Context: an optimization exercise on an open-source flow, tuned for small area and a short achievable clock period. The choices shown serve that exercise and are no tape-out recipe.
Where RTL was checked, it was by simulation tests only, not by an equivalence proof against the original.
Not every run is shown, and edits may drop behaviour that the tests do not exercise.
Function not checked in runs 6 to 8: the RTL went through the layout flow alone.
Power is estimated from default activity; no workload was simulated.

**flow/run.sh**
```bash
#!/bin/bash
# synth_recipe.tcl (not shown) runs the flow's synth.tcl, then flattens the netlist and writes it again
# the make line also repeats each setting of config.mk as NAME=value (left out here)
make -C /OpenROAD-flow-scripts/flow DESIGN_CONFIG=/design/flow/config.mk WORK_HOME=/design/flow/orfs CLKGATE_MAP_FILE= SYNTH_SCRIPT=/design/flow/synth_recipe.tcl finish
```
**flow/config.mk**
```make
export PLATFORM = sky130hd
export DESIGN_NAME = ALU
export DESIGN_NICKNAME = ALU
export VERILOG_FILES = /design/flow/design.v
export SDC_FILE = /design/flow/constraint.sdc
export NUM_CORES = 4
export LEC_CHECK = 0
export CAP_MARGIN = 20
export CORE_MARGIN = 2
export CORE_UTILIZATION = 40
export SLEW_MARGIN = 20
```
**flow/design.v**
```verilog
`timescale 1ns / 1ps
module logical(
input [15:0] a,b,
input [3*8:0] sel,
output reg [15:0] x
    );
 always@(*)
begin
    case(sel)
    "~": 
            x=~a;
    "|": 
            x=a|b;
    "&": 
            x=a&b;
    "~&": 
            x=~(a&b);
    "~|": 
            x=~(a|b);
    "^": 
            x=a^b;
    "~^": 
            x=~(a^b);
    "<<": 
            x=a<<1;
    ">>": 
            x=a>>1;
    "asl": 
            x={a[14:0],1'b0};
    "asr": 
            x={a[15],a[15:1]};
    "rol": 
            x={a[14:0],a[15]};
    "ror": 
            x={a[0],a[15:1]};  
    "cmp": 
            if(a>b)
                x=1;
             else if(a<b)
                x=16'hffff;
             else
                x=0;  
     default:
            x=0;
     endcase
end
endmodule
`timescale 1ns / 1ps
module arithmetic(
input [15:0] A,
input [15:0] B,
input [8:0] sel,
output reg [15:0] Sum,
output reg Cout
    );
wire [15:0] B_comp;
twos_comp TC(B,B_comp);
reg [15:0] b;
wire [15:0] S1;
wire c1;
adder A1( A, b, S1, c1);
always @(*)
case(sel)
"+" : begin
        b = B;
        Sum = S1;
        Cout = c1;
      end
"-" : begin
        b = B_comp;
        Sum = S1;
        Cout = 0;
      end       
default : begin
        b = B;
        Sum = 0;
        Cout = 0;
        end       
endcase 
endmodule
module adder(
input [15:0] A,
input [15:0] B,
output [15:0] Sum,
output Cout
    );
wire [2:0] cout_cla;
wire Cin;
assign Cin = 0;
carry_look_ahead CLA1(A[3:0],B[3:0], Cin, cout_cla[0]);
carry_look_ahead CLA2(A[7:4],B[7:4], cout_cla[0], cout_cla[1]);
carry_look_ahead CLA3(A[11:8],B[11:8], cout_cla[1], cout_cla[2] );  
carry_look_ahead CLA4(A[15:12],B[15:12], cout_cla[2], Cout );
ripple_carry_adder RCA1(A[3:0], B[3:0], Cin, Sum[3:0]);
ripple_carry_adder RCA2(A[7:4], B[7:4],cout_cla[0], Sum[7:4]);
ripple_carry_adder RCA3(A[11:8], B[11:8], cout_cla[1], Sum[11:8]);
ripple_carry_adder RCA4(A[15:12], B[15:12], cout_cla[2], Sum[15:12]);  
endmodule
module full_adder(
input a, b, cin,
output sum, cout
);
    assign sum = a ^ b ^ cin;
    assign cout = (a & b) | (b & cin) | (cin & a);
endmodule
module ripple_carry_adder(
    input [3:0] a, b,
    input cin,
    output [3:0] sum
);
    wire [3:0] c;
    full_adder FA1(a[0], b[0], cin, sum[0], c[0]);
    full_adder FA2(a[1], b[1], c[0], sum[1], c[1]);
    full_adder FA3(a[2], b[2], c[1], sum[2], c[2]);
    full_adder FA4(a[3], b[3], c[2], sum[3], c[3]);
endmodule
module carry_look_ahead(
input [3:0]a,b,
input Cin,
output Cout1);
wire [3:0]p,g;
assign p = a^b;
assign g = a&b;
assign Cout1 =  g[3] | (p[3] & g[2]) | (p[3] & p[2] & g[1]) | (p[3] & p[2] & p[1] & g[0]) | (p[3] & p[2] & p[1] & p[0] & Cin);
endmodule
module twos_comp(
input [15:0]B,
output [15:0]B_comp
);
assign B_comp = ~B + 1'b1;
endmodule
`timescale 1ns / 1ps
module multiplier( input clk, input[15:0]A1, B1, output reg [31:0] C);
integer i;
reg [31:0]A2;
reg [15:0]B2;
always@(posedge clk )
begin
		C=0;
		A2[15:0]=A1;
		A2[31:16]=0;
		B2=B1;
        for (i=0;i<16;i=i+1)
        begin
			if(B1[i]==1'b0)
			begin
				C=C+0;
			end
			else
			begin
				C=C+(A1<<i);
			end
		end
end
endmodule
`timescale 1ns / 1ps
module ALU(
input clk,
input [15:0]a,b,
input [3*8:0] op,
output  reg [31:0]out
    );
wire [15:0]z1,z2;
wire [31:0]z3;
reg [15:0] a1, a2, a3, b1, b2, b3;
reg [1:0] sel;
wire Cout;
always @(*)
if(  op == "" || op == "~" || op == "|" || op == "&" || op == "~&" || op == "~|" ||
     op == "^" || op == "~^" || op == ">>" || op == "<<" || op == "asr" || 
     op == "asl" || op == "ror" || op == "rol" || op == "cmp" )
 sel = 2'b00;
else if(op == "+" || op == "-")
    sel = 2'b01;
else if( op == "*" )
    sel = 2'b10;
else
    sel = 2'b00;
logical L(a1, b1, op, z1);
arithmetic AA1( a2,b2,op,z2,Cout);
multiplier M( clk,a3, b3, z3);
always @(*)
case(sel)
2'b00 : begin
        a1 = a;
        a2 = 0;
        a3 = 0;
        b1 = b;
        b2 = 0;
        b3 = 0;
        out[15:0] = z1;
        out[31:16] = 0;
        end
2'b01  : begin
        a1 = 0;
        a2 = a;
        a3 = 0;
        b1 = 0;
        b2 = b;
        b3 = 0;
        out[15:0] = z2;
        out[16] = Cout;
        out[31:17] = 0;
        end     
default :  begin
        a1 = 0;
        a2 = 0;
        a3 = a;
        b1 = 0;
        b2 = 0;
        b3 = b;
       out = z3;
        end            
endcase
endmodule
```
**flow/constraint.sdc**
```tcl
create_clock -name core_clock -period 28.0 [get_ports {clk}]
set_input_delay 5.6000 -clock core_clock [delete_from_list [all_inputs] [get_ports {clk}]]
set_output_delay 5.6000 -clock core_clock [all_outputs]
set_load 0.01 [all_outputs]
```
==> run_1/io_placement.png <==
The bar under the picture is 50 um long. Pins as bars across the die edge, other pins in gray.
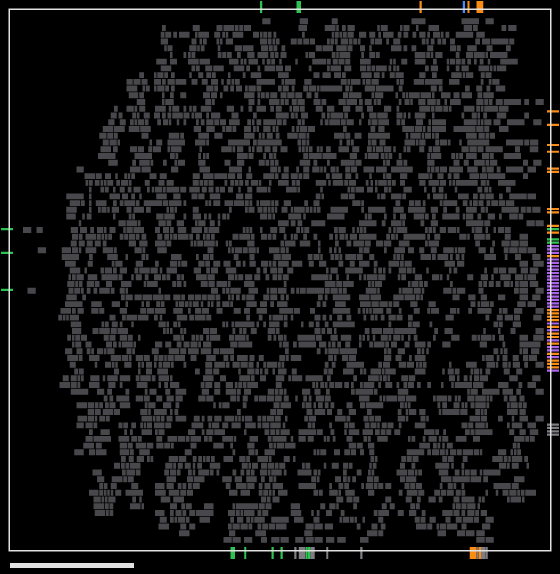
legend:
  green:
    port: b
    pins: 16
    direction: input
    edge: 7 bottom, 3 top, 3 right, 3 left
  blue:
    port: clk
    pins: 1
    direction: input
    edge: top
  orange:
    port: out
    pins: 32
    direction: output
    edge: 23 right, 5 top, 4 bottom
  purple:
    port: op
    pins: 25
    direction: input
    edge: right
all pins by edge: 55 right, 23 bottom, 9 top, 3 left

==> run_1/placement.png <==
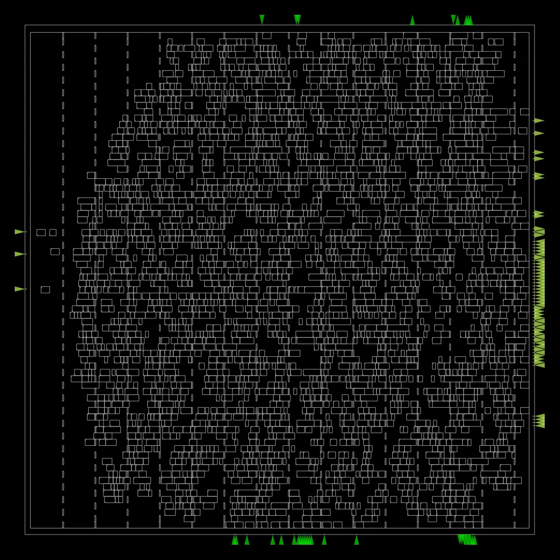
fillers: 4648
Core Rows: 78

==> run_1/layer_met3.png <==
The bar under the picture is 50 um long. Cells faint in the background.
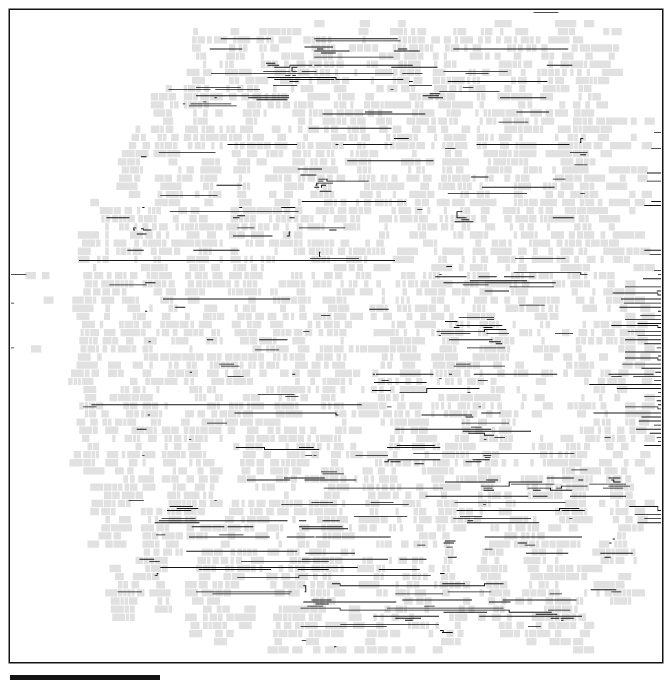
share of all routed wire: 6.5%
longest straight run: 105 um
main direction: horizontal
nets with wire on the layer: 264
wire length on this layer: 4420 um
Post-Route WL: 67900 um
via count: 20200
met3 usage: 2.41%

==> run_1/io_fan.png <==
The bar under the picture is 50 um long.
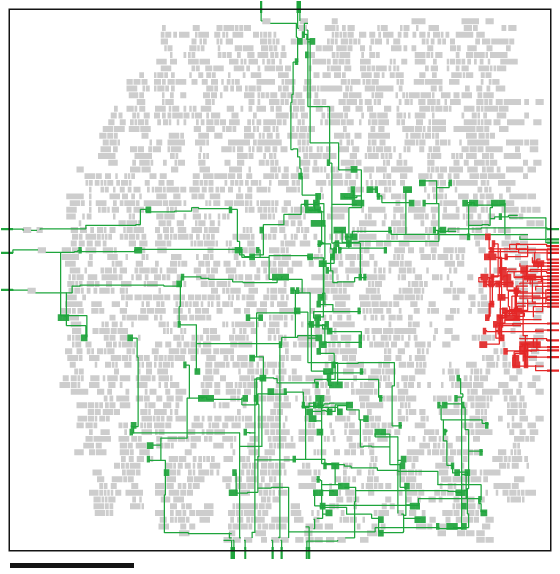
legend:
  red:
    port: op
    bits: 25
    direction: input
    edge: right
    end_cells: 41
    wire: 941 um
  green:
    port: b
    bits: 16
    direction: input
    edge: 7 bottom, 3 top, 3 right, 3 left
    end_cells: 173
    wire: 3540 um

==> summary.md, run 1 <==
| Metric | Value |
|---|---|
| Status | `finished clean` |
| Clock Power | `roughly 59 uW` |
| Psw | `roughly 50 uW` |
| Critical Path Start | `op[8]` |
| Boundary Pins | `90` |
| # resized after CTS | `0` |
| Clock power share | `40.7%` |
| Antenna-violating nets left | `0` |
| Chip height | `around 220 um` |
| Routability cong. | `about 0.95` |
| Area after DPL | `~0.020 mm^2` |
| Area grow syn2layout | `13.2%` |
| Pin count of the biggest net entering global routing | `between 40 and 50` |
| Slowest CP cell | `or4_1` |
| Share of the synthesized area in the top cell type | `21.6%` |
| Flop pwr share | `a little under a third` |
| Clock sink count | `32` |
| Buffer share of cell area | `6.85%` |
| CTS root buf | `clkbuf_16` |
| Maxcap violations | `0` |
| Ys flop type | `dfxtp_1` |
| Simple-Gate Fraction of Synth Area | `24.0%` |
| FF+latch count | `32` |
| Hold WC Path Type | `input pin to flip-flop` |
| Drt initial violations | `about 1700` |
| Slew @ Worst Pin | `between 900 and 1000 ps` |
| Placed cell count | `3278` |
| Multi-input combinational area share | `83.6%` |
| Sequential share of cell area | `roughly 3.1%` |
| Die boundary width | `218 um` |
| Switching Share | `a little over a third` |
| CTS Buffer Depth | `2` |
| Setup Viol. Count Final | `0` |
| CP Buf/Inv Count | `4` |
| Cell taking the most area after synthesis | `ha_1` |
| Metal3 WL | `4420 um` |
| # port buffers | `slightly below 90` |
| Adder-cell share of the synthesized area | `24.4%` |
| Combinational gate power | `40.6 uW` |
| Commonest cells after routing, fill and taps aside | `ha_1, nand2_1, nor2_1` |
| Global-route wire length before repair | `roughly 110000 um` |
| Critical Path Fanout Max | `13` |
| Number of synthesized flops with an enable pin | `0` |
| Main combinational cell family by area after synthesis | `compound AO/OA/AOI/OAI gates` |
| CORE AREA | `0.0453 mm^2` |
| Proportion of layout cells with a drive suffix above 1 | `8.89%` |
| Top power group | `clock` |
| Yosys warns | `5` |
| Most common cell in the synthesized netlist | `ha_1` |
| Most frequent cells after synthesis | `ha_1, nand2_1, nor2_1, a21oi_1, o21ai_0` |
| Cts hold-fix bufs | `0` |
## Run 2: files that changed since run 1, shown whole
removed: flow/run.sh
==> flow/design.v <==
module logical(
input [15:0] a, b,
input k_and, k_xor, k_a, inv,
input shl, rol, shr, asr, ror,
output [15:0] x
    );
wire [15:0] f = ({16{k_and}} & a & b) | ({16{k_xor}} & (a ^ b)) | ({16{k_a}} & a);
wire [15:0] bw = f ^ {16{inv}};
wire left = shl | rol;
wire right = shr | asr | ror;
wire [15:0] sl = {a[14:0], rol & a[15]};
wire [15:0] sr = {(asr & a[15]) | (ror & a[0]), a[15:1]};
assign x = bw | ({16{left}} & sl) | ({16{right}} & sr);
endmodule
module arithmetic(input [15:0] A, input [15:0] B, input sub, output [15:0] S, output Cout);
wire [15:0] y = B ^ {16{sub}};
wire [15:0] x = A;
wire [15:0] S_g, S_p;
wire S_G0, S_G1, S_G2, S_P2, S_G3, S_P3, S_G4, S_P4, S_G5, S_P5, S_G6, S_P6, S_G7, S_P7, S_G8, S_P8, S_G9, S_G10, S_G11, S_P11, S_G12, S_P12, S_G13, S_P13, S_G14, S_P14, S_G15, S_P15, S_G16, S_P16, S_G17, S_G18, S_G19, S_G20, S_G21, S_P21, S_G22, S_P22, S_G23, S_P23, S_G24, S_P24, S_G25, S_G26, S_G27, S_G28, S_G29, S_G30, S_G31, S_G32;
assign S_g = x[15:0] & y[15:0];
assign S_p = x[15:0] ^ y[15:0];
assign S_G0 = S_g[0] | (S_p[0] & sub);
assign S_G1 = S_g[1] | (S_p[1] & S_G0);
assign S_G2 = S_g[3] | (S_p[3] & S_g[2]);
assign S_P2 = S_p[3] & S_p[2];
assign S_G3 = S_g[5] | (S_p[5] & S_g[4]);
assign S_P3 = S_p[5] & S_p[4];
assign S_G4 = S_g[7] | (S_p[7] & S_g[6]);
assign S_P4 = S_p[7] & S_p[6];
assign S_G5 = S_g[9] | (S_p[9] & S_g[8]);
assign S_P5 = S_p[9] & S_p[8];
assign S_G6 = S_g[11] | (S_p[11] & S_g[10]);
assign S_P6 = S_p[11] & S_p[10];
assign S_G7 = S_g[13] | (S_p[13] & S_g[12]);
assign S_P7 = S_p[13] & S_p[12];
assign S_G8 = S_g[15] | (S_p[15] & S_g[14]);
assign S_P8 = S_p[15] & S_p[14];
assign S_G9 = S_g[2] | (S_p[2] & S_G1);
assign S_G10 = S_G2 | (S_P2 & S_G1);
assign S_G11 = S_g[6] | (S_p[6] & S_G3);
assign S_P11 = S_p[6] & S_P3;
assign S_G12 = S_G4 | (S_P4 & S_G3);
assign S_P12 = S_P4 & S_P3;
assign S_G13 = S_g[10] | (S_p[10] & S_G5);
assign S_P13 = S_p[10] & S_P5;
assign S_G14 = S_G6 | (S_P6 & S_G5);
assign S_P14 = S_P6 & S_P5;
assign S_G15 = S_g[14] | (S_p[14] & S_G7);
assign S_P15 = S_p[14] & S_P7;
assign S_G16 = S_G8 | (S_P8 & S_G7);
assign S_P16 = S_P8 & S_P7;
assign S_G17 = S_g[4] | (S_p[4] & S_G10);
assign S_G18 = S_G3 | (S_P3 & S_G10);
assign S_G19 = S_G11 | (S_P11 & S_G10);
assign S_G20 = S_G12 | (S_P12 & S_G10);
assign S_G21 = S_g[12] | (S_p[12] & S_G14);
assign S_P21 = S_p[12] & S_P14;
assign S_G22 = S_G7 | (S_P7 & S_G14);
assign S_P22 = S_P7 & S_P14;
assign S_G23 = S_G15 | (S_P15 & S_G14);
assign S_P23 = S_P15 & S_P14;
assign S_G24 = S_G16 | (S_P16 & S_G14);
assign S_P24 = S_P16 & S_P14;
assign S_G25 = S_g[8] | (S_p[8] & S_G20);
assign S_G26 = S_G5 | (S_P5 & S_G20);
assign S_G27 = S_G13 | (S_P13 & S_G20);
assign S_G28 = S_G14 | (S_P14 & S_G20);
assign S_G29 = S_G21 | (S_P21 & S_G20);
assign S_G30 = S_G22 | (S_P22 & S_G20);
assign S_G31 = S_G23 | (S_P23 & S_G20);
assign S_G32 = S_G24 | (S_P24 & S_G20);
assign S[0] = S_p[0] ^ sub;
assign S[1] = S_p[1] ^ S_G0;
assign S[2] = S_p[2] ^ S_G1;
assign S[3] = S_p[3] ^ S_G9;
assign S[4] = S_p[4] ^ S_G10;
assign S[5] = S_p[5] ^ S_G17;
assign S[6] = S_p[6] ^ S_G18;
assign S[7] = S_p[7] ^ S_G19;
assign S[8] = S_p[8] ^ S_G20;
assign S[9] = S_p[9] ^ S_G25;
assign S[10] = S_p[10] ^ S_G26;
assign S[11] = S_p[11] ^ S_G27;
assign S[12] = S_p[12] ^ S_G28;
assign S[13] = S_p[13] ^ S_G29;
assign S[14] = S_p[14] ^ S_G30;
assign S[15] = S_p[15] ^ S_G31;
assign Cout = S_G32;
endmodule
module multiplier(input clk, input [15:0] A1, input [15:0] B1, output reg [31:0] C);
wire [255:0] pp;
genvar gi, gj;
generate for (gi = 0; gi < 16; gi = gi + 1) begin : g_pp
  for (gj = 0; gj < 16; gj = gj + 1) begin : g_ppj
    assign pp[gi*16+gj] = A1[gi] & B1[gj];
  end
end endgenerate
wire [194:0] fs, fc;
wire [14:0] hs, hc;
assign hc[0] = pp[2] & pp[17];
assign hs[0] = pp[2] ^ pp[17];
assign fs[0] = pp[3] ^ pp[18] ^ pp[33];
assign fc[0] = (pp[3] & pp[18]) | (pp[3] & pp[33]) | (pp[18] & pp[33]);
assign hc[1] = pp[48] & hc[0];
assign hs[1] = pp[48] ^ hc[0];
assign fs[1] = pp[4] ^ pp[19] ^ pp[34];
assign fc[1] = (pp[4] & pp[19]) | (pp[4] & pp[34]) | (pp[19] & pp[34]);
assign fs[2] = pp[49] ^ pp[64] ^ fc[0];
assign fc[2] = (pp[49] & pp[64]) | (pp[49] & fc[0]) | (pp[64] & fc[0]);
assign hc[2] = hc[1] & fs[1];
assign hs[2] = hc[1] ^ fs[1];
assign fs[3] = pp[5] ^ pp[20] ^ pp[35];
assign fc[3] = (pp[5] & pp[20]) | (pp[5] & pp[35]) | (pp[20] & pp[35]);
assign fs[4] = pp[50] ^ pp[65] ^ pp[80];
assign fc[4] = (pp[50] & pp[65]) | (pp[50] & pp[80]) | (pp[65] & pp[80]);
assign fs[5] = fc[1] ^ fs[3] ^ fs[4];
assign fc[5] = (fc[1] & fs[3]) | (fc[1] & fs[4]) | (fs[3] & fs[4]);
assign hc[3] = hc[2] & fc[2];
assign hs[3] = hc[2] ^ fc[2];
assign fs[6] = pp[6] ^ pp[21] ^ pp[36];
assign fc[6] = (pp[6] & pp[21]) | (pp[6] & pp[36]) | (pp[21] & pp[36]);
assign fs[7] = pp[51] ^ pp[66] ^ pp[81];
assign fc[7] = (pp[51] & pp[66]) | (pp[51] & pp[81]) | (pp[66] & pp[81]);
assign fs[8] = pp[96] ^ fc[3] ^ fc[4];
assign fc[8] = (pp[96] & fc[3]) | (pp[96] & fc[4]) | (fc[3] & fc[4]);
assign fs[9] = fs[6] ^ fs[7] ^ fc[5];
assign fc[9] = (fs[6] & fs[7]) | (fs[6] & fc[5]) | (fs[7] & fc[5]);
assign hc[4] = fs[8] & hc[3];
assign hs[4] = fs[8] ^ hc[3];
assign fs[10] = pp[7] ^ pp[22] ^ pp[37];
assign fc[10] = (pp[7] & pp[22]) | (pp[7] & pp[37]) | (pp[22] & pp[37]);
assign fs[11] = pp[52] ^ pp[67] ^ pp[82];
assign fc[11] = (pp[52] & pp[67]) | (pp[52] & pp[82]) | (pp[67] & pp[82]);
assign fs[12] = pp[97] ^ pp[112] ^ fc[6];
assign fc[12] = (pp[97] & pp[112]) | (pp[97] & fc[6]) | (pp[112] & fc[6]);
assign fs[13] = fc[7] ^ fs[10] ^ fs[11];
assign fc[13] = (fc[7] & fs[10]) | (fc[7] & fs[11]) | (fs[10] & fs[11]);
assign fs[14] = fc[8] ^ fs[12] ^ fs[13];
assign fc[14] = (fc[8] & fs[12]) | (fc[8] & fs[13]) | (fs[12] & fs[13]);
assign hc[5] = fc[9] & hc[4];
assign hs[5] = fc[9] ^ hc[4];
assign fs[15] = pp[8] ^ pp[23] ^ pp[38];
assign fc[15] = (pp[8] & pp[23]) | (pp[8] & pp[38]) | (pp[23] & pp[38]);
assign fs[16] = pp[53] ^ pp[68] ^ pp[83];
assign fc[16] = (pp[53] & pp[68]) | (pp[53] & pp[83]) | (pp[68] & pp[83]);
assign fs[17] = pp[98] ^ pp[113] ^ pp[128];
assign fc[17] = (pp[98] & pp[113]) | (pp[98] & pp[128]) | (pp[113] & pp[128]);
assign fs[18] = fc[10] ^ fc[11] ^ fs[15];
assign fc[18] = (fc[10] & fc[11]) | (fc[10] & fs[15]) | (fc[11] & fs[15]);
assign fs[19] = fs[16] ^ fs[17] ^ fc[12];
assign fc[19] = (fs[16] & fs[17]) | (fs[16] & fc[12]) | (fs[17] & fc[12]);
assign fs[20] = fc[13] ^ fs[18] ^ fs[19];
assign fc[20] = (fc[13] & fs[18]) | (fc[13] & fs[19]) | (fs[18] & fs[19]);
assign hc[6] = fc[14] & hc[5];
assign hs[6] = fc[14] ^ hc[5];
assign fs[21] = pp[9] ^ pp[24] ^ pp[39];
assign fc[21] = (pp[9] & pp[24]) | (pp[9] & pp[39]) | (pp[24] & pp[39]);
assign fs[22] = pp[54] ^ pp[69] ^ pp[84];
assign fc[22] = (pp[54] & pp[69]) | (pp[54] & pp[84]) | (pp[69] & pp[84]);
assign fs[23] = pp[99] ^ pp[114] ^ pp[129];
assign fc[23] = (pp[99] & pp[114]) | (pp[99] & pp[129]) | (pp[114] & pp[129]);
assign fs[24] = pp[144] ^ fc[15] ^ fc[16];
assign fc[24] = (pp[144] & fc[15]) | (pp[144] & fc[16]) | (fc[15] & fc[16]);
assign fs[25] = fc[17] ^ fs[21] ^ fs[22];
assign fc[25] = (fc[17] & fs[21]) | (fc[17] & fs[22]) | (fs[21] & fs[22]);
assign fs[26] = fs[23] ^ fc[18] ^ fs[24];
assign fc[26] = (fs[23] & fc[18]) | (fs[23] & fs[24]) | (fc[18] & fs[24]);
assign fs[27] = fs[25] ^ fc[19] ^ fs[26];
assign fc[27] = (fs[25] & fc[19]) | (fs[25] & fs[26]) | (fc[19] & fs[26]);
assign hc[7] = fc[20] & hc[6];
assign hs[7] = fc[20] ^ hc[6];
assign fs[28] = pp[10] ^ pp[25] ^ pp[40];
assign fc[28] = (pp[10] & pp[25]) | (pp[10] & pp[40]) | (pp[25] & pp[40]);
assign fs[29] = pp[55] ^ pp[70] ^ pp[85];
assign fc[29] = (pp[55] & pp[70]) | (pp[55] & pp[85]) | (pp[70] & pp[85]);
assign fs[30] = pp[100] ^ pp[115] ^ pp[130];
assign fc[30] = (pp[100] & pp[115]) | (pp[100] & pp[130]) | (pp[115] & pp[130]);
assign fs[31] = pp[145] ^ pp[160] ^ fc[21];
assign fc[31] = (pp[145] & pp[160]) | (pp[145] & fc[21]) | (pp[160] & fc[21]);
assign fs[32] = fc[22] ^ fc[23] ^ fs[28];
assign fc[32] = (fc[22] & fc[23]) | (fc[22] & fs[28]) | (fc[23] & fs[28]);
assign fs[33] = fs[29] ^ fs[30] ^ fc[24];
assign fc[33] = (fs[29] & fs[30]) | (fs[29] & fc[24]) | (fs[30] & fc[24]);
assign fs[34] = fc[25] ^ fs[31] ^ fs[32];
assign fc[34] = (fc[25] & fs[31]) | (fc[25] & fs[32]) | (fs[31] & fs[32]);
assign fs[35] = fc[26] ^ fs[33] ^ fs[34];
assign fc[35] = (fc[26] & fs[33]) | (fc[26] & fs[34]) | (fs[33] & fs[34]);
assign hc[8] = fc[27] & fs[35];
assign hs[8] = fc[27] ^ fs[35];
assign fs[36] = pp[11] ^ pp[26] ^ pp[41];
assign fc[36] = (pp[11] & pp[26]) | (pp[11] & pp[41]) | (pp[26] & pp[41]);
assign fs[37] = pp[56] ^ pp[71] ^ pp[86];
assign fc[37] = (pp[56] & pp[71]) | (pp[56] & pp[86]) | (pp[71] & pp[86]);
assign fs[38] = pp[101] ^ pp[116] ^ pp[131];
assign fc[38] = (pp[101] & pp[116]) | (pp[101] & pp[131]) | (pp[116] & pp[131]);
assign fs[39] = pp[146] ^ pp[161] ^ pp[176];
assign fc[39] = (pp[146] & pp[161]) | (pp[146] & pp[176]) | (pp[161] & pp[176]);
assign fs[40] = fc[28] ^ fc[29] ^ fc[30];
assign fc[40] = (fc[28] & fc[29]) | (fc[28] & fc[30]) | (fc[29] & fc[30]);
assign fs[41] = fs[36] ^ fs[37] ^ fs[38];
assign fc[41] = (fs[36] & fs[37]) | (fs[36] & fs[38]) | (fs[37] & fs[38]);
assign fs[42] = fs[39] ^ fc[31] ^ fc[32];
assign fc[42] = (fs[39] & fc[31]) | (fs[39] & fc[32]) | (fc[31] & fc[32]);
assign fs[43] = fs[40] ^ fs[41] ^ fc[33];
assign fc[43] = (fs[40] & fs[41]) | (fs[40] & fc[33]) | (fs[41] & fc[33]);
assign fs[44] = fc[34] ^ fs[42] ^ fs[43];
assign fc[44] = (fc[34] & fs[42]) | (fc[34] & fs[43]) | (fs[42] & fs[43]);
assign hc[9] = fc[35] & hc[8];
assign hs[9] = fc[35] ^ hc[8];
assign fs[45] = pp[12] ^ pp[27] ^ pp[42];
assign fc[45] = (pp[12] & pp[27]) | (pp[12] & pp[42]) | (pp[27] & pp[42]);
assign fs[46] = pp[57] ^ pp[72] ^ pp[87];
assign fc[46] = (pp[57] & pp[72]) | (pp[57] & pp[87]) | (pp[72] & pp[87]);
assign fs[47] = pp[102] ^ pp[117] ^ pp[132];
assign fc[47] = (pp[102] & pp[117]) | (pp[102] & pp[132]) | (pp[117] & pp[132]);
assign fs[48] = pp[147] ^ pp[162] ^ pp[177];
assign fc[48] = (pp[147] & pp[162]) | (pp[147] & pp[177]) | (pp[162] & pp[177]);
assign fs[49] = pp[192] ^ fc[36] ^ fc[37];
assign fc[49] = (pp[192] & fc[36]) | (pp[192] & fc[37]) | (fc[36] & fc[37]);
assign fs[50] = fc[38] ^ fc[39] ^ fs[45];
assign fc[50] = (fc[38] & fc[39]) | (fc[38] & fs[45]) | (fc[39] & fs[45]);
assign fs[51] = fs[46] ^ fs[47] ^ fs[48];
assign fc[51] = (fs[46] & fs[47]) | (fs[46] & fs[48]) | (fs[47] & fs[48]);
assign fs[52] = fc[40] ^ fc[41] ^ fs[49];
assign fc[52] = (fc[40] & fc[41]) | (fc[40] & fs[49]) | (fc[41] & fs[49]);
assign fs[53] = fs[50] ^ fs[51] ^ fc[42];
assign fc[53] = (fs[50] & fs[51]) | (fs[50] & fc[42]) | (fs[51] & fc[42]);
assign fs[54] = fs[52] ^ fc[43] ^ fs[53];
assign fc[54] = (fs[52] & fc[43]) | (fs[52] & fs[53]) | (fc[43] & fs[53]);
assign hc[10] = fc[44] & fs[54];
assign hs[10] = fc[44] ^ fs[54];
assign fs[55] = pp[13] ^ pp[28] ^ pp[43];
assign fc[55] = (pp[13] & pp[28]) | (pp[13] & pp[43]) | (pp[28] & pp[43]);
assign fs[56] = pp[58] ^ pp[73] ^ pp[88];
assign fc[56] = (pp[58] & pp[73]) | (pp[58] & pp[88]) | (pp[73] & pp[88]);
assign fs[57] = pp[103] ^ pp[118] ^ pp[133];
assign fc[57] = (pp[103] & pp[118]) | (pp[103] & pp[133]) | (pp[118] & pp[133]);
assign fs[58] = pp[148] ^ pp[163] ^ pp[178];
assign fc[58] = (pp[148] & pp[163]) | (pp[148] & pp[178]) | (pp[163] & pp[178]);
assign fs[59] = pp[193] ^ pp[208] ^ fc[45];
assign fc[59] = (pp[193] & pp[208]) | (pp[193] & fc[45]) | (pp[208] & fc[45]);
assign fs[60] = fc[46] ^ fc[47] ^ fc[48];
assign fc[60] = (fc[46] & fc[47]) | (fc[46] & fc[48]) | (fc[47] & fc[48]);
assign fs[61] = fs[55] ^ fs[56] ^ fs[57];
assign fc[61] = (fs[55] & fs[56]) | (fs[55] & fs[57]) | (fs[56] & fs[57]);
assign fs[62] = fs[58] ^ fc[49] ^ fc[50];
assign fc[62] = (fs[58] & fc[49]) | (fs[58] & fc[50]) | (fc[49] & fc[50]);
assign fs[63] = fc[51] ^ fs[59] ^ fs[60];
assign fc[63] = (fc[51] & fs[59]) | (fc[51] & fs[60]) | (fs[59] & fs[60]);
assign fs[64] = fs[61] ^ fc[52] ^ fs[62];
assign fc[64] = (fs[61] & fc[52]) | (fs[61] & fs[62]) | (fc[52] & fs[62]);
assign fs[65] = fs[63] ^ fc[53] ^ fs[64];
assign fc[65] = (fs[63] & fc[53]) | (fs[63] & fs[64]) | (fc[53] & fs[64]);
assign hc[11] = fc[54] & fs[65];
assign hs[11] = fc[54] ^ fs[65];
assign fs[66] = pp[14] ^ pp[29] ^ pp[44];
assign fc[66] = (pp[14] & pp[29]) | (pp[14] & pp[44]) | (pp[29] & pp[44]);
assign fs[67] = pp[59] ^ pp[74] ^ pp[89];
assign fc[67] = (pp[59] & pp[74]) | (pp[59] & pp[89]) | (pp[74] & pp[89]);
assign fs[68] = pp[104] ^ pp[119] ^ pp[134];
assign fc[68] = (pp[104] & pp[119]) | (pp[104] & pp[134]) | (pp[119] & pp[134]);
assign fs[69] = pp[149] ^ pp[164] ^ pp[179];
assign fc[69] = (pp[149] & pp[164]) | (pp[149] & pp[179]) | (pp[164] & pp[179]);
assign fs[70] = pp[194] ^ pp[209] ^ pp[224];
assign fc[70] = (pp[194] & pp[209]) | (pp[194] & pp[224]) | (pp[209] & pp[224]);
assign fs[71] = fc[55] ^ fc[56] ^ fc[57];
assign fc[71] = (fc[55] & fc[56]) | (fc[55] & fc[57]) | (fc[56] & fc[57]);
assign fs[72] = fc[58] ^ fs[66] ^ fs[67];
assign fc[72] = (fc[58] & fs[66]) | (fc[58] & fs[67]) | (fs[66] & fs[67]);
assign fs[73] = fs[68] ^ fs[69] ^ fs[70];
assign fc[73] = (fs[68] & fs[69]) | (fs[68] & fs[70]) | (fs[69] & fs[70]);
assign fs[74] = fc[59] ^ fc[60] ^ fc[61];
assign fc[74] = (fc[59] & fc[60]) | (fc[59] & fc[61]) | (fc[60] & fc[61]);
assign fs[75] = fs[71] ^ fs[72] ^ fs[73];
assign fc[75] = (fs[71] & fs[72]) | (fs[71] & fs[73]) | (fs[72] & fs[73]);
assign fs[76] = fc[62] ^ fc[63] ^ fs[74];
assign fc[76] = (fc[62] & fc[63]) | (fc[62] & fs[74]) | (fc[63] & fs[74]);
assign fs[77] = fs[75] ^ fc[64] ^ fs[76];
assign fc[77] = (fs[75] & fc[64]) | (fs[75] & fs[76]) | (fc[64] & fs[76]);
assign hc[12] = fc[65] & fs[77];
assign hs[12] = fc[65] ^ fs[77];
assign fs[78] = pp[15] ^ pp[30] ^ pp[45];
assign fc[78] = (pp[15] & pp[30]) | (pp[15] & pp[45]) | (pp[30] & pp[45]);
assign fs[79] = pp[60] ^ pp[75] ^ pp[90];
assign fc[79] = (pp[60] & pp[75]) | (pp[60] & pp[90]) | (pp[75] & pp[90]);
assign fs[80] = pp[105] ^ pp[120] ^ pp[135];
assign fc[80] = (pp[105] & pp[120]) | (pp[105] & pp[135]) | (pp[120] & pp[135]);
assign fs[81] = pp[150] ^ pp[165] ^ pp[180];
assign fc[81] = (pp[150] & pp[165]) | (pp[150] & pp[180]) | (pp[165] & pp[180]);
assign fs[82] = pp[195] ^ pp[210] ^ pp[225];
assign fc[82] = (pp[195] & pp[210]) | (pp[195] & pp[225]) | (pp[210] & pp[225]);
assign fs[83] = pp[240] ^ fc[66] ^ fc[67];
assign fc[83] = (pp[240] & fc[66]) | (pp[240] & fc[67]) | (fc[66] & fc[67]);
assign fs[84] = fc[68] ^ fc[69] ^ fc[70];
assign fc[84] = (fc[68] & fc[69]) | (fc[68] & fc[70]) | (fc[69] & fc[70]);
assign fs[85] = fs[78] ^ fs[79] ^ fs[80];
assign fc[85] = (fs[78] & fs[79]) | (fs[78] & fs[80]) | (fs[79] & fs[80]);
assign fs[86] = fs[81] ^ fs[82] ^ fc[71];
assign fc[86] = (fs[81] & fs[82]) | (fs[81] & fc[71]) | (fs[82] & fc[71]);
assign fs[87] = fc[72] ^ fc[73] ^ fs[83];
assign fc[87] = (fc[72] & fc[73]) | (fc[72] & fs[83]) | (fc[73] & fs[83]);
assign fs[88] = fs[84] ^ fs[85] ^ fc[74];
assign fc[88] = (fs[84] & fs[85]) | (fs[84] & fc[74]) | (fs[85] & fc[74]);
assign fs[89] = fs[86] ^ fc[75] ^ fs[87];
assign fc[89] = (fs[86] & fc[75]) | (fs[86] & fs[87]) | (fc[75] & fs[87]);
assign fs[90] = fc[76] ^ fs[88] ^ fs[89];
assign fc[90] = (fc[76] & fs[88]) | (fc[76] & fs[89]) | (fs[88] & fs[89]);
assign hc[13] = fc[77] & fs[90];
assign hs[13] = fc[77] ^ fs[90];
assign fs[91] = pp[31] ^ pp[46] ^ pp[61];
assign fc[91] = (pp[31] & pp[46]) | (pp[31] & pp[61]) | (pp[46] & pp[61]);
assign fs[92] = pp[76] ^ pp[91] ^ pp[106];
assign fc[92] = (pp[76] & pp[91]) | (pp[76] & pp[106]) | (pp[91] & pp[106]);
assign fs[93] = pp[121] ^ pp[136] ^ pp[151];
assign fc[93] = (pp[121] & pp[136]) | (pp[121] & pp[151]) | (pp[136] & pp[151]);
assign fs[94] = pp[166] ^ pp[181] ^ pp[196];
assign fc[94] = (pp[166] & pp[181]) | (pp[166] & pp[196]) | (pp[181] & pp[196]);
assign fs[95] = pp[211] ^ pp[226] ^ pp[241];
assign fc[95] = (pp[211] & pp[226]) | (pp[211] & pp[241]) | (pp[226] & pp[241]);
assign fs[96] = fc[78] ^ fc[79] ^ fc[80];
assign fc[96] = (fc[78] & fc[79]) | (fc[78] & fc[80]) | (fc[79] & fc[80]);
assign fs[97] = fc[81] ^ fc[82] ^ fs[91];
assign fc[97] = (fc[81] & fc[82]) | (fc[81] & fs[91]) | (fc[82] & fs[91]);
assign fs[98] = fs[92] ^ fs[93] ^ fs[94];
assign fc[98] = (fs[92] & fs[93]) | (fs[92] & fs[94]) | (fs[93] & fs[94]);
assign fs[99] = fs[95] ^ fc[83] ^ fc[84];
assign fc[99] = (fs[95] & fc[83]) | (fs[95] & fc[84]) | (fc[83] & fc[84]);
assign fs[100] = fc[85] ^ fs[96] ^ fs[97];
assign fc[100] = (fc[85] & fs[96]) | (fc[85] & fs[97]) | (fs[96] & fs[97]);
assign fs[101] = fs[98] ^ fc[86] ^ fc[87];
assign fc[101] = (fs[98] & fc[86]) | (fs[98] & fc[87]) | (fc[86] & fc[87]);
assign fs[102] = fs[99] ^ fs[100] ^ fc[88];
assign fc[102] = (fs[99] & fs[100]) | (fs[99] & fc[88]) | (fs[100] & fc[88]);
assign fs[103] = fc[89] ^ fs[101] ^ fs[102];
assign fc[103] = (fc[89] & fs[101]) | (fc[89] & fs[102]) | (fs[101] & fs[102]);
assign hc[14] = fc[90] & hc[13];
assign hs[14] = fc[90] ^ hc[13];
assign fs[104] = pp[47] ^ pp[62] ^ pp[77];
assign fc[104] = (pp[47] & pp[62]) | (pp[47] & pp[77]) | (pp[62] & pp[77]);
assign fs[105] = pp[92] ^ pp[107] ^ pp[122];
assign fc[105] = (pp[92] & pp[107]) | (pp[92] & pp[122]) | (pp[107] & pp[122]);
assign fs[106] = pp[137] ^ pp[152] ^ pp[167];
assign fc[106] = (pp[137] & pp[152]) | (pp[137] & pp[167]) | (pp[152] & pp[167]);
assign fs[107] = pp[182] ^ pp[197] ^ pp[212];
assign fc[107] = (pp[182] & pp[197]) | (pp[182] & pp[212]) | (pp[197] & pp[212]);
assign fs[108] = pp[227] ^ pp[242] ^ fc[91];
assign fc[108] = (pp[227] & pp[242]) | (pp[227] & fc[91]) | (pp[242] & fc[91]);
assign fs[109] = fc[92] ^ fc[93] ^ fc[94];
assign fc[109] = (fc[92] & fc[93]) | (fc[92] & fc[94]) | (fc[93] & fc[94]);
assign fs[110] = fc[95] ^ fs[104] ^ fs[105];
assign fc[110] = (fc[95] & fs[104]) | (fc[95] & fs[105]) | (fs[104] & fs[105]);
assign fs[111] = fs[106] ^ fs[107] ^ fc[96];
assign fc[111] = (fs[106] & fs[107]) | (fs[106] & fc[96]) | (fs[107] & fc[96]);
assign fs[112] = fc[97] ^ fc[98] ^ fs[108];
assign fc[112] = (fc[97] & fc[98]) | (fc[97] & fs[108]) | (fc[98] & fs[108]);
assign fs[113] = fs[109] ^ fs[110] ^ fc[99];
assign fc[113] = (fs[109] & fs[110]) | (fs[109] & fc[99]) | (fs[110] & fc[99]);
assign fs[114] = fs[111] ^ fc[100] ^ fs[112];
assign fc[114] = (fs[111] & fc[100]) | (fs[111] & fs[112]) | (fc[100] & fs[112]);
assign fs[115] = fc[101] ^ fs[113] ^ fs[114];
assign fc[115] = (fc[101] & fs[113]) | (fc[101] & fs[114]) | (fs[113] & fs[114]);
assign fs[116] = fc[102] ^ fs[115] ^ fc[103];
assign fc[116] = (fc[102] & fs[115]) | (fc[102] & fc[103]) | (fs[115] & fc[103]);
assign fs[117] = pp[63] ^ pp[78] ^ pp[93];
assign fc[117] = (pp[63] & pp[78]) | (pp[63] & pp[93]) | (pp[78] & pp[93]);
assign fs[118] = pp[108] ^ pp[123] ^ pp[138];
assign fc[118] = (pp[108] & pp[123]) | (pp[108] & pp[138]) | (pp[123] & pp[138]);
assign fs[119] = pp[153] ^ pp[168] ^ pp[183];
assign fc[119] = (pp[153] & pp[168]) | (pp[153] & pp[183]) | (pp[168] & pp[183]);
assign fs[120] = pp[198] ^ pp[213] ^ pp[228];
assign fc[120] = (pp[198] & pp[213]) | (pp[198] & pp[228]) | (pp[213] & pp[228]);
assign fs[121] = pp[243] ^ fc[104] ^ fc[105];
assign fc[121] = (pp[243] & fc[104]) | (pp[243] & fc[105]) | (fc[104] & fc[105]);
assign fs[122] = fc[106] ^ fc[107] ^ fs[117];
assign fc[122] = (fc[106] & fc[107]) | (fc[106] & fs[117]) | (fc[107] & fs[117]);
assign fs[123] = fs[118] ^ fs[119] ^ fs[120];
assign fc[123] = (fs[118] & fs[119]) | (fs[118] & fs[120]) | (fs[119] & fs[120]);
assign fs[124] = fc[108] ^ fc[109] ^ fc[110];
assign fc[124] = (fc[108] & fc[109]) | (fc[108] & fc[110]) | (fc[109] & fc[110]);
assign fs[125] = fs[121] ^ fs[122] ^ fs[123];
assign fc[125] = (fs[121] & fs[122]) | (fs[121] & fs[123]) | (fs[122] & fs[123]);
assign fs[126] = fc[111] ^ fc[112] ^ fs[124];
assign fc[126] = (fc[111] & fc[112]) | (fc[111] & fs[124]) | (fc[112] & fs[124]);
assign fs[127] = fs[125] ^ fc[113] ^ fc[114];
assign fc[127] = (fs[125] & fc[113]) | (fs[125] & fc[114]) | (fc[113] & fc[114]);
assign fs[128] = fs[126] ^ fc[115] ^ fs[127];
assign fc[128] = (fs[126] & fc[115]) | (fs[126] & fs[127]) | (fc[115] & fs[127]);
assign fs[129] = pp[79] ^ pp[94] ^ pp[109];
assign fc[129] = (pp[79] & pp[94]) | (pp[79] & pp[109]) | (pp[94] & pp[109]);
assign fs[130] = pp[124] ^ pp[139] ^ pp[154];
assign fc[130] = (pp[124] & pp[139]) | (pp[124] & pp[154]) | (pp[139] & pp[154]);
assign fs[131] = pp[169] ^ pp[184] ^ pp[199];
assign fc[131] = (pp[169] & pp[184]) | (pp[169] & pp[199]) | (pp[184] & pp[199]);
assign fs[132] = pp[214] ^ pp[229] ^ pp[244];
assign fc[132] = (pp[214] & pp[229]) | (pp[214] & pp[244]) | (pp[229] & pp[244]);
assign fs[133] = fc[117] ^ fc[118] ^ fc[119];
assign fc[133] = (fc[117] & fc[118]) | (fc[117] & fc[119]) | (fc[118] & fc[119]);
assign fs[134] = fc[120] ^ fs[129] ^ fs[130];
assign fc[134] = (fc[120] & fs[129]) | (fc[120] & fs[130]) | (fs[129] & fs[130]);
assign fs[135] = fs[131] ^ fs[132] ^ fc[121];
assign fc[135] = (fs[131] & fs[132]) | (fs[131] & fc[121]) | (fs[132] & fc[121]);
assign fs[136] = fc[122] ^ fc[123] ^ fs[133];
assign fc[136] = (fc[122] & fc[123]) | (fc[122] & fs[133]) | (fc[123] & fs[133]);
assign fs[137] = fs[134] ^ fc[124] ^ fs[135];
assign fc[137] = (fs[134] & fc[124]) | (fs[134] & fs[135]) | (fc[124] & fs[135]);
assign fs[138] = fc[125] ^ fs[136] ^ fc[126];
assign fc[138] = (fc[125] & fs[136]) | (fc[125] & fc[126]) | (fs[136] & fc[126]);
assign fs[139] = fs[137] ^ fc[127] ^ fs[138];
assign fc[139] = (fs[137] & fc[127]) | (fs[137] & fs[138]) | (fc[127] & fs[138]);
assign fs[140] = pp[95] ^ pp[110] ^ pp[125];
assign fc[140] = (pp[95] & pp[110]) | (pp[95] & pp[125]) | (pp[110] & pp[125]);
assign fs[141] = pp[140] ^ pp[155] ^ pp[170];
assign fc[141] = (pp[140] & pp[155]) | (pp[140] & pp[170]) | (pp[155] & pp[170]);
assign fs[142] = pp[185] ^ pp[200] ^ pp[215];
assign fc[142] = (pp[185] & pp[200]) | (pp[185] & pp[215]) | (pp[200] & pp[215]);
assign fs[143] = pp[230] ^ pp[245] ^ fc[129];
assign fc[143] = (pp[230] & pp[245]) | (pp[230] & fc[129]) | (pp[245] & fc[129]);
assign fs[144] = fc[130] ^ fc[131] ^ fc[132];
assign fc[144] = (fc[130] & fc[131]) | (fc[130] & fc[132]) | (fc[131] & fc[132]);
assign fs[145] = fs[140] ^ fs[141] ^ fs[142];
assign fc[145] = (fs[140] & fs[141]) | (fs[140] & fs[142]) | (fs[141] & fs[142]);
assign fs[146] = fc[133] ^ fc[134] ^ fs[143];
assign fc[146] = (fc[133] & fc[134]) | (fc[133] & fs[143]) | (fc[134] & fs[143]);
assign fs[147] = fs[144] ^ fs[145] ^ fc[135];
assign fc[147] = (fs[144] & fs[145]) | (fs[144] & fc[135]) | (fs[145] & fc[135]);
assign fs[148] = fc[136] ^ fs[146] ^ fc[137];
assign fc[148] = (fc[136] & fs[146]) | (fc[136] & fc[137]) | (fs[146] & fc[137]);
assign fs[149] = fs[147] ^ fs[148] ^ fc[138];
assign fc[149] = (fs[147] & fs[148]) | (fs[147] & fc[138]) | (fs[148] & fc[138]);
assign fs[150] = pp[111] ^ pp[126] ^ pp[141];
assign fc[150] = (pp[111] & pp[126]) | (pp[111] & pp[141]) | (pp[126] & pp[141]);
assign fs[151] = pp[156] ^ pp[171] ^ pp[186];
assign fc[151] = (pp[156] & pp[171]) | (pp[156] & pp[186]) | (pp[171] & pp[186]);
assign fs[152] = pp[201] ^ pp[216] ^ pp[231];
assign fc[152] = (pp[201] & pp[216]) | (pp[201] & pp[231]) | (pp[216] & pp[231]);
assign fs[153] = pp[246] ^ fc[140] ^ fc[141];
assign fc[153] = (pp[246] & fc[140]) | (pp[246] & fc[141]) | (fc[140] & fc[141]);
assign fs[154] = fc[142] ^ fs[150] ^ fs[151];
assign fc[154] = (fc[142] & fs[150]) | (fc[142] & fs[151]) | (fs[150] & fs[151]);
assign fs[155] = fs[152] ^ fc[143] ^ fc[144];
assign fc[155] = (fs[152] & fc[143]) | (fs[152] & fc[144]) | (fc[143] & fc[144]);
assign fs[156] = fc[145] ^ fs[153] ^ fs[154];
assign fc[156] = (fc[145] & fs[153]) | (fc[145] & fs[154]) | (fs[153] & fs[154]);
assign fs[157] = fc[146] ^ fs[155] ^ fs[156];
assign fc[157] = (fc[146] & fs[155]) | (fc[146] & fs[156]) | (fs[155] & fs[156]);
assign fs[158] = fc[147] ^ fs[157] ^ fc[148];
assign fc[158] = (fc[147] & fs[157]) | (fc[147] & fc[148]) | (fs[157] & fc[148]);
assign fs[159] = pp[127] ^ pp[142] ^ pp[157];
assign fc[159] = (pp[127] & pp[142]) | (pp[127] & pp[157]) | (pp[142] & pp[157]);
assign fs[160] = pp[172] ^ pp[187] ^ pp[202];
assign fc[160] = (pp[172] & pp[187]) | (pp[172] & pp[202]) | (pp[187] & pp[202]);
assign fs[161] = pp[217] ^ pp[232] ^ pp[247];
assign fc[161] = (pp[217] & pp[232]) | (pp[217] & pp[247]) | (pp[232] & pp[247]);
assign fs[162] = fc[150] ^ fc[151] ^ fc[152];
assign fc[162] = (fc[150] & fc[151]) | (fc[150] & fc[152]) | (fc[151] & fc[152]);
assign fs[163] = fs[159] ^ fs[160] ^ fs[161];
assign fc[163] = (fs[159] & fs[160]) | (fs[159] & fs[161]) | (fs[160] & fs[161]);
assign fs[164] = fc[153] ^ fc[154] ^ fs[162];
assign fc[164] = (fc[153] & fc[154]) | (fc[153] & fs[162]) | (fc[154] & fs[162]);
assign fs[165] = fs[163] ^ fc[155] ^ fc[156];
assign fc[165] = (fs[163] & fc[155]) | (fs[163] & fc[156]) | (fc[155] & fc[156]);
assign fs[166] = fs[164] ^ fc[157] ^ fs[165];
assign fc[166] = (fs[164] & fc[157]) | (fs[164] & fs[165]) | (fc[157] & fs[165]);
assign fs[167] = pp[143] ^ pp[158] ^ pp[173];
assign fc[167] = (pp[143] & pp[158]) | (pp[143] & pp[173]) | (pp[158] & pp[173]);
assign fs[168] = pp[188] ^ pp[203] ^ pp[218];
assign fc[168] = (pp[188] & pp[203]) | (pp[188] & pp[218]) | (pp[203] & pp[218]);
assign fs[169] = pp[233] ^ pp[248] ^ fc[159];
assign fc[169] = (pp[233] & pp[248]) | (pp[233] & fc[159]) | (pp[248] & fc[159]);
assign fs[170] = fc[160] ^ fc[161] ^ fs[167];
assign fc[170] = (fc[160] & fc[161]) | (fc[160] & fs[167]) | (fc[161] & fs[167]);
assign fs[171] = fs[168] ^ fc[162] ^ fc[163];
assign fc[171] = (fs[168] & fc[162]) | (fs[168] & fc[163]) | (fc[162] & fc[163]);
assign fs[172] = fs[169] ^ fs[170] ^ fc[164];
assign fc[172] = (fs[169] & fs[170]) | (fs[169] & fc[164]) | (fs[170] & fc[164]);
assign fs[173] = fs[171] ^ fc[165] ^ fs[172];
assign fc[173] = (fs[171] & fc[165]) | (fs[171] & fs[172]) | (fc[165] & fs[172]);
assign fs[174] = pp[159] ^ pp[174] ^ pp[189];
assign fc[174] = (pp[159] & pp[174]) | (pp[159] & pp[189]) | (pp[174] & pp[189]);
assign fs[175] = pp[204] ^ pp[219] ^ pp[234];
assign fc[175] = (pp[204] & pp[219]) | (pp[204] & pp[234]) | (pp[219] & pp[234]);
assign fs[176] = pp[249] ^ fc[167] ^ fc[168];
assign fc[176] = (pp[249] & fc[167]) | (pp[249] & fc[168]) | (fc[167] & fc[168]);
assign fs[177] = fs[174] ^ fs[175] ^ fc[169];
assign fc[177] = (fs[174] & fs[175]) | (fs[174] & fc[169]) | (fs[175] & fc[169]);
assign fs[178] = fc[170] ^ fs[176] ^ fc[171];
assign fc[178] = (fc[170] & fs[176]) | (fc[170] & fc[171]) | (fs[176] & fc[171]);
assign fs[179] = fs[177] ^ fc[172] ^ fs[178];
assign fc[179] = (fs[177] & fc[172]) | (fs[177] & fs[178]) | (fc[172] & fs[178]);
assign fs[180] = pp[175] ^ pp[190] ^ pp[205];
assign fc[180] = (pp[175] & pp[190]) | (pp[175] & pp[205]) | (pp[190] & pp[205]);
assign fs[181] = pp[220] ^ pp[235] ^ pp[250];
assign fc[181] = (pp[220] & pp[235]) | (pp[220] & pp[250]) | (pp[235] & pp[250]);
assign fs[182] = fc[174] ^ fc[175] ^ fs[180];
assign fc[182] = (fc[174] & fc[175]) | (fc[174] & fs[180]) | (fc[175] & fs[180]);
assign fs[183] = fs[181] ^ fc[176] ^ fs[182];
assign fc[183] = (fs[181] & fc[176]) | (fs[181] & fs[182]) | (fc[176] & fs[182]);
assign fs[184] = fc[177] ^ fs[183] ^ fc[178];
assign fc[184] = (fc[177] & fs[183]) | (fc[177] & fc[178]) | (fs[183] & fc[178]);
assign fs[185] = pp[191] ^ pp[206] ^ pp[221];
assign fc[185] = (pp[191] & pp[206]) | (pp[191] & pp[221]) | (pp[206] & pp[221]);
assign fs[186] = pp[236] ^ pp[251] ^ fc[180];
assign fc[186] = (pp[236] & pp[251]) | (pp[236] & fc[180]) | (pp[251] & fc[180]);
assign fs[187] = fc[181] ^ fs[185] ^ fc[182];
assign fc[187] = (fc[181] & fs[185]) | (fc[181] & fc[182]) | (fs[185] & fc[182]);
assign fs[188] = fs[186] ^ fc[183] ^ fs[187];
assign fc[188] = (fs[186] & fc[183]) | (fs[186] & fs[187]) | (fc[183] & fs[187]);
assign fs[189] = pp[207] ^ pp[222] ^ pp[237];
assign fc[189] = (pp[207] & pp[222]) | (pp[207] & pp[237]) | (pp[222] & pp[237]);
assign fs[190] = pp[252] ^ fc[185] ^ fs[189];
assign fc[190] = (pp[252] & fc[185]) | (pp[252] & fs[189]) | (fc[185] & fs[189]);
assign fs[191] = fc[186] ^ fs[190] ^ fc[187];
assign fc[191] = (fc[186] & fs[190]) | (fc[186] & fc[187]) | (fs[190] & fc[187]);
assign fs[192] = pp[223] ^ pp[238] ^ pp[253];
assign fc[192] = (pp[223] & pp[238]) | (pp[223] & pp[253]) | (pp[238] & pp[253]);
assign fs[193] = fc[189] ^ fs[192] ^ fc[190];
assign fc[193] = (fc[189] & fs[192]) | (fc[189] & fc[190]) | (fs[192] & fc[190]);
assign fs[194] = pp[239] ^ pp[254] ^ fc[192];
assign fc[194] = (pp[239] & pp[254]) | (pp[239] & fc[192]) | (pp[254] & fc[192]);
wire [31:0] rx, ry, prod;
assign rx[0] = pp[0]; assign ry[0] = 1'b0;
assign rx[1] = pp[1]; assign ry[1] = pp[16];
assign rx[2] = pp[32]; assign ry[2] = hs[0];
assign rx[3] = fs[0]; assign ry[3] = hs[1];
assign rx[4] = fs[2]; assign ry[4] = hs[2];
assign rx[5] = fs[5]; assign ry[5] = hs[3];
assign rx[6] = fs[9]; assign ry[6] = hs[4];
assign rx[7] = fs[14]; assign ry[7] = hs[5];
assign rx[8] = fs[20]; assign ry[8] = hs[6];
assign rx[9] = fs[27]; assign ry[9] = hs[7];
assign rx[10] = hc[7]; assign ry[10] = hs[8];
assign rx[11] = fs[44]; assign ry[11] = hs[9];
assign rx[12] = hc[9]; assign ry[12] = hs[10];
assign rx[13] = hc[10]; assign ry[13] = hs[11];
assign rx[14] = hc[11]; assign ry[14] = hs[12];
assign rx[15] = hc[12]; assign ry[15] = hs[13];
assign rx[16] = fs[103]; assign ry[16] = hs[14];
assign rx[17] = hc[14]; assign ry[17] = fs[116];
assign rx[18] = fc[116]; assign ry[18] = fs[128];
assign rx[19] = fc[128]; assign ry[19] = fs[139];
assign rx[20] = fc[139]; assign ry[20] = fs[149];
assign rx[21] = fc[149]; assign ry[21] = fs[158];
assign rx[22] = fc[158]; assign ry[22] = fs[166];
assign rx[23] = fc[166]; assign ry[23] = fs[173];
assign rx[24] = fc[173]; assign ry[24] = fs[179];
assign rx[25] = fc[179]; assign ry[25] = fs[184];
assign rx[26] = fc[184]; assign ry[26] = fs[188];
assign rx[27] = fc[188]; assign ry[27] = fs[191];
assign rx[28] = fc[191]; assign ry[28] = fs[193];
assign rx[29] = fc[193]; assign ry[29] = fs[194];
assign rx[30] = pp[255]; assign ry[30] = fc[194];
assign rx[31] = 1'b0; assign ry[31] = 1'b0;
wire [31:1] prod_g, prod_p;
wire prod_G0, prod_G1, prod_P1, prod_G2, prod_P2, prod_G3, prod_P3, prod_G4, prod_P4, prod_G5, prod_P5, prod_G6, prod_P6, prod_G7, prod_P7, prod_G8, prod_P8, prod_G9, prod_P9, prod_G10, prod_P10, prod_G11, prod_P11, prod_G12, prod_P12, prod_G13, prod_P13, prod_G14, prod_P14, prod_G15, prod_G16, prod_G17, prod_P17, prod_G18, prod_P18, prod_G19, prod_P19, prod_G20, prod_P20, prod_G21, prod_P21, prod_G22, prod_P22, prod_G23, prod_P23, prod_G24, prod_P24, prod_G25, prod_P25, prod_G26, prod_P26, prod_G27, prod_P27, prod_G28, prod_P28, prod_G29, prod_P29, prod_G30, prod_G31, prod_G32, prod_G33, prod_G34, prod_P34, prod_G35, prod_P35, prod_G36, prod_P36, prod_G37, prod_P37, prod_G38, prod_P38, prod_G39, prod_P39, prod_G40, prod_P40, prod_G41, prod_P41, prod_G42, prod_P42, prod_G43, prod_P43, prod_G44, prod_P44, prod_G45, prod_G46, prod_G47, prod_G48, prod_G49, prod_G50, prod_G51, prod_G52, prod_G53, prod_P53, prod_G54, prod_P54, prod_G55, prod_P55, prod_G56, prod_P56, prod_G57, prod_P57, prod_G58, prod_P58, prod_G59, prod_P59, prod_G60, prod_G61, prod_G62, prod_G63, prod_G64, prod_G65, prod_G66, prod_G67, prod_G68, prod_G69, prod_G70, prod_G71, prod_G72, prod_G73, prod_G74;
assign prod_g = rx[31:1] & ry[31:1];
assign prod_p = rx[31:1] ^ ry[31:1];
assign prod_G0 = prod_g[2] | (prod_p[2] & prod_g[1]);
assign prod_G1 = prod_g[4] | (prod_p[4] & prod_g[3]);
assign prod_P1 = prod_p[4] & prod_p[3];
assign prod_G2 = prod_g[6] | (prod_p[6] & prod_g[5]);
assign prod_P2 = prod_p[6] & prod_p[5];
assign prod_G3 = prod_g[8] | (prod_p[8] & prod_g[7]);
assign prod_P3 = prod_p[8] & prod_p[7];
assign prod_G4 = prod_g[10] | (prod_p[10] & prod_g[9]);
assign prod_P4 = prod_p[10] & prod_p[9];
assign prod_G5 = prod_g[12] | (prod_p[12] & prod_g[11]);
assign prod_P5 = prod_p[12] & prod_p[11];
assign prod_G6 = prod_g[14] | (prod_p[14] & prod_g[13]);
assign prod_P6 = prod_p[14] & prod_p[13];
assign prod_G7 = prod_g[16] | (prod_p[16] & prod_g[15]);
assign prod_P7 = prod_p[16] & prod_p[15];
assign prod_G8 = prod_g[18] | (prod_p[18] & prod_g[17]);
assign prod_P8 = prod_p[18] & prod_p[17];
assign prod_G9 = prod_g[20] | (prod_p[20] & prod_g[19]);
assign prod_P9 = prod_p[20] & prod_p[19];
assign prod_G10 = prod_g[22] | (prod_p[22] & prod_g[21]);
assign prod_P10 = prod_p[22] & prod_p[21];
assign prod_G11 = prod_g[24] | (prod_p[24] & prod_g[23]);
assign prod_P11 = prod_p[24] & prod_p[23];
assign prod_G12 = prod_g[26] | (prod_p[26] & prod_g[25]);
assign prod_P12 = prod_p[26] & prod_p[25];
assign prod_G13 = prod_g[28] | (prod_p[28] & prod_g[27]);
assign prod_P13 = prod_p[28] & prod_p[27];
assign prod_G14 = prod_g[30] | (prod_p[30] & prod_g[29]);
assign prod_P14 = prod_p[30] & prod_p[29];
assign prod_G15 = prod_g[3] | (prod_p[3] & prod_G0);
assign prod_G16 = prod_G1 | (prod_P1 & prod_G0);
assign prod_G17 = prod_g[7] | (prod_p[7] & prod_G2);
assign prod_P17 = prod_p[7] & prod_P2;
assign prod_G18 = prod_G3 | (prod_P3 & prod_G2);
assign prod_P18 = prod_P3 & prod_P2;
assign prod_G19 = prod_g[11] | (prod_p[11] & prod_G4);
assign prod_P19 = prod_p[11] & prod_P4;
assign prod_G20 = prod_G5 | (prod_P5 & prod_G4);
assign prod_P20 = prod_P5 & prod_P4;
assign prod_G21 = prod_g[15] | (prod_p[15] & prod_G6);
assign prod_P21 = prod_p[15] & prod_P6;
assign prod_G22 = prod_G7 | (prod_P7 & prod_G6);
assign prod_P22 = prod_P7 & prod_P6;
assign prod_G23 = prod_g[19] | (prod_p[19] & prod_G8);
assign prod_P23 = prod_p[19] & prod_P8;
assign prod_G24 = prod_G9 | (prod_P9 & prod_G8);
assign prod_P24 = prod_P9 & prod_P8;
assign prod_G25 = prod_g[23] | (prod_p[23] & prod_G10);
assign prod_P25 = prod_p[23] & prod_P10;
assign prod_G26 = prod_G11 | (prod_P11 & prod_G10);
assign prod_P26 = prod_P11 & prod_P10;
assign prod_G27 = prod_g[27] | (prod_p[27] & prod_G12);
assign prod_P27 = prod_p[27] & prod_P12;
assign prod_G28 = prod_G13 | (prod_P13 & prod_G12);
assign prod_P28 = prod_P13 & prod_P12;
assign prod_G29 = prod_g[31] | (prod_p[31] & prod_G14);
assign prod_P29 = prod_p[31] & prod_P14;
assign prod_G30 = prod_g[5] | (prod_p[5] & prod_G16);
assign prod_G31 = prod_G2 | (prod_P2 & prod_G16);
assign prod_G32 = prod_G17 | (prod_P17 & prod_G16);
assign prod_G33 = prod_G18 | (prod_P18 & prod_G16);
assign prod_G34 = prod_g[13] | (prod_p[13] & prod_G20);
assign prod_P34 = prod_p[13] & prod_P20;
assign prod_G35 = prod_G6 | (prod_P6 & prod_G20);
assign prod_P35 = prod_P6 & prod_P20;
assign prod_G36 = prod_G21 | (prod_P21 & prod_G20);
assign prod_P36 = prod_P21 & prod_P20;
assign prod_G37 = prod_G22 | (prod_P22 & prod_G20);
assign prod_P37 = prod_P22 & prod_P20;
assign prod_G38 = prod_g[21] | (prod_p[21] & prod_G24);
assign prod_P38 = prod_p[21] & prod_P24;
assign prod_G39 = prod_G10 | (prod_P10 & prod_G24);
assign prod_P39 = prod_P10 & prod_P24;
assign prod_G40 = prod_G25 | (prod_P25 & prod_G24);
assign prod_P40 = prod_P25 & prod_P24;
assign prod_G41 = prod_G26 | (prod_P26 & prod_G24);
assign prod_P41 = prod_P26 & prod_P24;
assign prod_G42 = prod_g[29] | (prod_p[29] & prod_G28);
assign prod_P42 = prod_p[29] & prod_P28;
assign prod_G43 = prod_G14 | (prod_P14 & prod_G28);
assign prod_P43 = prod_P14 & prod_P28;
assign prod_G44 = prod_G29 | (prod_P29 & prod_G28);
assign prod_P44 = prod_P29 & prod_P28;
assign prod_G45 = prod_g[9] | (prod_p[9] & prod_G33);
assign prod_G46 = prod_G4 | (prod_P4 & prod_G33);
assign prod_G47 = prod_G19 | (prod_P19 & prod_G33);
assign prod_G48 = prod_G20 | (prod_P20 & prod_G33);
assign prod_G49 = prod_G34 | (prod_P34 & prod_G33);
assign prod_G50 = prod_G35 | (prod_P35 & prod_G33);
assign prod_G51 = prod_G36 | (prod_P36 & prod_G33);
assign prod_G52 = prod_G37 | (prod_P37 & prod_G33);
assign prod_G53 = prod_g[25] | (prod_p[25] & prod_G41);
assign prod_P53 = prod_p[25] & prod_P41;
assign prod_G54 = prod_G12 | (prod_P12 & prod_G41);
assign prod_P54 = prod_P12 & prod_P41;
assign prod_G55 = prod_G27 | (prod_P27 & prod_G41);
assign prod_P55 = prod_P27 & prod_P41;
assign prod_G56 = prod_G28 | (prod_P28 & prod_G41);
assign prod_P56 = prod_P28 & prod_P41;
assign prod_G57 = prod_G42 | (prod_P42 & prod_G41);
assign prod_P57 = prod_P42 & prod_P41;
assign prod_G58 = prod_G43 | (prod_P43 & prod_G41);
assign prod_P58 = prod_P43 & prod_P41;
assign prod_G59 = prod_G44 | (prod_P44 & prod_G41);
assign prod_P59 = prod_P44 & prod_P41;
assign prod_G60 = prod_g[17] | (prod_p[17] & prod_G52);
assign prod_G61 = prod_G8 | (prod_P8 & prod_G52);
assign prod_G62 = prod_G23 | (prod_P23 & prod_G52);
assign prod_G63 = prod_G24 | (prod_P24 & prod_G52);
assign prod_G64 = prod_G38 | (prod_P38 & prod_G52);
assign prod_G65 = prod_G39 | (prod_P39 & prod_G52);
assign prod_G66 = prod_G40 | (prod_P40 & prod_G52);
assign prod_G67 = prod_G41 | (prod_P41 & prod_G52);
assign prod_G68 = prod_G53 | (prod_P53 & prod_G52);
assign prod_G69 = prod_G54 | (prod_P54 & prod_G52);
assign prod_G70 = prod_G55 | (prod_P55 & prod_G52);
assign prod_G71 = prod_G56 | (prod_P56 & prod_G52);
assign prod_G72 = prod_G57 | (prod_P57 & prod_G52);
assign prod_G73 = prod_G58 | (prod_P58 & prod_G52);
assign prod_G74 = prod_G59 | (prod_P59 & prod_G52);
assign prod[1] = prod_p[1];
assign prod[2] = prod_p[2] ^ prod_g[1];
assign prod[3] = prod_p[3] ^ prod_G0;
assign prod[4] = prod_p[4] ^ prod_G15;
assign prod[5] = prod_p[5] ^ prod_G16;
assign prod[6] = prod_p[6] ^ prod_G30;
assign prod[7] = prod_p[7] ^ prod_G31;
assign prod[8] = prod_p[8] ^ prod_G32;
assign prod[9] = prod_p[9] ^ prod_G33;
assign prod[10] = prod_p[10] ^ prod_G45;
assign prod[11] = prod_p[11] ^ prod_G46;
assign prod[12] = prod_p[12] ^ prod_G47;
assign prod[13] = prod_p[13] ^ prod_G48;
assign prod[14] = prod_p[14] ^ prod_G49;
assign prod[15] = prod_p[15] ^ prod_G50;
assign prod[16] = prod_p[16] ^ prod_G51;
assign prod[17] = prod_p[17] ^ prod_G52;
assign prod[18] = prod_p[18] ^ prod_G60;
assign prod[19] = prod_p[19] ^ prod_G61;
assign prod[20] = prod_p[20] ^ prod_G62;
assign prod[21] = prod_p[21] ^ prod_G63;
assign prod[22] = prod_p[22] ^ prod_G64;
assign prod[23] = prod_p[23] ^ prod_G65;
assign prod[24] = prod_p[24] ^ prod_G66;
assign prod[25] = prod_p[25] ^ prod_G67;
assign prod[26] = prod_p[26] ^ prod_G68;
assign prod[27] = prod_p[27] ^ prod_G69;
assign prod[28] = prod_p[28] ^ prod_G70;
assign prod[29] = prod_p[29] ^ prod_G71;
assign prod[30] = prod_p[30] ^ prod_G72;
assign prod[31] = prod_p[31] ^ prod_G73;
assign prod[0] = rx[0];
always @(posedge clk) C <= prod;
endmodule
module ALU(
input clk,
input [15:0] a, b,
input [3*8:0] op,
output [31:0] out
    );
wire [7:0] c0 = op[7:0], c1 = op[15:8], c2 = op[23:16];
wire z2  = (op[24:16] == 9'd0);          
wire z1  = z2 & (c1 == 8'd0);            
wire t3  = ~op[24];                      
wire is_mul  = z1 & (c0 == "*");
wire is_add  = z1 & (c0 == "+");
wire is_sub  = z1 & (c0 == "-");
wire is_not  = z1 & (c0 == "~");
wire is_or   = z1 & (c0 == "|");
wire is_and  = z1 & (c0 == "&");
wire is_xor  = z1 & (c0 == "^");
wire tl      = z2 & (c1 == "~");
wire is_nand = tl & (c0 == "&");
wire is_nor  = tl & (c0 == "|");
wire is_xnor = tl & (c0 == "^");
wire is_shl  = z2 & (c1 == "<") & (c0 == "<");
wire is_shr  = z2 & (c1 == ">") & (c0 == ">");
wire as_     = t3 & (c2 == "a") & (c1 == "s");
wire ro_     = t3 & (c2 == "r") & (c1 == "o");
wire is_asl  = as_ & (c0 == "l");
wire is_asr  = as_ & (c0 == "r");
wire is_rol  = ro_ & (c0 == "l");
wire is_ror  = ro_ & (c0 == "r");
wire is_cmp  = t3 & (c2 == "c") & (c1 == "m") & (c0 == "p");
wire [15:0] zl;
logical L(.a(a), .b(b),
  .k_and(is_and | is_or | is_nand | is_nor),
  .k_xor(is_or | is_xor | is_nor | is_xnor),
  .k_a(is_not),
  .inv(is_not | is_nand | is_nor | is_xnor),
  .shl(is_shl | is_asl), .rol(is_rol),
  .shr(is_shr), .asr(is_asr), .ror(is_ror),
  .x(zl));
wire [15:0] s;
wire co;
arithmetic AA1(.A(a), .B(b), .sub(~op[1]), .S(s), .Cout(co));
wire ne = |(a ^ b);
wire lt = ~co;
wire [31:0] p;
multiplier M(.clk(clk), .A1(a), .B1(b & {16{is_mul}}), .C(p));
wire as = is_add | is_sub;
assign out[15:0]  = zl | ({16{as}} & s) | ({16{is_mul}} & p[15:0])
                  | {{15{is_cmp & lt}}, is_cmp & ne};
assign out[16]    = (is_add & co) | (is_mul & p[16]);
assign out[31:17] = {15{is_mul}} & p[31:17];
endmodule
==> flow/flow/run.sh <==
#!/bin/bash
# Standard ORFS layout with small port buffers and a timing-repair slack target.
set -euo pipefail
MARGIN=$(cat flow/margin.txt 2>/dev/null || echo 0)
BUF=$(cat flow/portbuf.txt 2>/dev/null || echo sky130_fd_sc_hd__buf_2)
bash standard.sh "BUFFER_PORTS_ARGS=-buffer_cell $BUF" "SETUP_SLACK_MARGIN=$MARGIN" finish > standard.log 2>&1
==> flow/flow/margin.txt <==
14
==> flow/standard.sh <==
#!/bin/bash
# synth_recipe.tcl (not shown) runs the flow's synth.tcl, then flattens the netlist and writes it again
# the make line also repeats each setting of config.mk as NAME=value (left out here)
make -C /OpenROAD-flow-scripts/flow DESIGN_CONFIG=/design/flow/config.mk WORK_HOME=/design/flow/orfs CLKGATE_MAP_FILE= SYNTH_SCRIPT=/design/flow/synth_recipe.tcl "${@:-finish}"
==> flow/config.mk <==
export PLATFORM = sky130hd
export DESIGN_NAME = ALU
export DESIGN_NICKNAME = ALU
export VERILOG_FILES = /design/flow/design.v
export SDC_FILE = /design/flow/constraint.sdc
export NUM_CORES = 4
export LEC_CHECK = 0
export ABC_AREA = 1
export CAP_MARGIN = 20
export CORE_MARGIN = 2
export CORE_UTILIZATION = 40
export SLEW_MARGIN = 20
==> run_2/io_placement.png <==
The bar under the picture is 50 um long. Pins as bars across the die edge, other pins in gray.
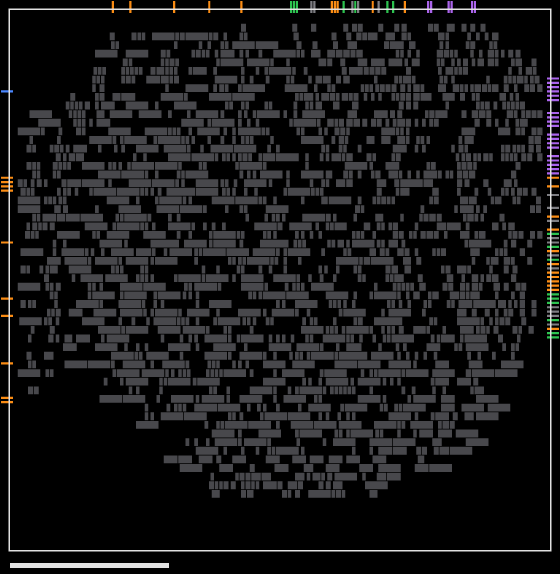
legend:
  orange:
    port: out
    pins: 32
    direction: output
    edge: 12 right, 10 top, 10 left
  green:
    port: b
    pins: 16
    direction: input
    edge: 9 right, 7 top
  blue:
    port: clk
    pins: 1
    direction: input
    edge: left
  purple:
    port: op
    pins: 25
    direction: input
    edge: 19 right, 6 top
all pins by edge: 51 right, 28 top, 11 left

==> run_2/placement.png <==
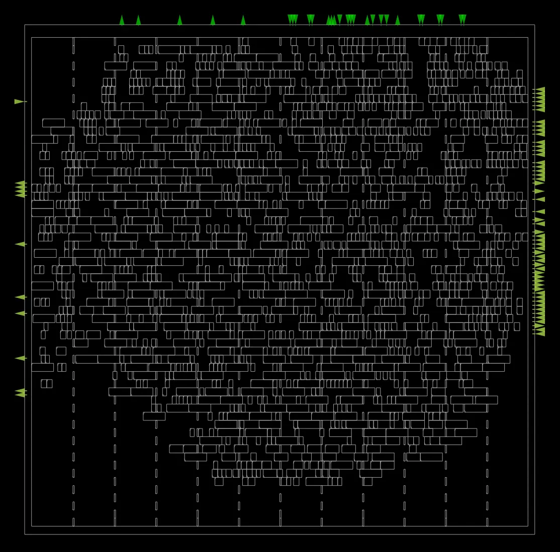
Core Rows: 60
tap cells: 341
sequential share of cell area: 5.40%
post-route insts no fill: 1924
final design utilization: 43.9%

==> run_2/layer_met3.png <==
The bar under the picture is 50 um long. Cells faint in the background.
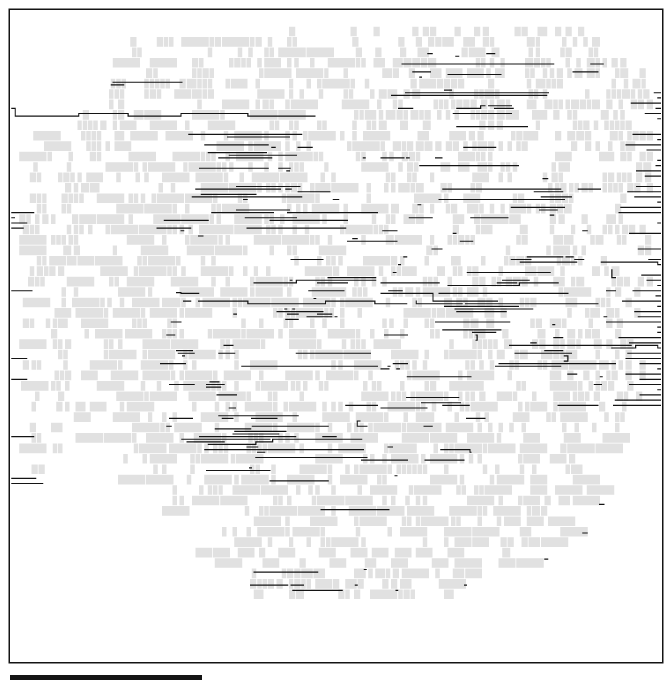
Post-Route WL: 33800 um
via count: 10100
met3 usage: 3.30%

==> run 2 against run 1 <==
Still clean on timing, DRC and antenna; count of clock-buffer cells in the layout grew 2; via count decreased by 50%; maximum frequency rose by 94%; sequential share of layout area increased by 2.3 points; critical path depth fell by 91; wire length shrank 50%; largest power group unchanged; cell area is 43% lower.
==> summary.md, run 2 <==
| Metric | Value |
|---|---|
| Slew @ Worst Pin | `around 850 ps` |
| Commonest cells after routing, fill and taps aside | `nand2_1, inv_1, nor2_1` |
| # port buffers | `89` |
| Yosys warns | `1` |
| Psw | `around 62 uW` |
| Metal3 WL | `2410 um` |
| Maxcap violations | `0` |
| Adder-cell share of the synthesized area | `43.5%` |
| Pin count of the biggest net entering global routing | `36` |
| Simple-Gate Fraction of Synth Area | `a little over 30%` |
| Fillers | `between 2000 and 3000` |
| Global-route wire length before repair | `54400 um` |
| Power per cell area | `~13 mW/mm^2` |
| Status | `finished clean` |
| Share of the synthesized area in the top cell type | `between 30% and 40%` |
| Critical Path Start | `op[1]` |
| Cts hold-fix bufs | `0` |
| Clock buffer count from CTS | `5` |
| CP Buf/Inv Count | `3` |
| Fmax | `72.9 MHz` |
| Critical Path Fanout Max | `21` |
| FF+latch count | `32` |
| CTS Buffer Depth | `2` |
| Number of synthesized flops with an enable pin | `0` |
| Drt initial violations | `between 700 and 800` |
| Clock Power | `64.8 uW` |
| Most frequent cells after synthesis | `nand2_1, inv_1, nor2_1, fa_1, nand3_1` |
| Area after DPL | `0.0117 mm^2` |
| Placed cell count | `around 1900` |
| Clock power share | `40.8%` |
| Buffer share of cell area | `3.84%` |
| Antenna-violating nets left | `0` |
| Area grow syn2layout | `7.42%` |
| Chip height | `170 um` |
| CP startpoint kind | `input pin` |
| Hold WC Path Type | `input pin to flip-flop` |
| # resized after CTS | `1` |
| Die boundary width | `~170 um` |
| Multi-input gate area | `0.00892 mm^2` |
| Boundary Pins | `90` |
| Clock sink count | `32` |
| Flop pwr share | `approximately 29%` |
| CORE AREA | `~0.027 mm^2` |
| Ys flop type | `dfxtp_1` |
| Setup Viol. Count Final | `0` |
| Cell taking the most area after synthesis | `fa_1` |
| Top power group | `clock` |
| CTS root buf | `clkbuf_16` |
| Most common cell in the synthesized netlist | `nand2_1` |
| Multi-input combinational area share | `around three quarters` |
==> run 3: changes to the inputs <==
==> flow/flow/margin.txt (replaced) <==
0
==> run_3/clock_tree.png <==
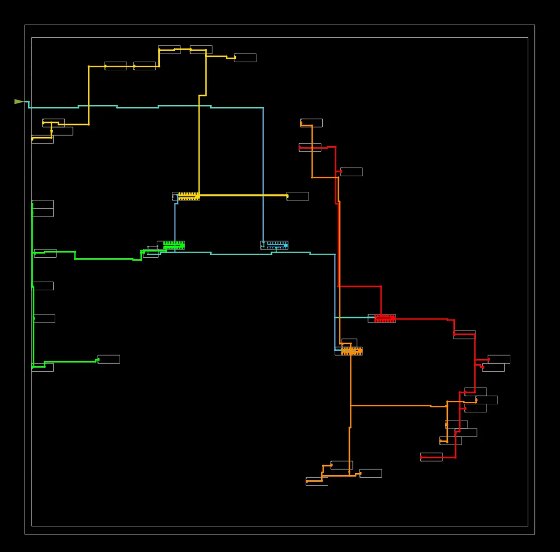
H-tree levels: 2
CTS root buf: clkbuf_16
clock sink count: 32
clock buffer count from CTS: 5
FF+latch count: 32

==> run_3/layer_met3.png <==
The bar under the picture is 50 um long. Cells faint in the background.
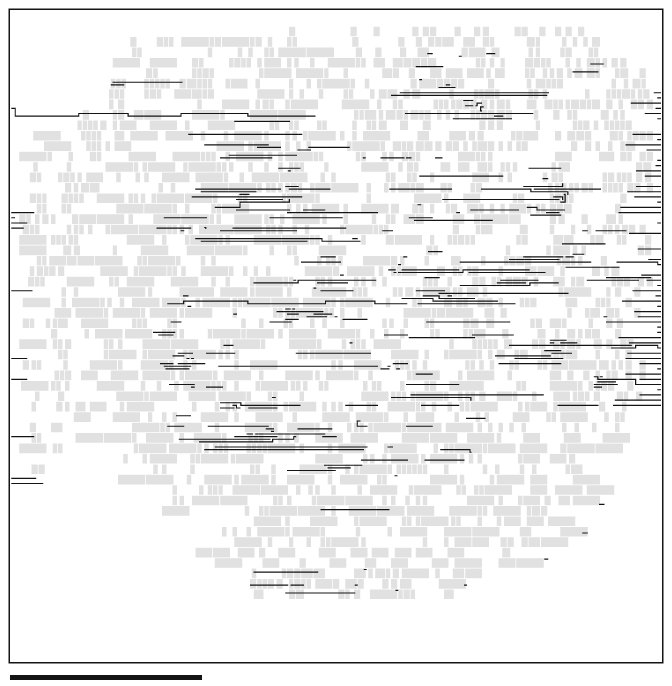
share of all routed wire: 7.6%
nets with wire on the layer: 193

==> run_3/placement.png <==
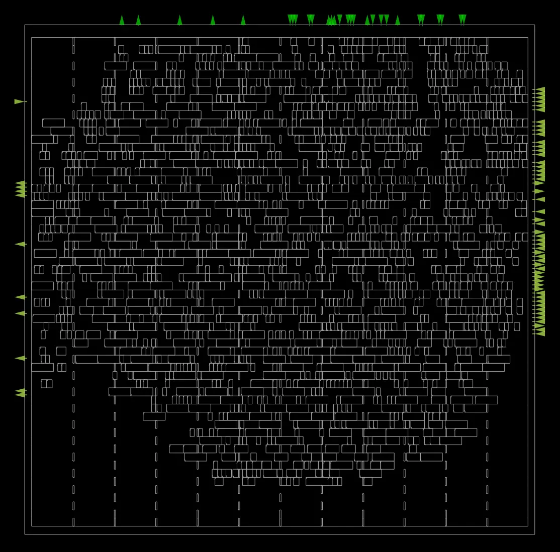
fillers: 2852
final design utilization: 43.8%
CORE AREA: 0.0270 mm^2
sequential share of cell area: 5.41%

==> run 3 against run 2 <==
Maximum frequency decreased by 3.3%; sequential power about the same; non-clock buffer count is the same; clock power barely moved; setup slack worse by 470 ps; synthesized area did not move; combinational power barely moved; critical path type unchanged.
==> summary.md, run 3 <==
| Metric | Value |
|---|---|
| Number of synthesized flops with an enable pin | `0` |
| # port buffers | `89` |
| Status | `finished clean` |
| Cell taking the most area after synthesis | `fa_1` |
| Routability cong. | `0.898` |
| Via count | `10100` |
| Hold WC Path Type | `input pin to flip-flop` |
| Metal3 WL | `between 2000 and 3000 um` |
| Boundary Pins | `90` |
| Slew @ Worst Pin | `about 850 ps` |
| Multi-input combinational area share | `between 70% and 80%` |
| Ys flop type | `dfxtp_1` |
| Post-route insts no fill | `1924` |
| # resized after CTS | `0` |
| Commonest cells after routing, fill and taps aside | `nand2_1, inv_1, nor2_1` |
| Tap cells | `between 300 and 400` |
| Cts hold-fix bufs | `0` |
| Top power group | `clock` |
| Most common cell in the synthesized netlist | `nand2_1` |
| Critical Path Start | `op[1]` |
| CTS Buffer Depth | `2` |
| Clock power share | `40.9%` |
| Flop pwr share | `about 29%` |
| Met3 usage | `between 3 and 4%` |
| CP Buf/Inv Count | `4` |
| Proportion of layout cells with a drive suffix above 1 | `9.29%` |
| Maxcap violations | `0` |
==> run 4: changes to the inputs <==
==> flow/flow/margin.txt (replaced) <==
17
==> run_4/io_placement.png <==
The bar under the picture is 50 um long. Pins as bars across the die edge, other pins in gray.
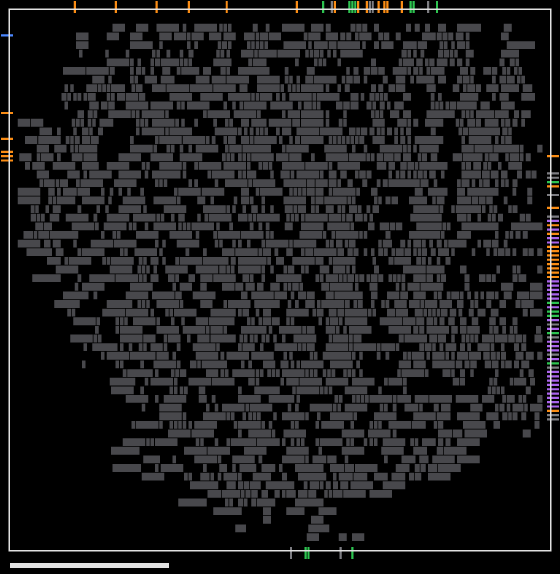
legend:
  green:
    port: b
    pins: 16
    direction: input
    edge: 7 top, 6 right, 3 bottom
  purple:
    port: op
    pins: 25
    direction: input
    edge: right
  blue:
    port: clk
    pins: 1
    direction: input
    edge: left
  orange:
    port: out
    pins: 32
    direction: output
    edge: 14 right, 13 top, 5 left
all pins by edge: 55 right, 24 top, 6 left, 5 bottom

==> run_4/placement.png <==
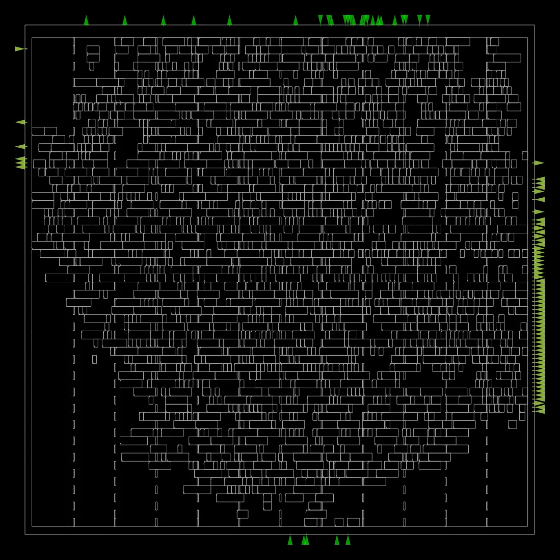
final design utilization: 53.8%
sequential share of cell area: 4.41%
fillers: 2535
post-route insts no fill: 2036

==> run_4/wires.png <==
The bar under the picture is 50 um long. Two of the layers only.
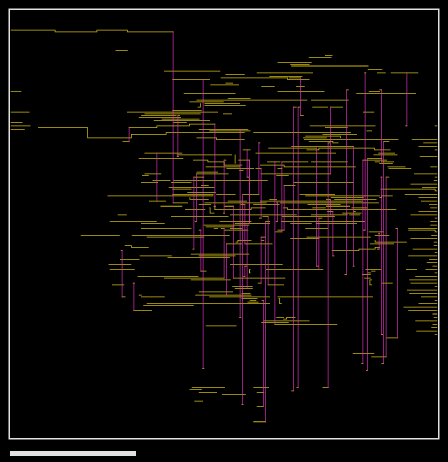
legend:
  yellow:
    layer: metal 3
    wire_length: 3450 um
  magenta:
    layer: metal 4
    wire_length: 2130 um

==> run 4 against run 3 <==
Sequential cell count did not move; largest power group is now combinational cells; total power rose by 13%; combinational power rose by 49%; count of clock-buffer cells in the layout did not move; global-route usage rose by 3.1 points; non-clock buffer count rose by 108; setup slack improved by 1000 ps; cell area rose by 23%; first-iteration DRC count rose by 41%; die area did not move; core utilization rose by 9.9 points; highest routed layer unchanged; still clean; synthesized area did not move.
==> summary.md, run 4 <==
| Metric | Value |
|---|---|
| Power per cell area | `roughly 12 mW/mm^2` |
| Slowest CP cell | `inv_1` |
| Status | `finished clean` |
| Clock Power | `~60 uW` |
| # port buffers | `89` |
| Antenna-violating nets left | `0` |
| Drt initial violations | `roughly 1100` |
| Ys flop type | `dfxtp_1` |
| Main combinational cell family by area after synthesis | `adder cells` |
| Tap cells | `roughly 340` |
| Most common cell in the synthesized netlist | `nand2_1` |
| CTS root buf | `clkbuf_16` |
| H-tree levels | `2` |
| Yosys warns | `1` |
| Pin count of the biggest net entering global routing | `23` |
| Top power group | `combinational cells` |
| Boundary Pins | `90` |
| # resized after CTS | `approximately 180` |
| CORE AREA | `around 0.027 mm^2` |
| Number of synthesized flops with an enable pin | `0` |
| Proportion of layout cells with a drive suffix above 1 | `27.8%` |
| Flop pwr share | `25.4%` |
| Adder-cell share of the synthesized area | `a little over two fifths` |
| Fmax | `75.9 MHz` |
| Combinational gate power | `about 72 uW` |
| Clock power share | `34.4%` |
| Met3 usage | `between 3 and 4%` |
| Cts hold-fix bufs | `0` |
| Hold WC Path Type | `input pin to flip-flop` |
| Cell taking the most area after synthesis | `fa_1` |
| Via count | `about 11000` |
| Buffer share of cell area | `about an eighth` |
| Global-route wire length before repair | `roughly 60000 um` |
| CP startpoint kind | `input pin` |
| Area after DPL | `between 0.01 and 0.015 mm^2` |
| Post-Route WL | `39000 um` |
| Switching Share | `39.0%` |
| Most frequent cells after synthesis | `nand2_1, inv_1, nor2_1, fa_1, nand3_1` |
| Share of the synthesized area in the top cell type | `about 37%` |
| Maxcap violations | `0` |
| Clock buffer count from CTS | `5` |
| FF+latch count | `32` |
| Routability cong. | `around 1` |
| Leak | `0.00738 uW` |
| Commonest cells after routing, fill and taps aside | `nand2_1, inv_1, fa_1` |
| Die boundary width | `170 um` |
| Critical Path Start | `a[11]` |
| Critical Path Fanout Max | `11` |
| Simple-Gate Fraction of Synth Area | `roughly 30%` |
| CP Buf/Inv Count | `4` |
| Multi-input gate area | `between 0.01 and 0.015 mm^2` |
| Multi-input combinational area share | `70.0%` |
| Psw | `between 60 and 70 uW` |
| Metal3 WL | `about 3500 um` |
| Clock sink count | `32` |
==> run 5: changes to the inputs <==
==> flow/run.sh (new file) <==
#!/bin/bash
# synth_recipe.tcl (not shown) runs the flow's synth.tcl, then flattens the netlist and writes it again
# the make line also repeats each setting of config.mk as NAME=value (left out here)
make -C /OpenROAD-flow-scripts/flow DESIGN_CONFIG=/design/flow/config.mk WORK_HOME=/design/flow/orfs CLKGATE_MAP_FILE= SYNTH_SCRIPT=/design/flow/synth_recipe.tcl finish
removed: flow/flow/run.sh
removed: flow/flow/margin.txt
removed: flow/standard.sh
==> run_5/clock_tree.png <==
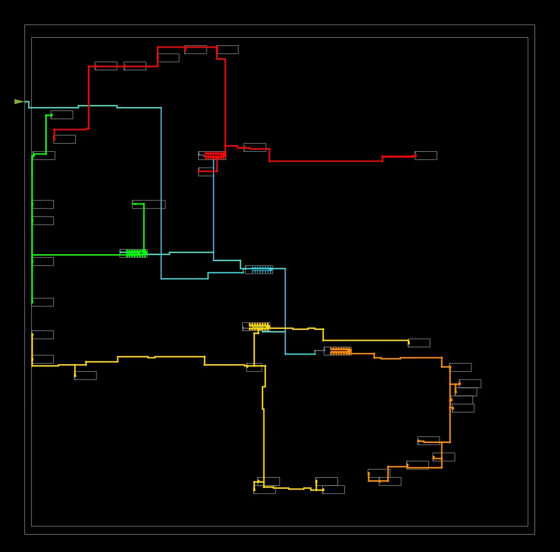

==> run_5/io_placement.png <==
The bar under the picture is 50 um long. Pins as bars across the die edge, other pins in gray.
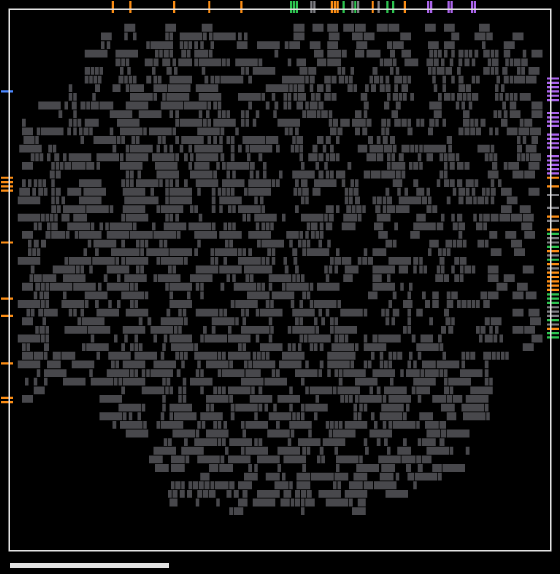
legend:
  blue:
    port: clk
    pins: 1
    direction: input
    edge: left
  green:
    port: b
    pins: 16
    direction: input
    edge: 9 right, 7 top
  orange:
    port: out
    pins: 32
    direction: output
    edge: 12 right, 10 top, 10 left
  purple:
    port: op
    pins: 25
    direction: input
    edge: 19 right, 6 top
chip height: 170 um
# port buffers: 89
die boundary width: 170 um

==> run_5/placement.png <==
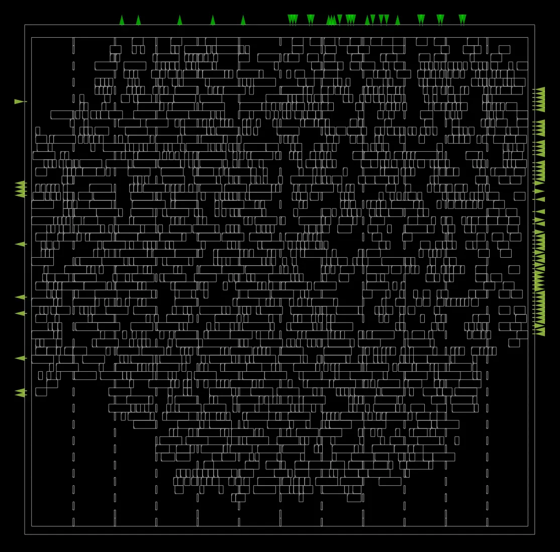
fillers: 2782
post-route insts no fill: 1928
sequential share of cell area: 5.19%
final design utilization: 45.7%

==> run 5 against run 4 <==
Still clean; wire length down 12%; sequential share of layout area is 0.78 points higher; non-clock buffer count decreased by 105; setup slack worse by 1700 ps; synthesized area is the same; global-route usage fell by 2.5 points; die area did not move; critical path depth rose by 1; hold slack better by 330 ps; maximum frequency decreased by 11%; core utilization decreased by 8.1 points.
==> summary.md, run 5 <==
| Metric | Value |
|---|---|
| Status | `finished clean` |
| CTS Buffer Depth | `2` |
| Setup Viol. Count Final | `0` |
| Boundary Pins | `90` |
| Metal3 WL | `about 2800 um` |
| Ys flop type | `dfxtp_1` |
| Maxcap violations | `0` |
| CP Buf/Inv Count | `5` |
| Flop pwr share | `a little over a quarter` |
| Drt initial violations | `just over 800` |
| Cts hold-fix bufs | `0` |
| Adder-cell share of the synthesized area | `~44%` |
| Clock sink count | `32` |
| Fmax | `~67 MHz` |
| Yosys warns | `1` |
| Post-Route WL | `around 34000 um` |
| Placed cell count | `~1900` |
| Power per cell area | `between 10 and 15 mW/mm^2` |
| Leak | `0.00644 uW` |
| Tap cells | `~340` |
| Switching Share | `36.3%` |
| Top power group | `clock` |
| H-tree levels | `2` |
| Pin count of the biggest net entering global routing | `29` |
| Number of synthesized flops with an enable pin | `0` |
| Met3 usage | `between 3 and 4%` |
| Multi-input gate area | `about 0.0089 mm^2` |
| Slew @ Worst Pin | `roughly 900 ps` |
| Hold WC Path Type | `input pin to flip-flop` |
| Routability cong. | `between 0.9 and 1` |
| Clock power share | `a little over two fifths` |
| Most frequent cells after synthesis | `nand2_1, inv_1, nor2_1, fa_1, nand3_1` |
| Global-route wire length before repair | `~55000 um` |
| Clock buffer count from CTS | `5` |
| Share of the synthesized area in the top cell type | `a little under two fifths` |
| Antenna-violating nets left | `0` |
| Slowest CP cell | `nor2_1` |
| Via count | `slightly below 10000` |
| Critical Path Fanout Max | `21` |
| Clock Power | `75.2 uW` |
| CORE AREA | `0.0270 mm^2` |
| Proportion of layout cells with a drive suffix above 1 | `3.91%` |
| Most common cell in the synthesized netlist | `nand2_1` |
| Critical Path Start | `op[1]` |
| Multi-input combinational area share | `roughly 72%` |
| Cell taking the most area after synthesis | `fa_1` |
--- run 6: outline of the changes from run 5 ---
flow/design.v: 762 -> 1141 lines; modules unchanged: 0
  logical: edited, 14 -> 14 lines
  arithmetic: edited, 75 -> 147 lines
  multiplier: edited, 621 -> 927 lines
  ALU: edited, 52 -> 53 lines
==> module logical as of run 6 <==
module logical(
input [15:0] a, p, g,
input k_g, k_p, k_a, inv,
input shl, rol, shr, asr, ror,
output [15:0] x
    );
wire [15:0] f = ({16{k_g}} & g) | ({16{k_p}} & p) | ({16{k_a}} & a);
wire [15:0] bw = f ^ {16{inv}};
wire left = shl | rol;
wire right = shr | asr | ror;
wire [15:0] sl = {a[14:0], rol & a[15]};
wire [15:0] sr = {(asr & a[15]) | (ror & a[0]), a[15:1]};
assign x = bw | ({16{left}} & sl) | ({16{right}} & sr);
endmodule
==> module ALU as of run 6 <==
module ALU(
input clk,
input [15:0] a, b,
input [3*8:0] op,
output [31:0] out
    );
wire [7:0] c0 = op[7:0], c1 = op[15:8], c2 = op[23:16];
wire z2  = (op[24:16] == 9'd0);          
wire z1  = z2 & (c1 == 8'd0);            
wire t3  = ~op[24];                      
wire is_mul  = z1 & (c0 == "*");
wire is_add  = z1 & (c0 == "+");
wire is_sub  = z1 & (c0 == "-");
wire is_not  = z1 & (c0 == "~");
wire is_or   = z1 & (c0 == "|");
wire is_and  = z1 & (c0 == "&");
wire is_xor  = z1 & (c0 == "^");
wire tl      = z2 & (c1 == "~");
wire is_nand = tl & (c0 == "&");
wire is_nor  = tl & (c0 == "|");
wire is_xnor = tl & (c0 == "^");
wire is_shl  = z2 & (c1 == "<") & (c0 == "<");
wire is_shr  = z2 & (c1 == ">") & (c0 == ">");
wire as_     = t3 & (c2 == "a") & (c1 == "s");
wire ro_     = t3 & (c2 == "r") & (c1 == "o");
wire is_asl  = as_ & (c0 == "l");
wire is_asr  = as_ & (c0 == "r");
wire is_rol  = ro_ & (c0 == "l");
wire is_ror  = ro_ & (c0 == "r");
wire is_cmp  = t3 & (c2 == "c") & (c1 == "m") & (c0 == "p");
wire sub = ~op[1] & (op[0] | ~op[2]);
wire [15:0] s, p, g;
wire co;
arithmetic AA1(.A(a), .B(b), .sub(sub), .S(s), .Cout(co), .p(p), .g(g));
wire lt = ~co;                           
wire ne = ~&p;                           
wire [15:0] zl;
logical L(.a(a), .p(p), .g(g),
  .k_g(is_and | is_or | is_nand | is_nor),
  .k_p(is_or | is_xor | is_nor | is_xnor),
  .k_a(is_not),
  .inv(is_not | is_nand | is_nor | is_xnor),
  .shl(is_shl | is_asl), .rol(is_rol),
  .shr(is_shr), .asr(is_asr), .ror(is_ror),
  .x(zl));
wire [31:0] m;
multiplier M(.clk(clk), .A1(a), .B1(b), .en(is_mul), .C(m));
wire as = is_add | is_sub;
assign out[15:0]  = zl | ({16{as}} & s) | ({16{is_mul}} & m[15:0])
                  | {{15{is_cmp & lt}}, is_cmp & ne};
assign out[16]    = (is_add & co) | (is_mul & m[16]);
assign out[31:17] = {15{is_mul}} & m[31:17];
endmodule
==> flow/flow/run.sh (new file) <==
#!/bin/bash
# Layout flow: the standard ORFS flow, with
#  - the generated multiplier and adder modules mapped gate for gate onto cells (flow/map_cells.py)
#    before synthesis, so Yosys keeps their adder structure as written;
#  - small port buffers and a timing-repair slack target.
set -euo pipefail
MARGIN=$(cat flow/margin.txt 2>/dev/null || echo 0)
BUF=$(cat flow/portbuf.txt 2>/dev/null || echo sky130_fd_sc_hd__buf_2)
python3 flow/map_cells.py design.v design_mapped.v > map_cells.log 2>&1
bash standard.sh "VERILOG_FILES=$PWD/design_mapped.v" "BUFFER_PORTS_ARGS=-buffer_cell $BUF" "SETUP_SLACK_MARGIN=$MARGIN" finish > standard.log 2>&1
==> flow/flow/map_cells.py (new file) <==
#!/usr/bin/env python3
"""Maps the generated modules of design.v (multiplier, arithmetic) gate for gate onto sky130
cells before synthesis. In those modules each gate is one assign driving a net named KIND_N
(KIND_N_s / KIND_N_c for the sum and carry of an adder); KIND names the cell. Other lines are
kept; the multiplier's product register becomes dfxtp cells named as Yosys names them.
usage: map_cells.py design.v out.v"""
import re, sys

CELL = {
    'inv': ('inv_1', ['A'], ['Y']),
    'nand2': ('nand2_1', ['A', 'B'], ['Y']),
    'nor2': ('nor2_1', ['A', 'B'], ['Y']),
    'fa': ('fa_1', ['A', 'B', 'CIN'], ['SUM', 'COUT']),
    'ha': ('ha_1', ['A', 'B'], ['SUM', 'COUT']),
    'xor2': ('xor2_1', ['A', 'B'], ['X']),
    'xnor2': ('xnor2_1', ['A', 'B'], ['Y']),
    'a21oi': ('a21oi_1', ['A1', 'A2', 'B1'], ['Y']),
    'o21ai': ('o21ai_0', ['A1', 'A2', 'B1'], ['Y']),
}
IDENT = r'[A-Za-z_][A-Za-z0-9_]*(?:\s*\[\s*\d+\s*\])?'
GATE = re.compile(r'\s*assign\s+((' + '|'.join(CELL) + r')_(\d+)(?:_([sc]))?)\s*=\s*([^;]*);\s*$')


def map_module(mod):
    gates = {}
    out = []
    for line in mod.split('\n'):
        m = GATE.match(line)
        if not m:
            out.append(line)
            continue
        lhs, kind, idx, part, rhs = m.groups()
        ins = []
        for t in re.findall(IDENT, rhs):
            t = re.sub(r'\s+', '', t)
            if t not in ins:
                ins.append(t)
        e = gates.get(idx)
        if e is None:
            e = gates[idx] = {'kind': kind, 'ins': None, 'outs': {}, 'pos': len(out)}
            out.append(None)
        if part in (None, 's'):
            e['ins'] = ins
        e['outs'][part] = lhs
    for idx, e in gates.items():
        cell, ip, op = CELL[e['kind']]
        assert len(e['ins']) == len(ip), (idx, e)
        outs = [e['outs'][None]] if None in e['outs'] else [e['outs']['s'], e['outs']['c']]
        pins = [f'.{p}({s})' for p, s in zip(ip, e['ins'])] + \
               [f'.{p}({s})' for p, s in zip(op, outs)]
        out[e['pos']] = f'sky130_fd_sc_hd__{cell} g{idx} (' + ', '.join(pins) + ');'
    text = '\n'.join(out)
    m = re.search(r'always\s*@\s*\(\s*posedge\s+clk\s*\)\s*C\s*<=\s*prod\s*;', text)
    if m:
        regs = '\n'.join(f'sky130_fd_sc_hd__dfxtp_1 \\C[{c}]$_DFF_P_  (.CLK(clk), .D(prod[{c}]), .Q(C[{c}]));'
                         for c in range(32))
        text = text[:m.start()] + regs + text[m.end():]
        text = re.sub(r'output\s+reg\s+\[31:0\]\s*C', 'output [31:0] C', text)
    return text, len(gates)


src = open(sys.argv[1]).read()
total = 0
for name in ('multiplier', 'arithmetic'):
    m = re.search(r'module\s+' + name + r'\s*\(.*?\bendmodule\b', src, re.S)
    if m:
        text, n = map_module(m.group(0))
        src = src[:m.start()] + text + src[m.end():]
        total += n
open(sys.argv[2], 'w').write(src)
print(f'mapped {total} gates', file=sys.stderr)
==> flow/flow/margin.txt (new file) <==
15
==> flow/standard.sh (new file) <==
#!/bin/bash
# synth_recipe.tcl (not shown) runs the flow's synth.tcl, then flattens the netlist and writes it again
# the make line also repeats each setting of config.mk as NAME=value (left out here)
make -C /OpenROAD-flow-scripts/flow DESIGN_CONFIG=/design/flow/config.mk WORK_HOME=/design/flow/orfs CLKGATE_MAP_FILE= SYNTH_SCRIPT=/design/flow/synth_recipe.tcl "${@:-finish}"
--- a/flow/config.mk
+++ b/flow/config.mk
@@ -6,5 +6,4 @@
 export NUM_CORES = 4
 export LEC_CHECK = 0
-export ABC_AREA = 1
 export CAP_MARGIN = 20
 export CORE_MARGIN = 2
removed: flow/run.sh
==> run_6/io_placement.png <==
The bar under the picture is 50 um long. Pins as bars across the die edge, other pins in gray.
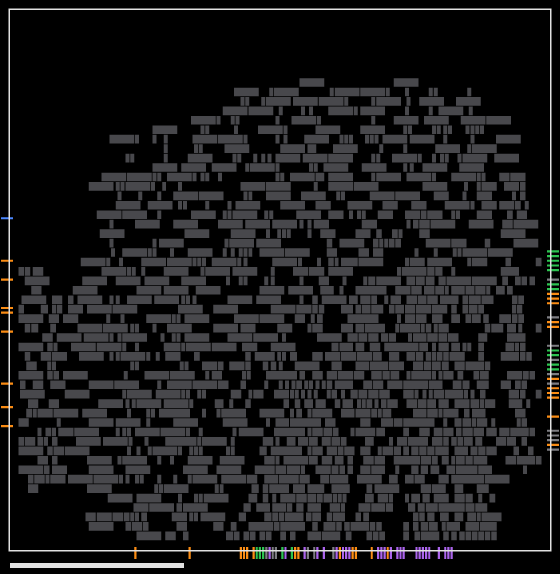
legend:
  purple:
    port: op
    pins: 25
    direction: input
    edge: bottom
  orange:
    port: out
    pins: 32
    direction: output
    edge: 13 bottom, 11 right, 8 left
  blue:
    port: clk
    pins: 1
    direction: input
    edge: left
  green:
    port: b
    pins: 16
    direction: input
    edge: 11 right, 5 bottom
all pins by edge: 49 bottom, 32 right, 9 left

==> run_6/layer_met3.png <==
The bar under the picture is 50 um long. Cells faint in the background.
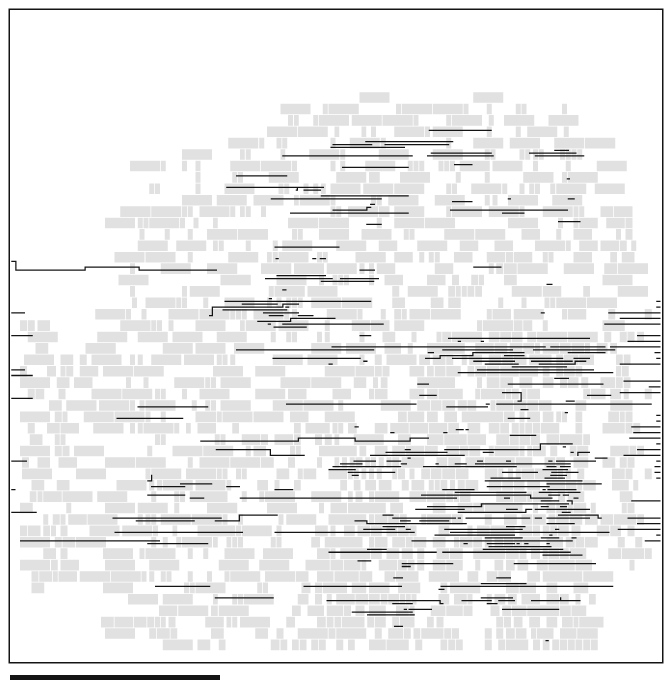
via count: 8647
Post-Route WL: 31300 um

==> run_6/placement.png <==
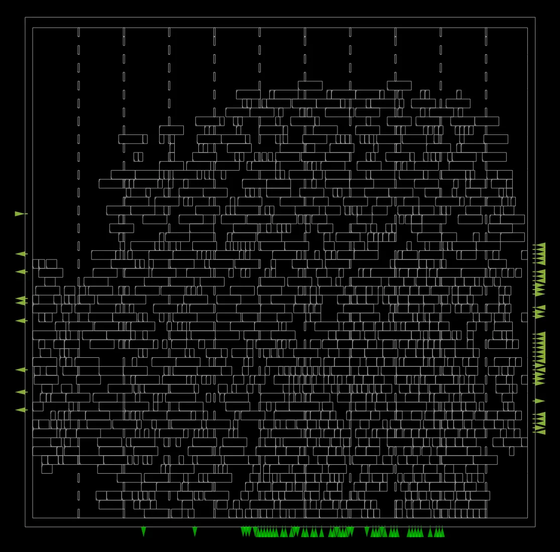
final design utilization: 49.4%
CORE AREA: 0.0226 mm^2
post-route insts no fill: 1431
tap cells: 285
Core Rows: 55

==> run 6 against run 5 <==
Setup slack better by 1000 ps; critical path depth is 4 higher; die area shrank 16%; maximum frequency up 7.5%; critical endpoint is now out[2]; cell area is 9.7% lower; total power grew 9.1%; sequential share of layout area rose by 0.56 points; via count decreased by 13%; core utilization up 3.7 points; sequential power barely moved; wire length is 8.5% lower; still clean on timing, DRC and antenna.
==> summary.md, run 6 <==
| Metric | Value |
|---|---|
| Clock buffer count from CTS | `5` |
| Status | `finished clean` |
| Met3 usage | `between 4 and 5%` |
| Multi-input gate area | `about 0.0088 mm^2` |
| Proportion of layout cells with a drive suffix above 1 | `about 22%` |
| Clock sink count | `32` |
| Commonest cells after routing, fill and taps aside | `nor2_1, fa_1, buf_2` |
| Sequential share of cell area | `between 5 and 6%` |
| Antenna-violating nets left | `0` |
| Slowest CP cell | `ha_2` |
| Die boundary width | `approximately 160 um` |
| Top power group | `combinational cells` |
| Share of the synthesized area in the top cell type | `43.2%` |
| Adder-cell share of the synthesized area | `around half` |
| Boundary Pins | `90` |
| Switching Share | `approximately 39%` |
| Clock power share | `32.3%` |
| Ys flop type | `dfxtp_1` |
| Cts hold-fix bufs | `0` |
| Placed cell count | `between 1000 and 1500` |
| Power per cell area | `around 17 mW/mm^2` |
| CP Buf/Inv Count | `6` |
| # resized after CTS | `~110` |
| Combinational gate power | `between 80 and 90 uW` |
| Hold WC Path Type | `input pin to flip-flop` |
| Most common cell in the synthesized netlist | `nor2_1` |
| Yosys warns | `0` |
| CTS root buf | `clkbuf_16` |
| Flop pwr share | `24.0%` |
| Metal3 WL | `approximately 2800 um` |
| FF+latch count | `32` |
| Psw | `between 70 and 80 uW` |
| CP startpoint kind | `input pin` |
| Leak | `roughly 0.0061 uW` |
| Buffer share of cell area | `8.87%` |
| # port buffers | `between 80 and 90` |
| Clock Power | `about 61 uW` |
| Fillers | `2104` |
| Area grow syn2layout | `21.4%` |
| Maxcap violations | `0` |
==> run 7: changes to the inputs <==
==> flow/flow/margin.txt (replaced) <==
14
==> run_7/io_fan.png <==
The bar under the picture is 50 um long.
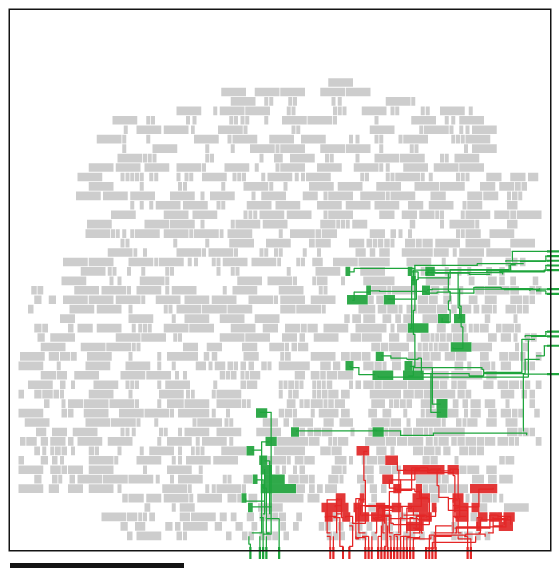
legend:
  green:
    port: b
    bits: 16
    direction: input
    edge: 11 right, 5 bottom
    end_cells: 32
    wire: 927 um
  red:
    port: op
    bits: 25
    direction: input
    edge: bottom
    end_cells: 38
    wire: 758 um

==> run_7/io_placement.png <==
The bar under the picture is 50 um long. Pins as bars across the die edge, other pins in gray.
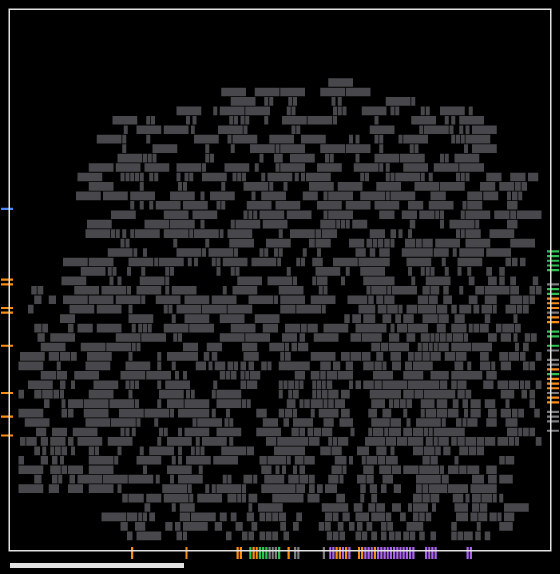
chip height: 156 um
die boundary width: 156 um

==> run_7/layer_met3.png <==
The bar under the picture is 50 um long. Cells faint in the background.
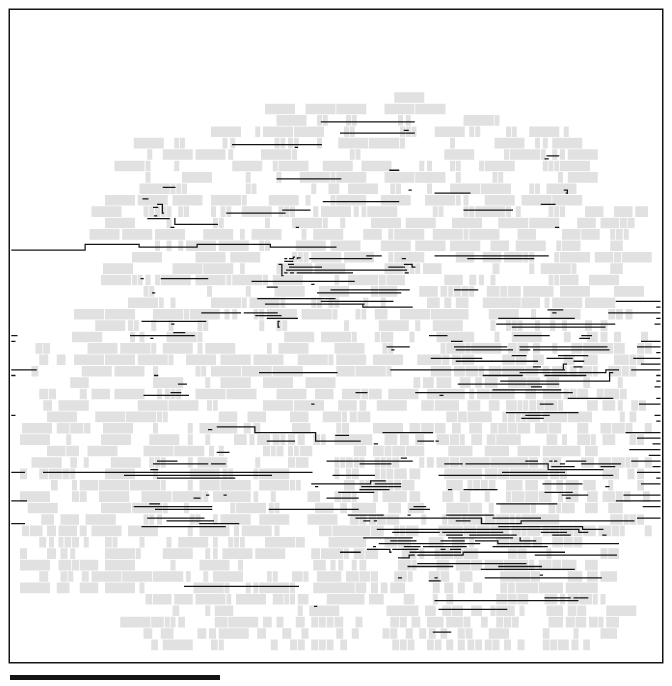
wire length on this layer: 2470 um
nets with wire on the layer: 174
main direction: horizontal
longest straight run: 63.9 um
share of all routed wire: 8.3%

==> run 7 against run 6 <==
Still clean on timing, DRC and antenna; wire length is 4.4% lower; non-clock buffer count shrank 28; total power decreased by 2.6%; global-route usage decreased by 1.5 points; setup slack got worse by 180 ps; sequential share of layout area is 0.23 points higher; via count decreased by 3.8%; critical path depth stayed put; count of clock-buffer cells in the layout stayed put; critical path type unchanged; largest cell class unchanged; largest power group unchanged.
==> summary.md, run 7 <==
| Metric | Value |
|---|---|
| Final design utilization | `between 40% and 50%` |
| Maxcap violations | `0` |
| CORE AREA | `about 0.023 mm^2` |
| Psw | `a little over 70 uW` |
| CP startpoint kind | `input pin` |
| Switching Share | `approximately two fifths` |
| Metal3 WL | `2470 um` |
| Power per cell area | `roughly 17 mW/mm^2` |
| Most common cell in the synthesized netlist | `nor2_1` |
| Area grow syn2layout | `16.7%` |
| Most frequent cells after synthesis | `nor2_1, fa_1, inv_1, ha_1` |
| Share of the synthesized area in the top cell type | `a little over two fifths` |
| Status | `finished clean` |
| Adder-cell share of the synthesized area | `about 50%` |
| Met3 usage | `about 3.9%` |
| Hold WC Path Type | `input pin to flip-flop` |
| Area after DPL | `approximately 0.010 mm^2` |
| Antenna-violating nets left | `0` |
| Clock buffer count from CTS | `5` |
| Flop pwr share | `24.7%` |
| Core Rows | `between 50 and 60` |
| # port buffers | `89` |
| Fillers | `around 2200` |
| Clock-pin slew on the worst setup and hold paths | `roughly 60 ps` |
| Buffer share of cell area | `under 10%` |
| # resized after CTS | `11` |
| Multi-input combinational area share | `80.7%` |
| Critical Path Fanout Max | `7` |
| Slew @ Worst Pin | `875 ps` |
| Top power group | `combinational cells` |
| Via count | `between 8000 and 9000` |
| Multi-input gate area | `0.00864 mm^2` |
| Leak | `0.00581 uW` |
| CTS root buf | `clkbuf_16` |
| Yosys warns | `0` |
| Initial antenna violation count | `0` |
| Proportion of layout cells with a drive suffix above 1 | `approximately 17%` |
| CTS Buffer Depth | `2` |
| Post-Route WL | `between 20000 and 30000 um` |
| Gr busiest metal | `met2` |
| Boundary Pins | `90` |
| Commonest cells after routing, fill and taps aside | `nor2_1, fa_1, buf_2` |
| Tap cells | `about 290` |
| Critical Path Start | `op[0]` |
| Simple-Gate Fraction of Synth Area | `19.6%` |
| Post-route insts no fill | `around 1400` |
| Slowest CP cell | `a211o_1` |
| Cell taking the most area after synthesis | `fa_1` |
| Pin count of the biggest net entering global routing | `32` |
| Number of synthesized flops with an enable pin | `0` |
| Ys flop type | `dfxtp_1` |
| H-tree levels | `2` |
| Critical-path cell list | `buf_4 -> inv_2 -> a21oi_4 -> buf_12 -> xor2_2 -> ha_4 -> a21oi_2 -> o21ai_4 -> a21oi_4 -> buf_6 -> inv_1 -> a21oi_1 -> xnor2_1 -> a22oi_1 -> o221ai_1 -> a211o_1 -> buf_2` |
| Clock sink count | `32` |
| Clock power share | `between 30% and 40%` |
| Combinational gate power | `approximately 80 uW` |
| CP Buf/Inv Count | `6` |
| Sequential share of cell area | `about 6.0%` |
## Run 8: large edit since run 7, in outline
flow/design.v: 1141 -> 1214 lines; modules unchanged: 2
  logical: edited, 14 -> 88 lines
  ALU: edited, 53 -> 52 lines
==> module ALU as of run 8 <==
module ALU(
input clk,
input [15:0] a, b,
input [3*8:0] op,
output [31:0] out
    );
wire [7:0] c0 = op[7:0], c1 = op[15:8], c2 = op[23:16];
wire z2  = (op[24:16] == 9'd0);          
wire z1  = z2 & (c1 == 8'd0);            
wire t3  = ~op[24];                      
wire is_mul  = z1 & (c0 == "*");
wire is_add  = z1 & (c0 == "+");
wire is_sub  = z1 & (c0 == "-");
wire is_not  = z1 & (c0 == "~");
wire is_or   = z1 & (c0 == "|");
wire is_and  = z1 & (c0 == "&");
wire is_xor  = z1 & (c0 == "^");
wire tl      = z2 & (c1 == "~");
wire is_nand = tl & (c0 == "&");
wire is_nor  = tl & (c0 == "|");
wire is_xnor = tl & (c0 == "^");
wire is_shl  = z2 & (c1 == "<") & (c0 == "<");
wire is_shr  = z2 & (c1 == ">") & (c0 == ">");
wire as_     = t3 & (c2 == "a") & (c1 == "s");
wire ro_     = t3 & (c2 == "r") & (c1 == "o");
wire is_asl  = as_ & (c0 == "l");
wire is_asr  = as_ & (c0 == "r");
wire is_rol  = ro_ & (c0 == "l");
wire is_ror  = ro_ & (c0 == "r");
wire is_cmp  = t3 & (c2 == "c") & (c1 == "m") & (c0 == "p");
wire sub = ~op[1] & (op[0] | ~op[2]);
wire [15:0] s, p, g;
wire co;
arithmetic AA1(.A(a), .B(b), .sub(sub), .S(s), .Cout(co), .p(p), .g(g));
wire lt = ~co;                           
wire ne = ~&p;                           
wire [31:0] m;
multiplier M(.clk(clk), .A1(a), .B1(b), .en(is_mul), .C(m));
wire as = is_add | is_sub;
logical L(.a(a), .p(p), .g(g), .s(s), .m(m[15:0]),
  .k_g(is_and | is_or | is_nand | is_nor),
  .k_p(is_or | is_xor | is_nor | is_xnor),
  .k_a(is_not),
  .inv(is_not | is_nand | is_nor | is_xnor),
  .as(as),
  .left(is_shl | is_asl | is_rol), .rol(is_rol),
  .right(is_shr | is_asr | is_ror), .asr(is_asr), .ror(is_ror),
  .mul(is_mul), .cmp(is_cmp), .lt(lt), .ne(ne),
  .x(out[15:0]));
assign out[16]    = (is_add & co) | (is_mul & m[16]);
assign out[31:17] = {15{is_mul}} & m[31:17];
endmodule
--- a/flow/flow/map_cells.py
+++ b/flow/flow/map_cells.py
@@ -1,4 +1,4 @@
 #!/usr/bin/env python3
-"""Maps the generated modules of design.v (multiplier, arithmetic) gate for gate onto sky130
+"""Maps the generated modules of design.v (multiplier, arithmetic, logical) gate for gate onto sky130
 cells before synthesis. In those modules each gate is one assign driving a net named KIND_N
 (KIND_N_s / KIND_N_c for the sum and carry of an adder); KIND names the cell. Other lines are
@@ -17,4 +17,7 @@
     'a21oi': ('a21oi_1', ['A1', 'A2', 'B1'], ['Y']),
     'o21ai': ('o21ai_0', ['A1', 'A2', 'B1'], ['Y']),
+    'a222oi': ('a222oi_1', ['A1', 'A2', 'B1', 'B2', 'C1', 'C2'], ['Y']),
+    'a22oi': ('a22oi_1', ['A1', 'A2', 'B1', 'B2'], ['Y']),
+    'nand3': ('nand3_1', ['A', 'B', 'C'], ['Y']),
 }
 IDENT = r'[A-Za-z_][A-Za-z0-9_]*(?:\s*\[\s*\d+\s*\])?'
@@ -62,5 +65,5 @@
 src = open(sys.argv[1]).read()
 total = 0
-for name in ('multiplier', 'arithmetic'):
+for name in ('multiplier', 'arithmetic', 'logical'):
     m = re.search(r'module\s+' + name + r'\s*\(.*?\bendmodule\b', src, re.S)
     if m:
==> flow/flow/margin.txt (replaced) <==
0
==> run_8/io_placement.png <==
The bar under the picture is 50 um long. Pins as bars across the die edge, other pins in gray.
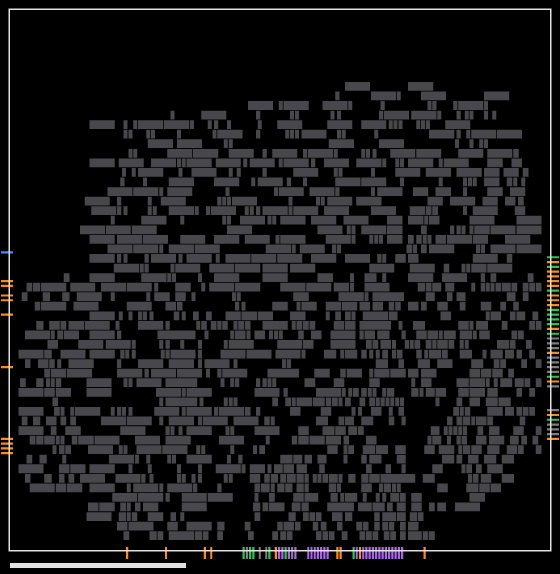
legend:
  green:
    port: b
    pins: 16
    direction: input
    edge: 10 right, 6 bottom
  orange:
    port: out
    pins: 32
    direction: output
    edge: 13 right, 10 left, 9 bottom
  purple:
    port: op
    pins: 25
    direction: input
    edge: bottom
  blue:
    port: clk
    pins: 1
    direction: input
    edge: left
all pins by edge: 44 bottom, 35 right, 11 left
die boundary width: 154 um
chip height: 154 um

==> run_8/layer_met3.png <==
The bar under the picture is 50 um long. Cells faint in the background.
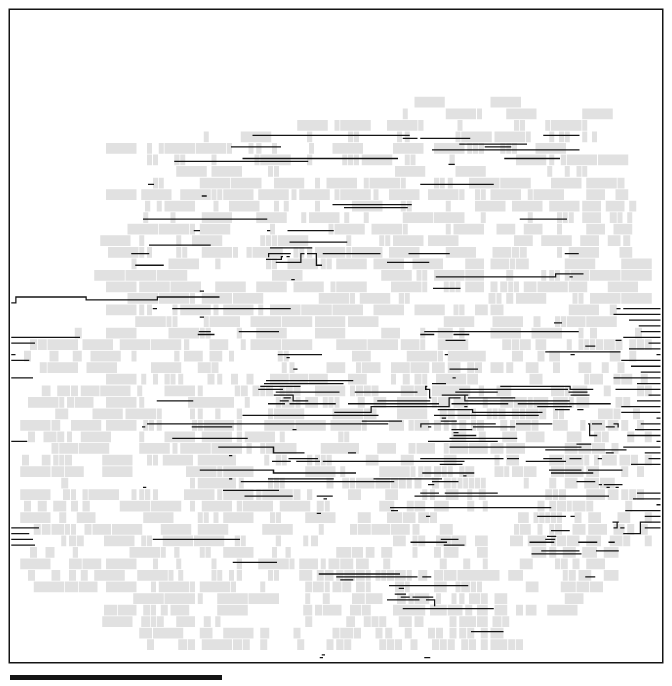
main direction: horizontal
wire length on this layer: 2190 um

==> run_8/wires.png <==
The bar under the picture is 50 um long. Two of the layers only.
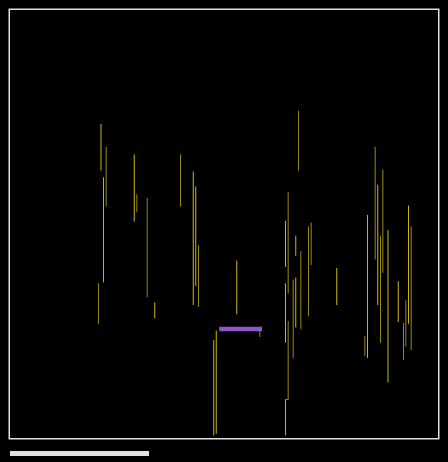
legend:
  yellow:
    layer: metal 4
    wire_length: 1050 um
  purple:
    layer: metal 5
    wire_length: 13.8 um
via count: 7850
Post-Route WL: 27600 um
WL per Instance: 20.7 um
All-Layer GR Usage: 24.2%

==> run 8 against run 7 <==
Count of clock-buffer cells in the layout is 1 lower; sequential cell count stayed put; highest routed layer is now met5; via count is 5.7% lower; cell area fell by 7.8%; critical endpoint is now out[10]; global-route usage down 0.81 points; largest power group is now clock; core utilization down 2.4 points; maximum frequency fell by 6.8%; critical path type unchanged.
==> summary.md, run 8 <==
| Metric | Value |
|---|---|
| Status | `finished clean` |
| Slowest CP cell | `a21oi_1` |
| Gr busiest metal | `met2` |
| CTS root buf | `clkbuf_16` |
| Critical Path Start | `op[2]` |
| Cts hold-fix bufs | `0` |
| Hold WC Path Type | `input pin to flip-flop` |
| Proportion of layout cells with a drive suffix above 1 | `between 10% and 20%` |
| Fillers | `between 2000 and 2500` |
| Cell taking the most area after synthesis | `fa_1` |
| Number of synthesized flops with an enable pin | `0` |
| Critical-path cell list | `buf_2 -> nor2b_1 -> nor2_2 -> buf_4 -> xor2_1 -> ha_1 -> a21oi_1 -> o21ai_0 -> a21oi_1 -> o21ai_0 -> a21oi_1 -> inv_1 -> inv_1 -> a22oi_1 -> nand3_1 -> buf_2` |
| # port buffers | `roughly 90` |
| Sequential share of cell area | `6.49%` |
| Multi-input gate area | `0.00804 mm^2` |
| Clock buffer count from CTS | `5` |
| Boundary Pins | `90` |
| Clock power share | `roughly two fifths` |
| Clock sink count | `32` |
| Critical Path Fanout Max | `18` |
| # resized after CTS | `0` |
| Initial antenna violation count | `3` |
| Fmax | `66.7 MHz` |
| Most common cell in the synthesized netlist | `nor2_1` |
| Buffer share of cell area | `~5%` |
| Placed cell count | `roughly 1300` |
| Ys flop type | `dfxtp_1` |
| Top power group | `clock` |
| Share of the synthesized area in the top cell type | `roughly 44%` |
| Area grow syn2layout | `10.2%` |
| Power per cell area | `around 17 mW/mm^2` |
| Slew @ Worst Pin | `957 ps` |
| Flop pwr share | `roughly 28%` |
| CORE AREA | `approximately 0.022 mm^2` |
| Area after DPL | `slightly below 0.01 mm^2` |
| Leak | `0.00542 uW` |
| Clock-pin slew on the worst setup and hold paths | `~60 ps` |
| H-tree levels | `2` |
| Switching Share | `between 30% and 40%` |
| Commonest cells after routing, fill and taps aside | `nor2_1, fa_1, buf_2` |
| Combinational gate power | `between 50 and 60 uW` |
| Main combinational cell family by area after synthesis | `adder cells` |

## Gallery

Clock tree after CTS.
Plate I
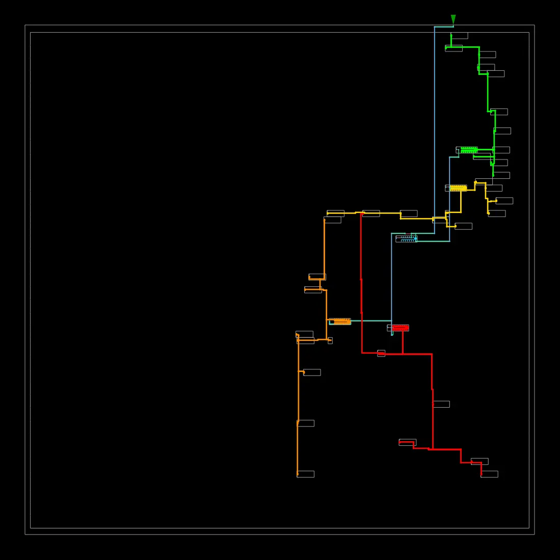
Plate II
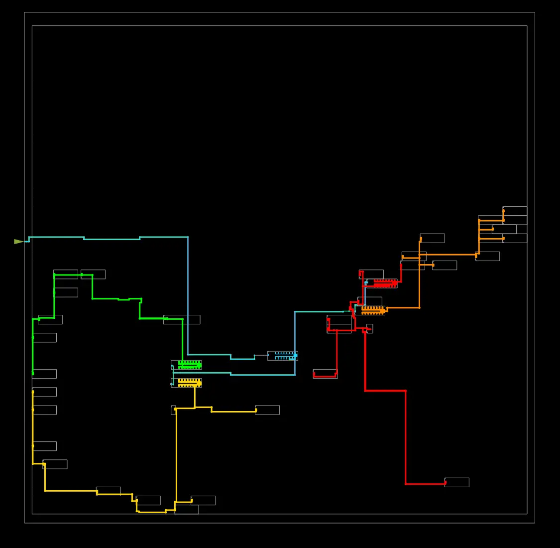
Plate III
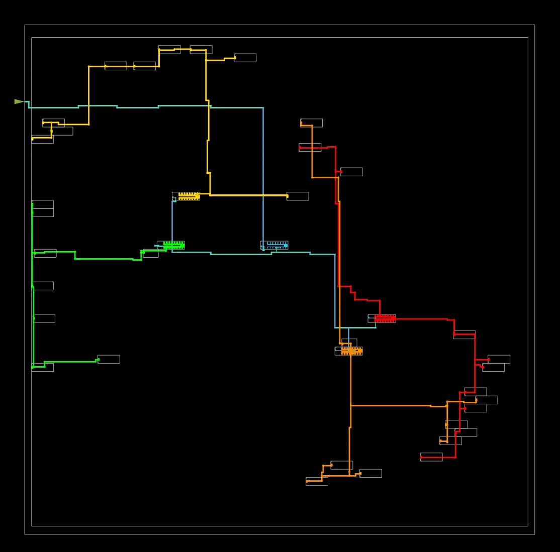
Plate IV
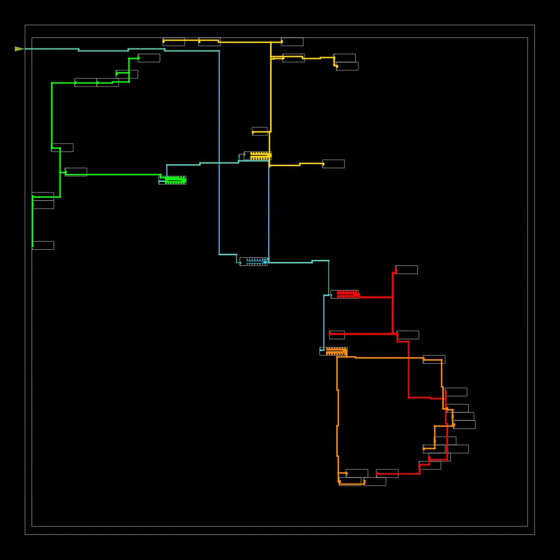
Plate III is run 2.
Plate II is run 8.
Plate I is run 1.
Plate IV is run 4.


## Gallery

Metal layers overlaid.
The bar under the picture is 50 um long. Two of the layers only.
panel A
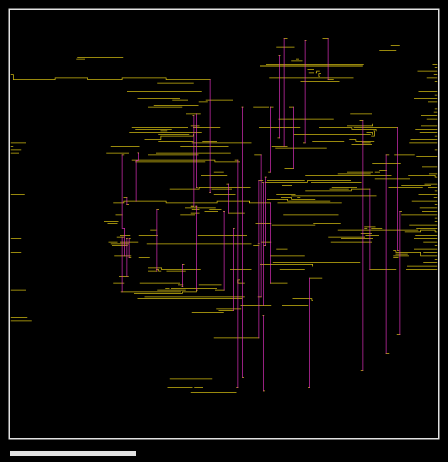
panel B
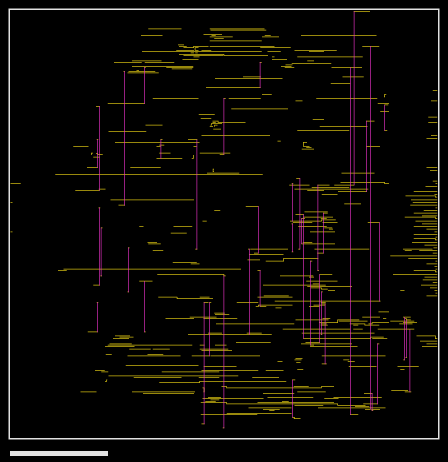
panel C
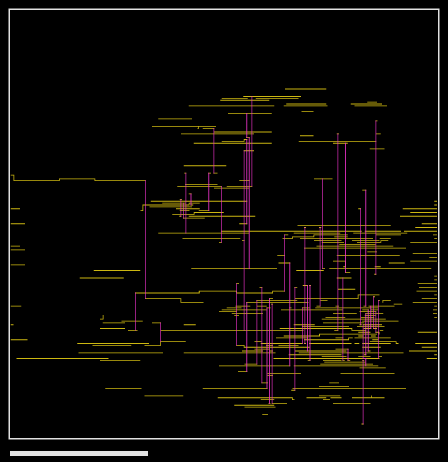
Of these, most wire: panel B
Of these, largest die: panel B
panel B -> run 1
panel A -> run 3
panel C -> run 6

Key to panel B:
legend:
  magenta:
    layer: metal 4
    wire_length: 1640 um
  yellow:
    layer: metal 3
    wire_length: 4420 um

[separate check: timing with driven ports]
How much do the figures lean on ideal ports? The routed layouts below were timed once more, with nothing changed but the port constraints. Step 1 (the two cells are an assumption about what drives the block):
set clk [get_ports {clk}]
set_driving_cell -lib_cell sky130_fd_sc_hd__clkbuf_16 $clk
set_driving_cell -lib_cell sky130_fd_sc_hd__buf_2 [delete_from_list [all_inputs] $clk]
Step 2 moves the port delays by t, midway between the first and last clock arrival at a register: inputs arrive t later, outputs are due t later. That takes back most of the time a late clock gives input paths. a / b / c = no drivers / after step 1 / after step 2; a / b = the first two.
| run | t (ns) | setup WS [ns] | worst hold slack (ns) | worst register clock-pin slew, ns |
|---|---|---|---|---|
| run 1 | 0.343 | 1.385 / 1.399 / 1.056 | 6.018 / 6.012 / 6.355 | 0.07 / 0.07 |
| run 2 | 0.345 | 14.274 / 14.254 / 14.254 | 5.689 / 5.663 / 6.008 | 0.07 / 0.07 |
| run 3 | 0.348 | 13.805 / 13.783 / 13.783 | 5.695 / 5.669 / 6.017 | 0.07 / 0.07 |
| run 4 | 0.339 | 14.826 / 14.632 / 14.632 | 5.685 / 5.673 / 6.012 | 0.06 / 0.06 |
| run 5 | 0.349 | 13.158 / 13.135 / 13.135 | 6.010 / 5.994 / 6.343 | 0.08 / 0.08 |
| run 6 | 0.331 | 14.197 / 14.136 / 14.136 | 5.899 / 5.878 / 6.127 | 0.06 / 0.06 |
| run 7 | 0.333 | 14.019 / 13.994 / 13.994 | 6.059 / 6.032 / 6.117 | 0.06 / 0.06 |
| run 8 | 0.327 | 13.002 / 12.979 / 12.979 | 5.841 / 5.823 / 6.112 | 0.06 / 0.06 |
After both steps every run listed still meets setup and hold. The setup slack of run 1, which loses most, moves by +0.014 ns with the drivers and by -0.329 ns with both steps.
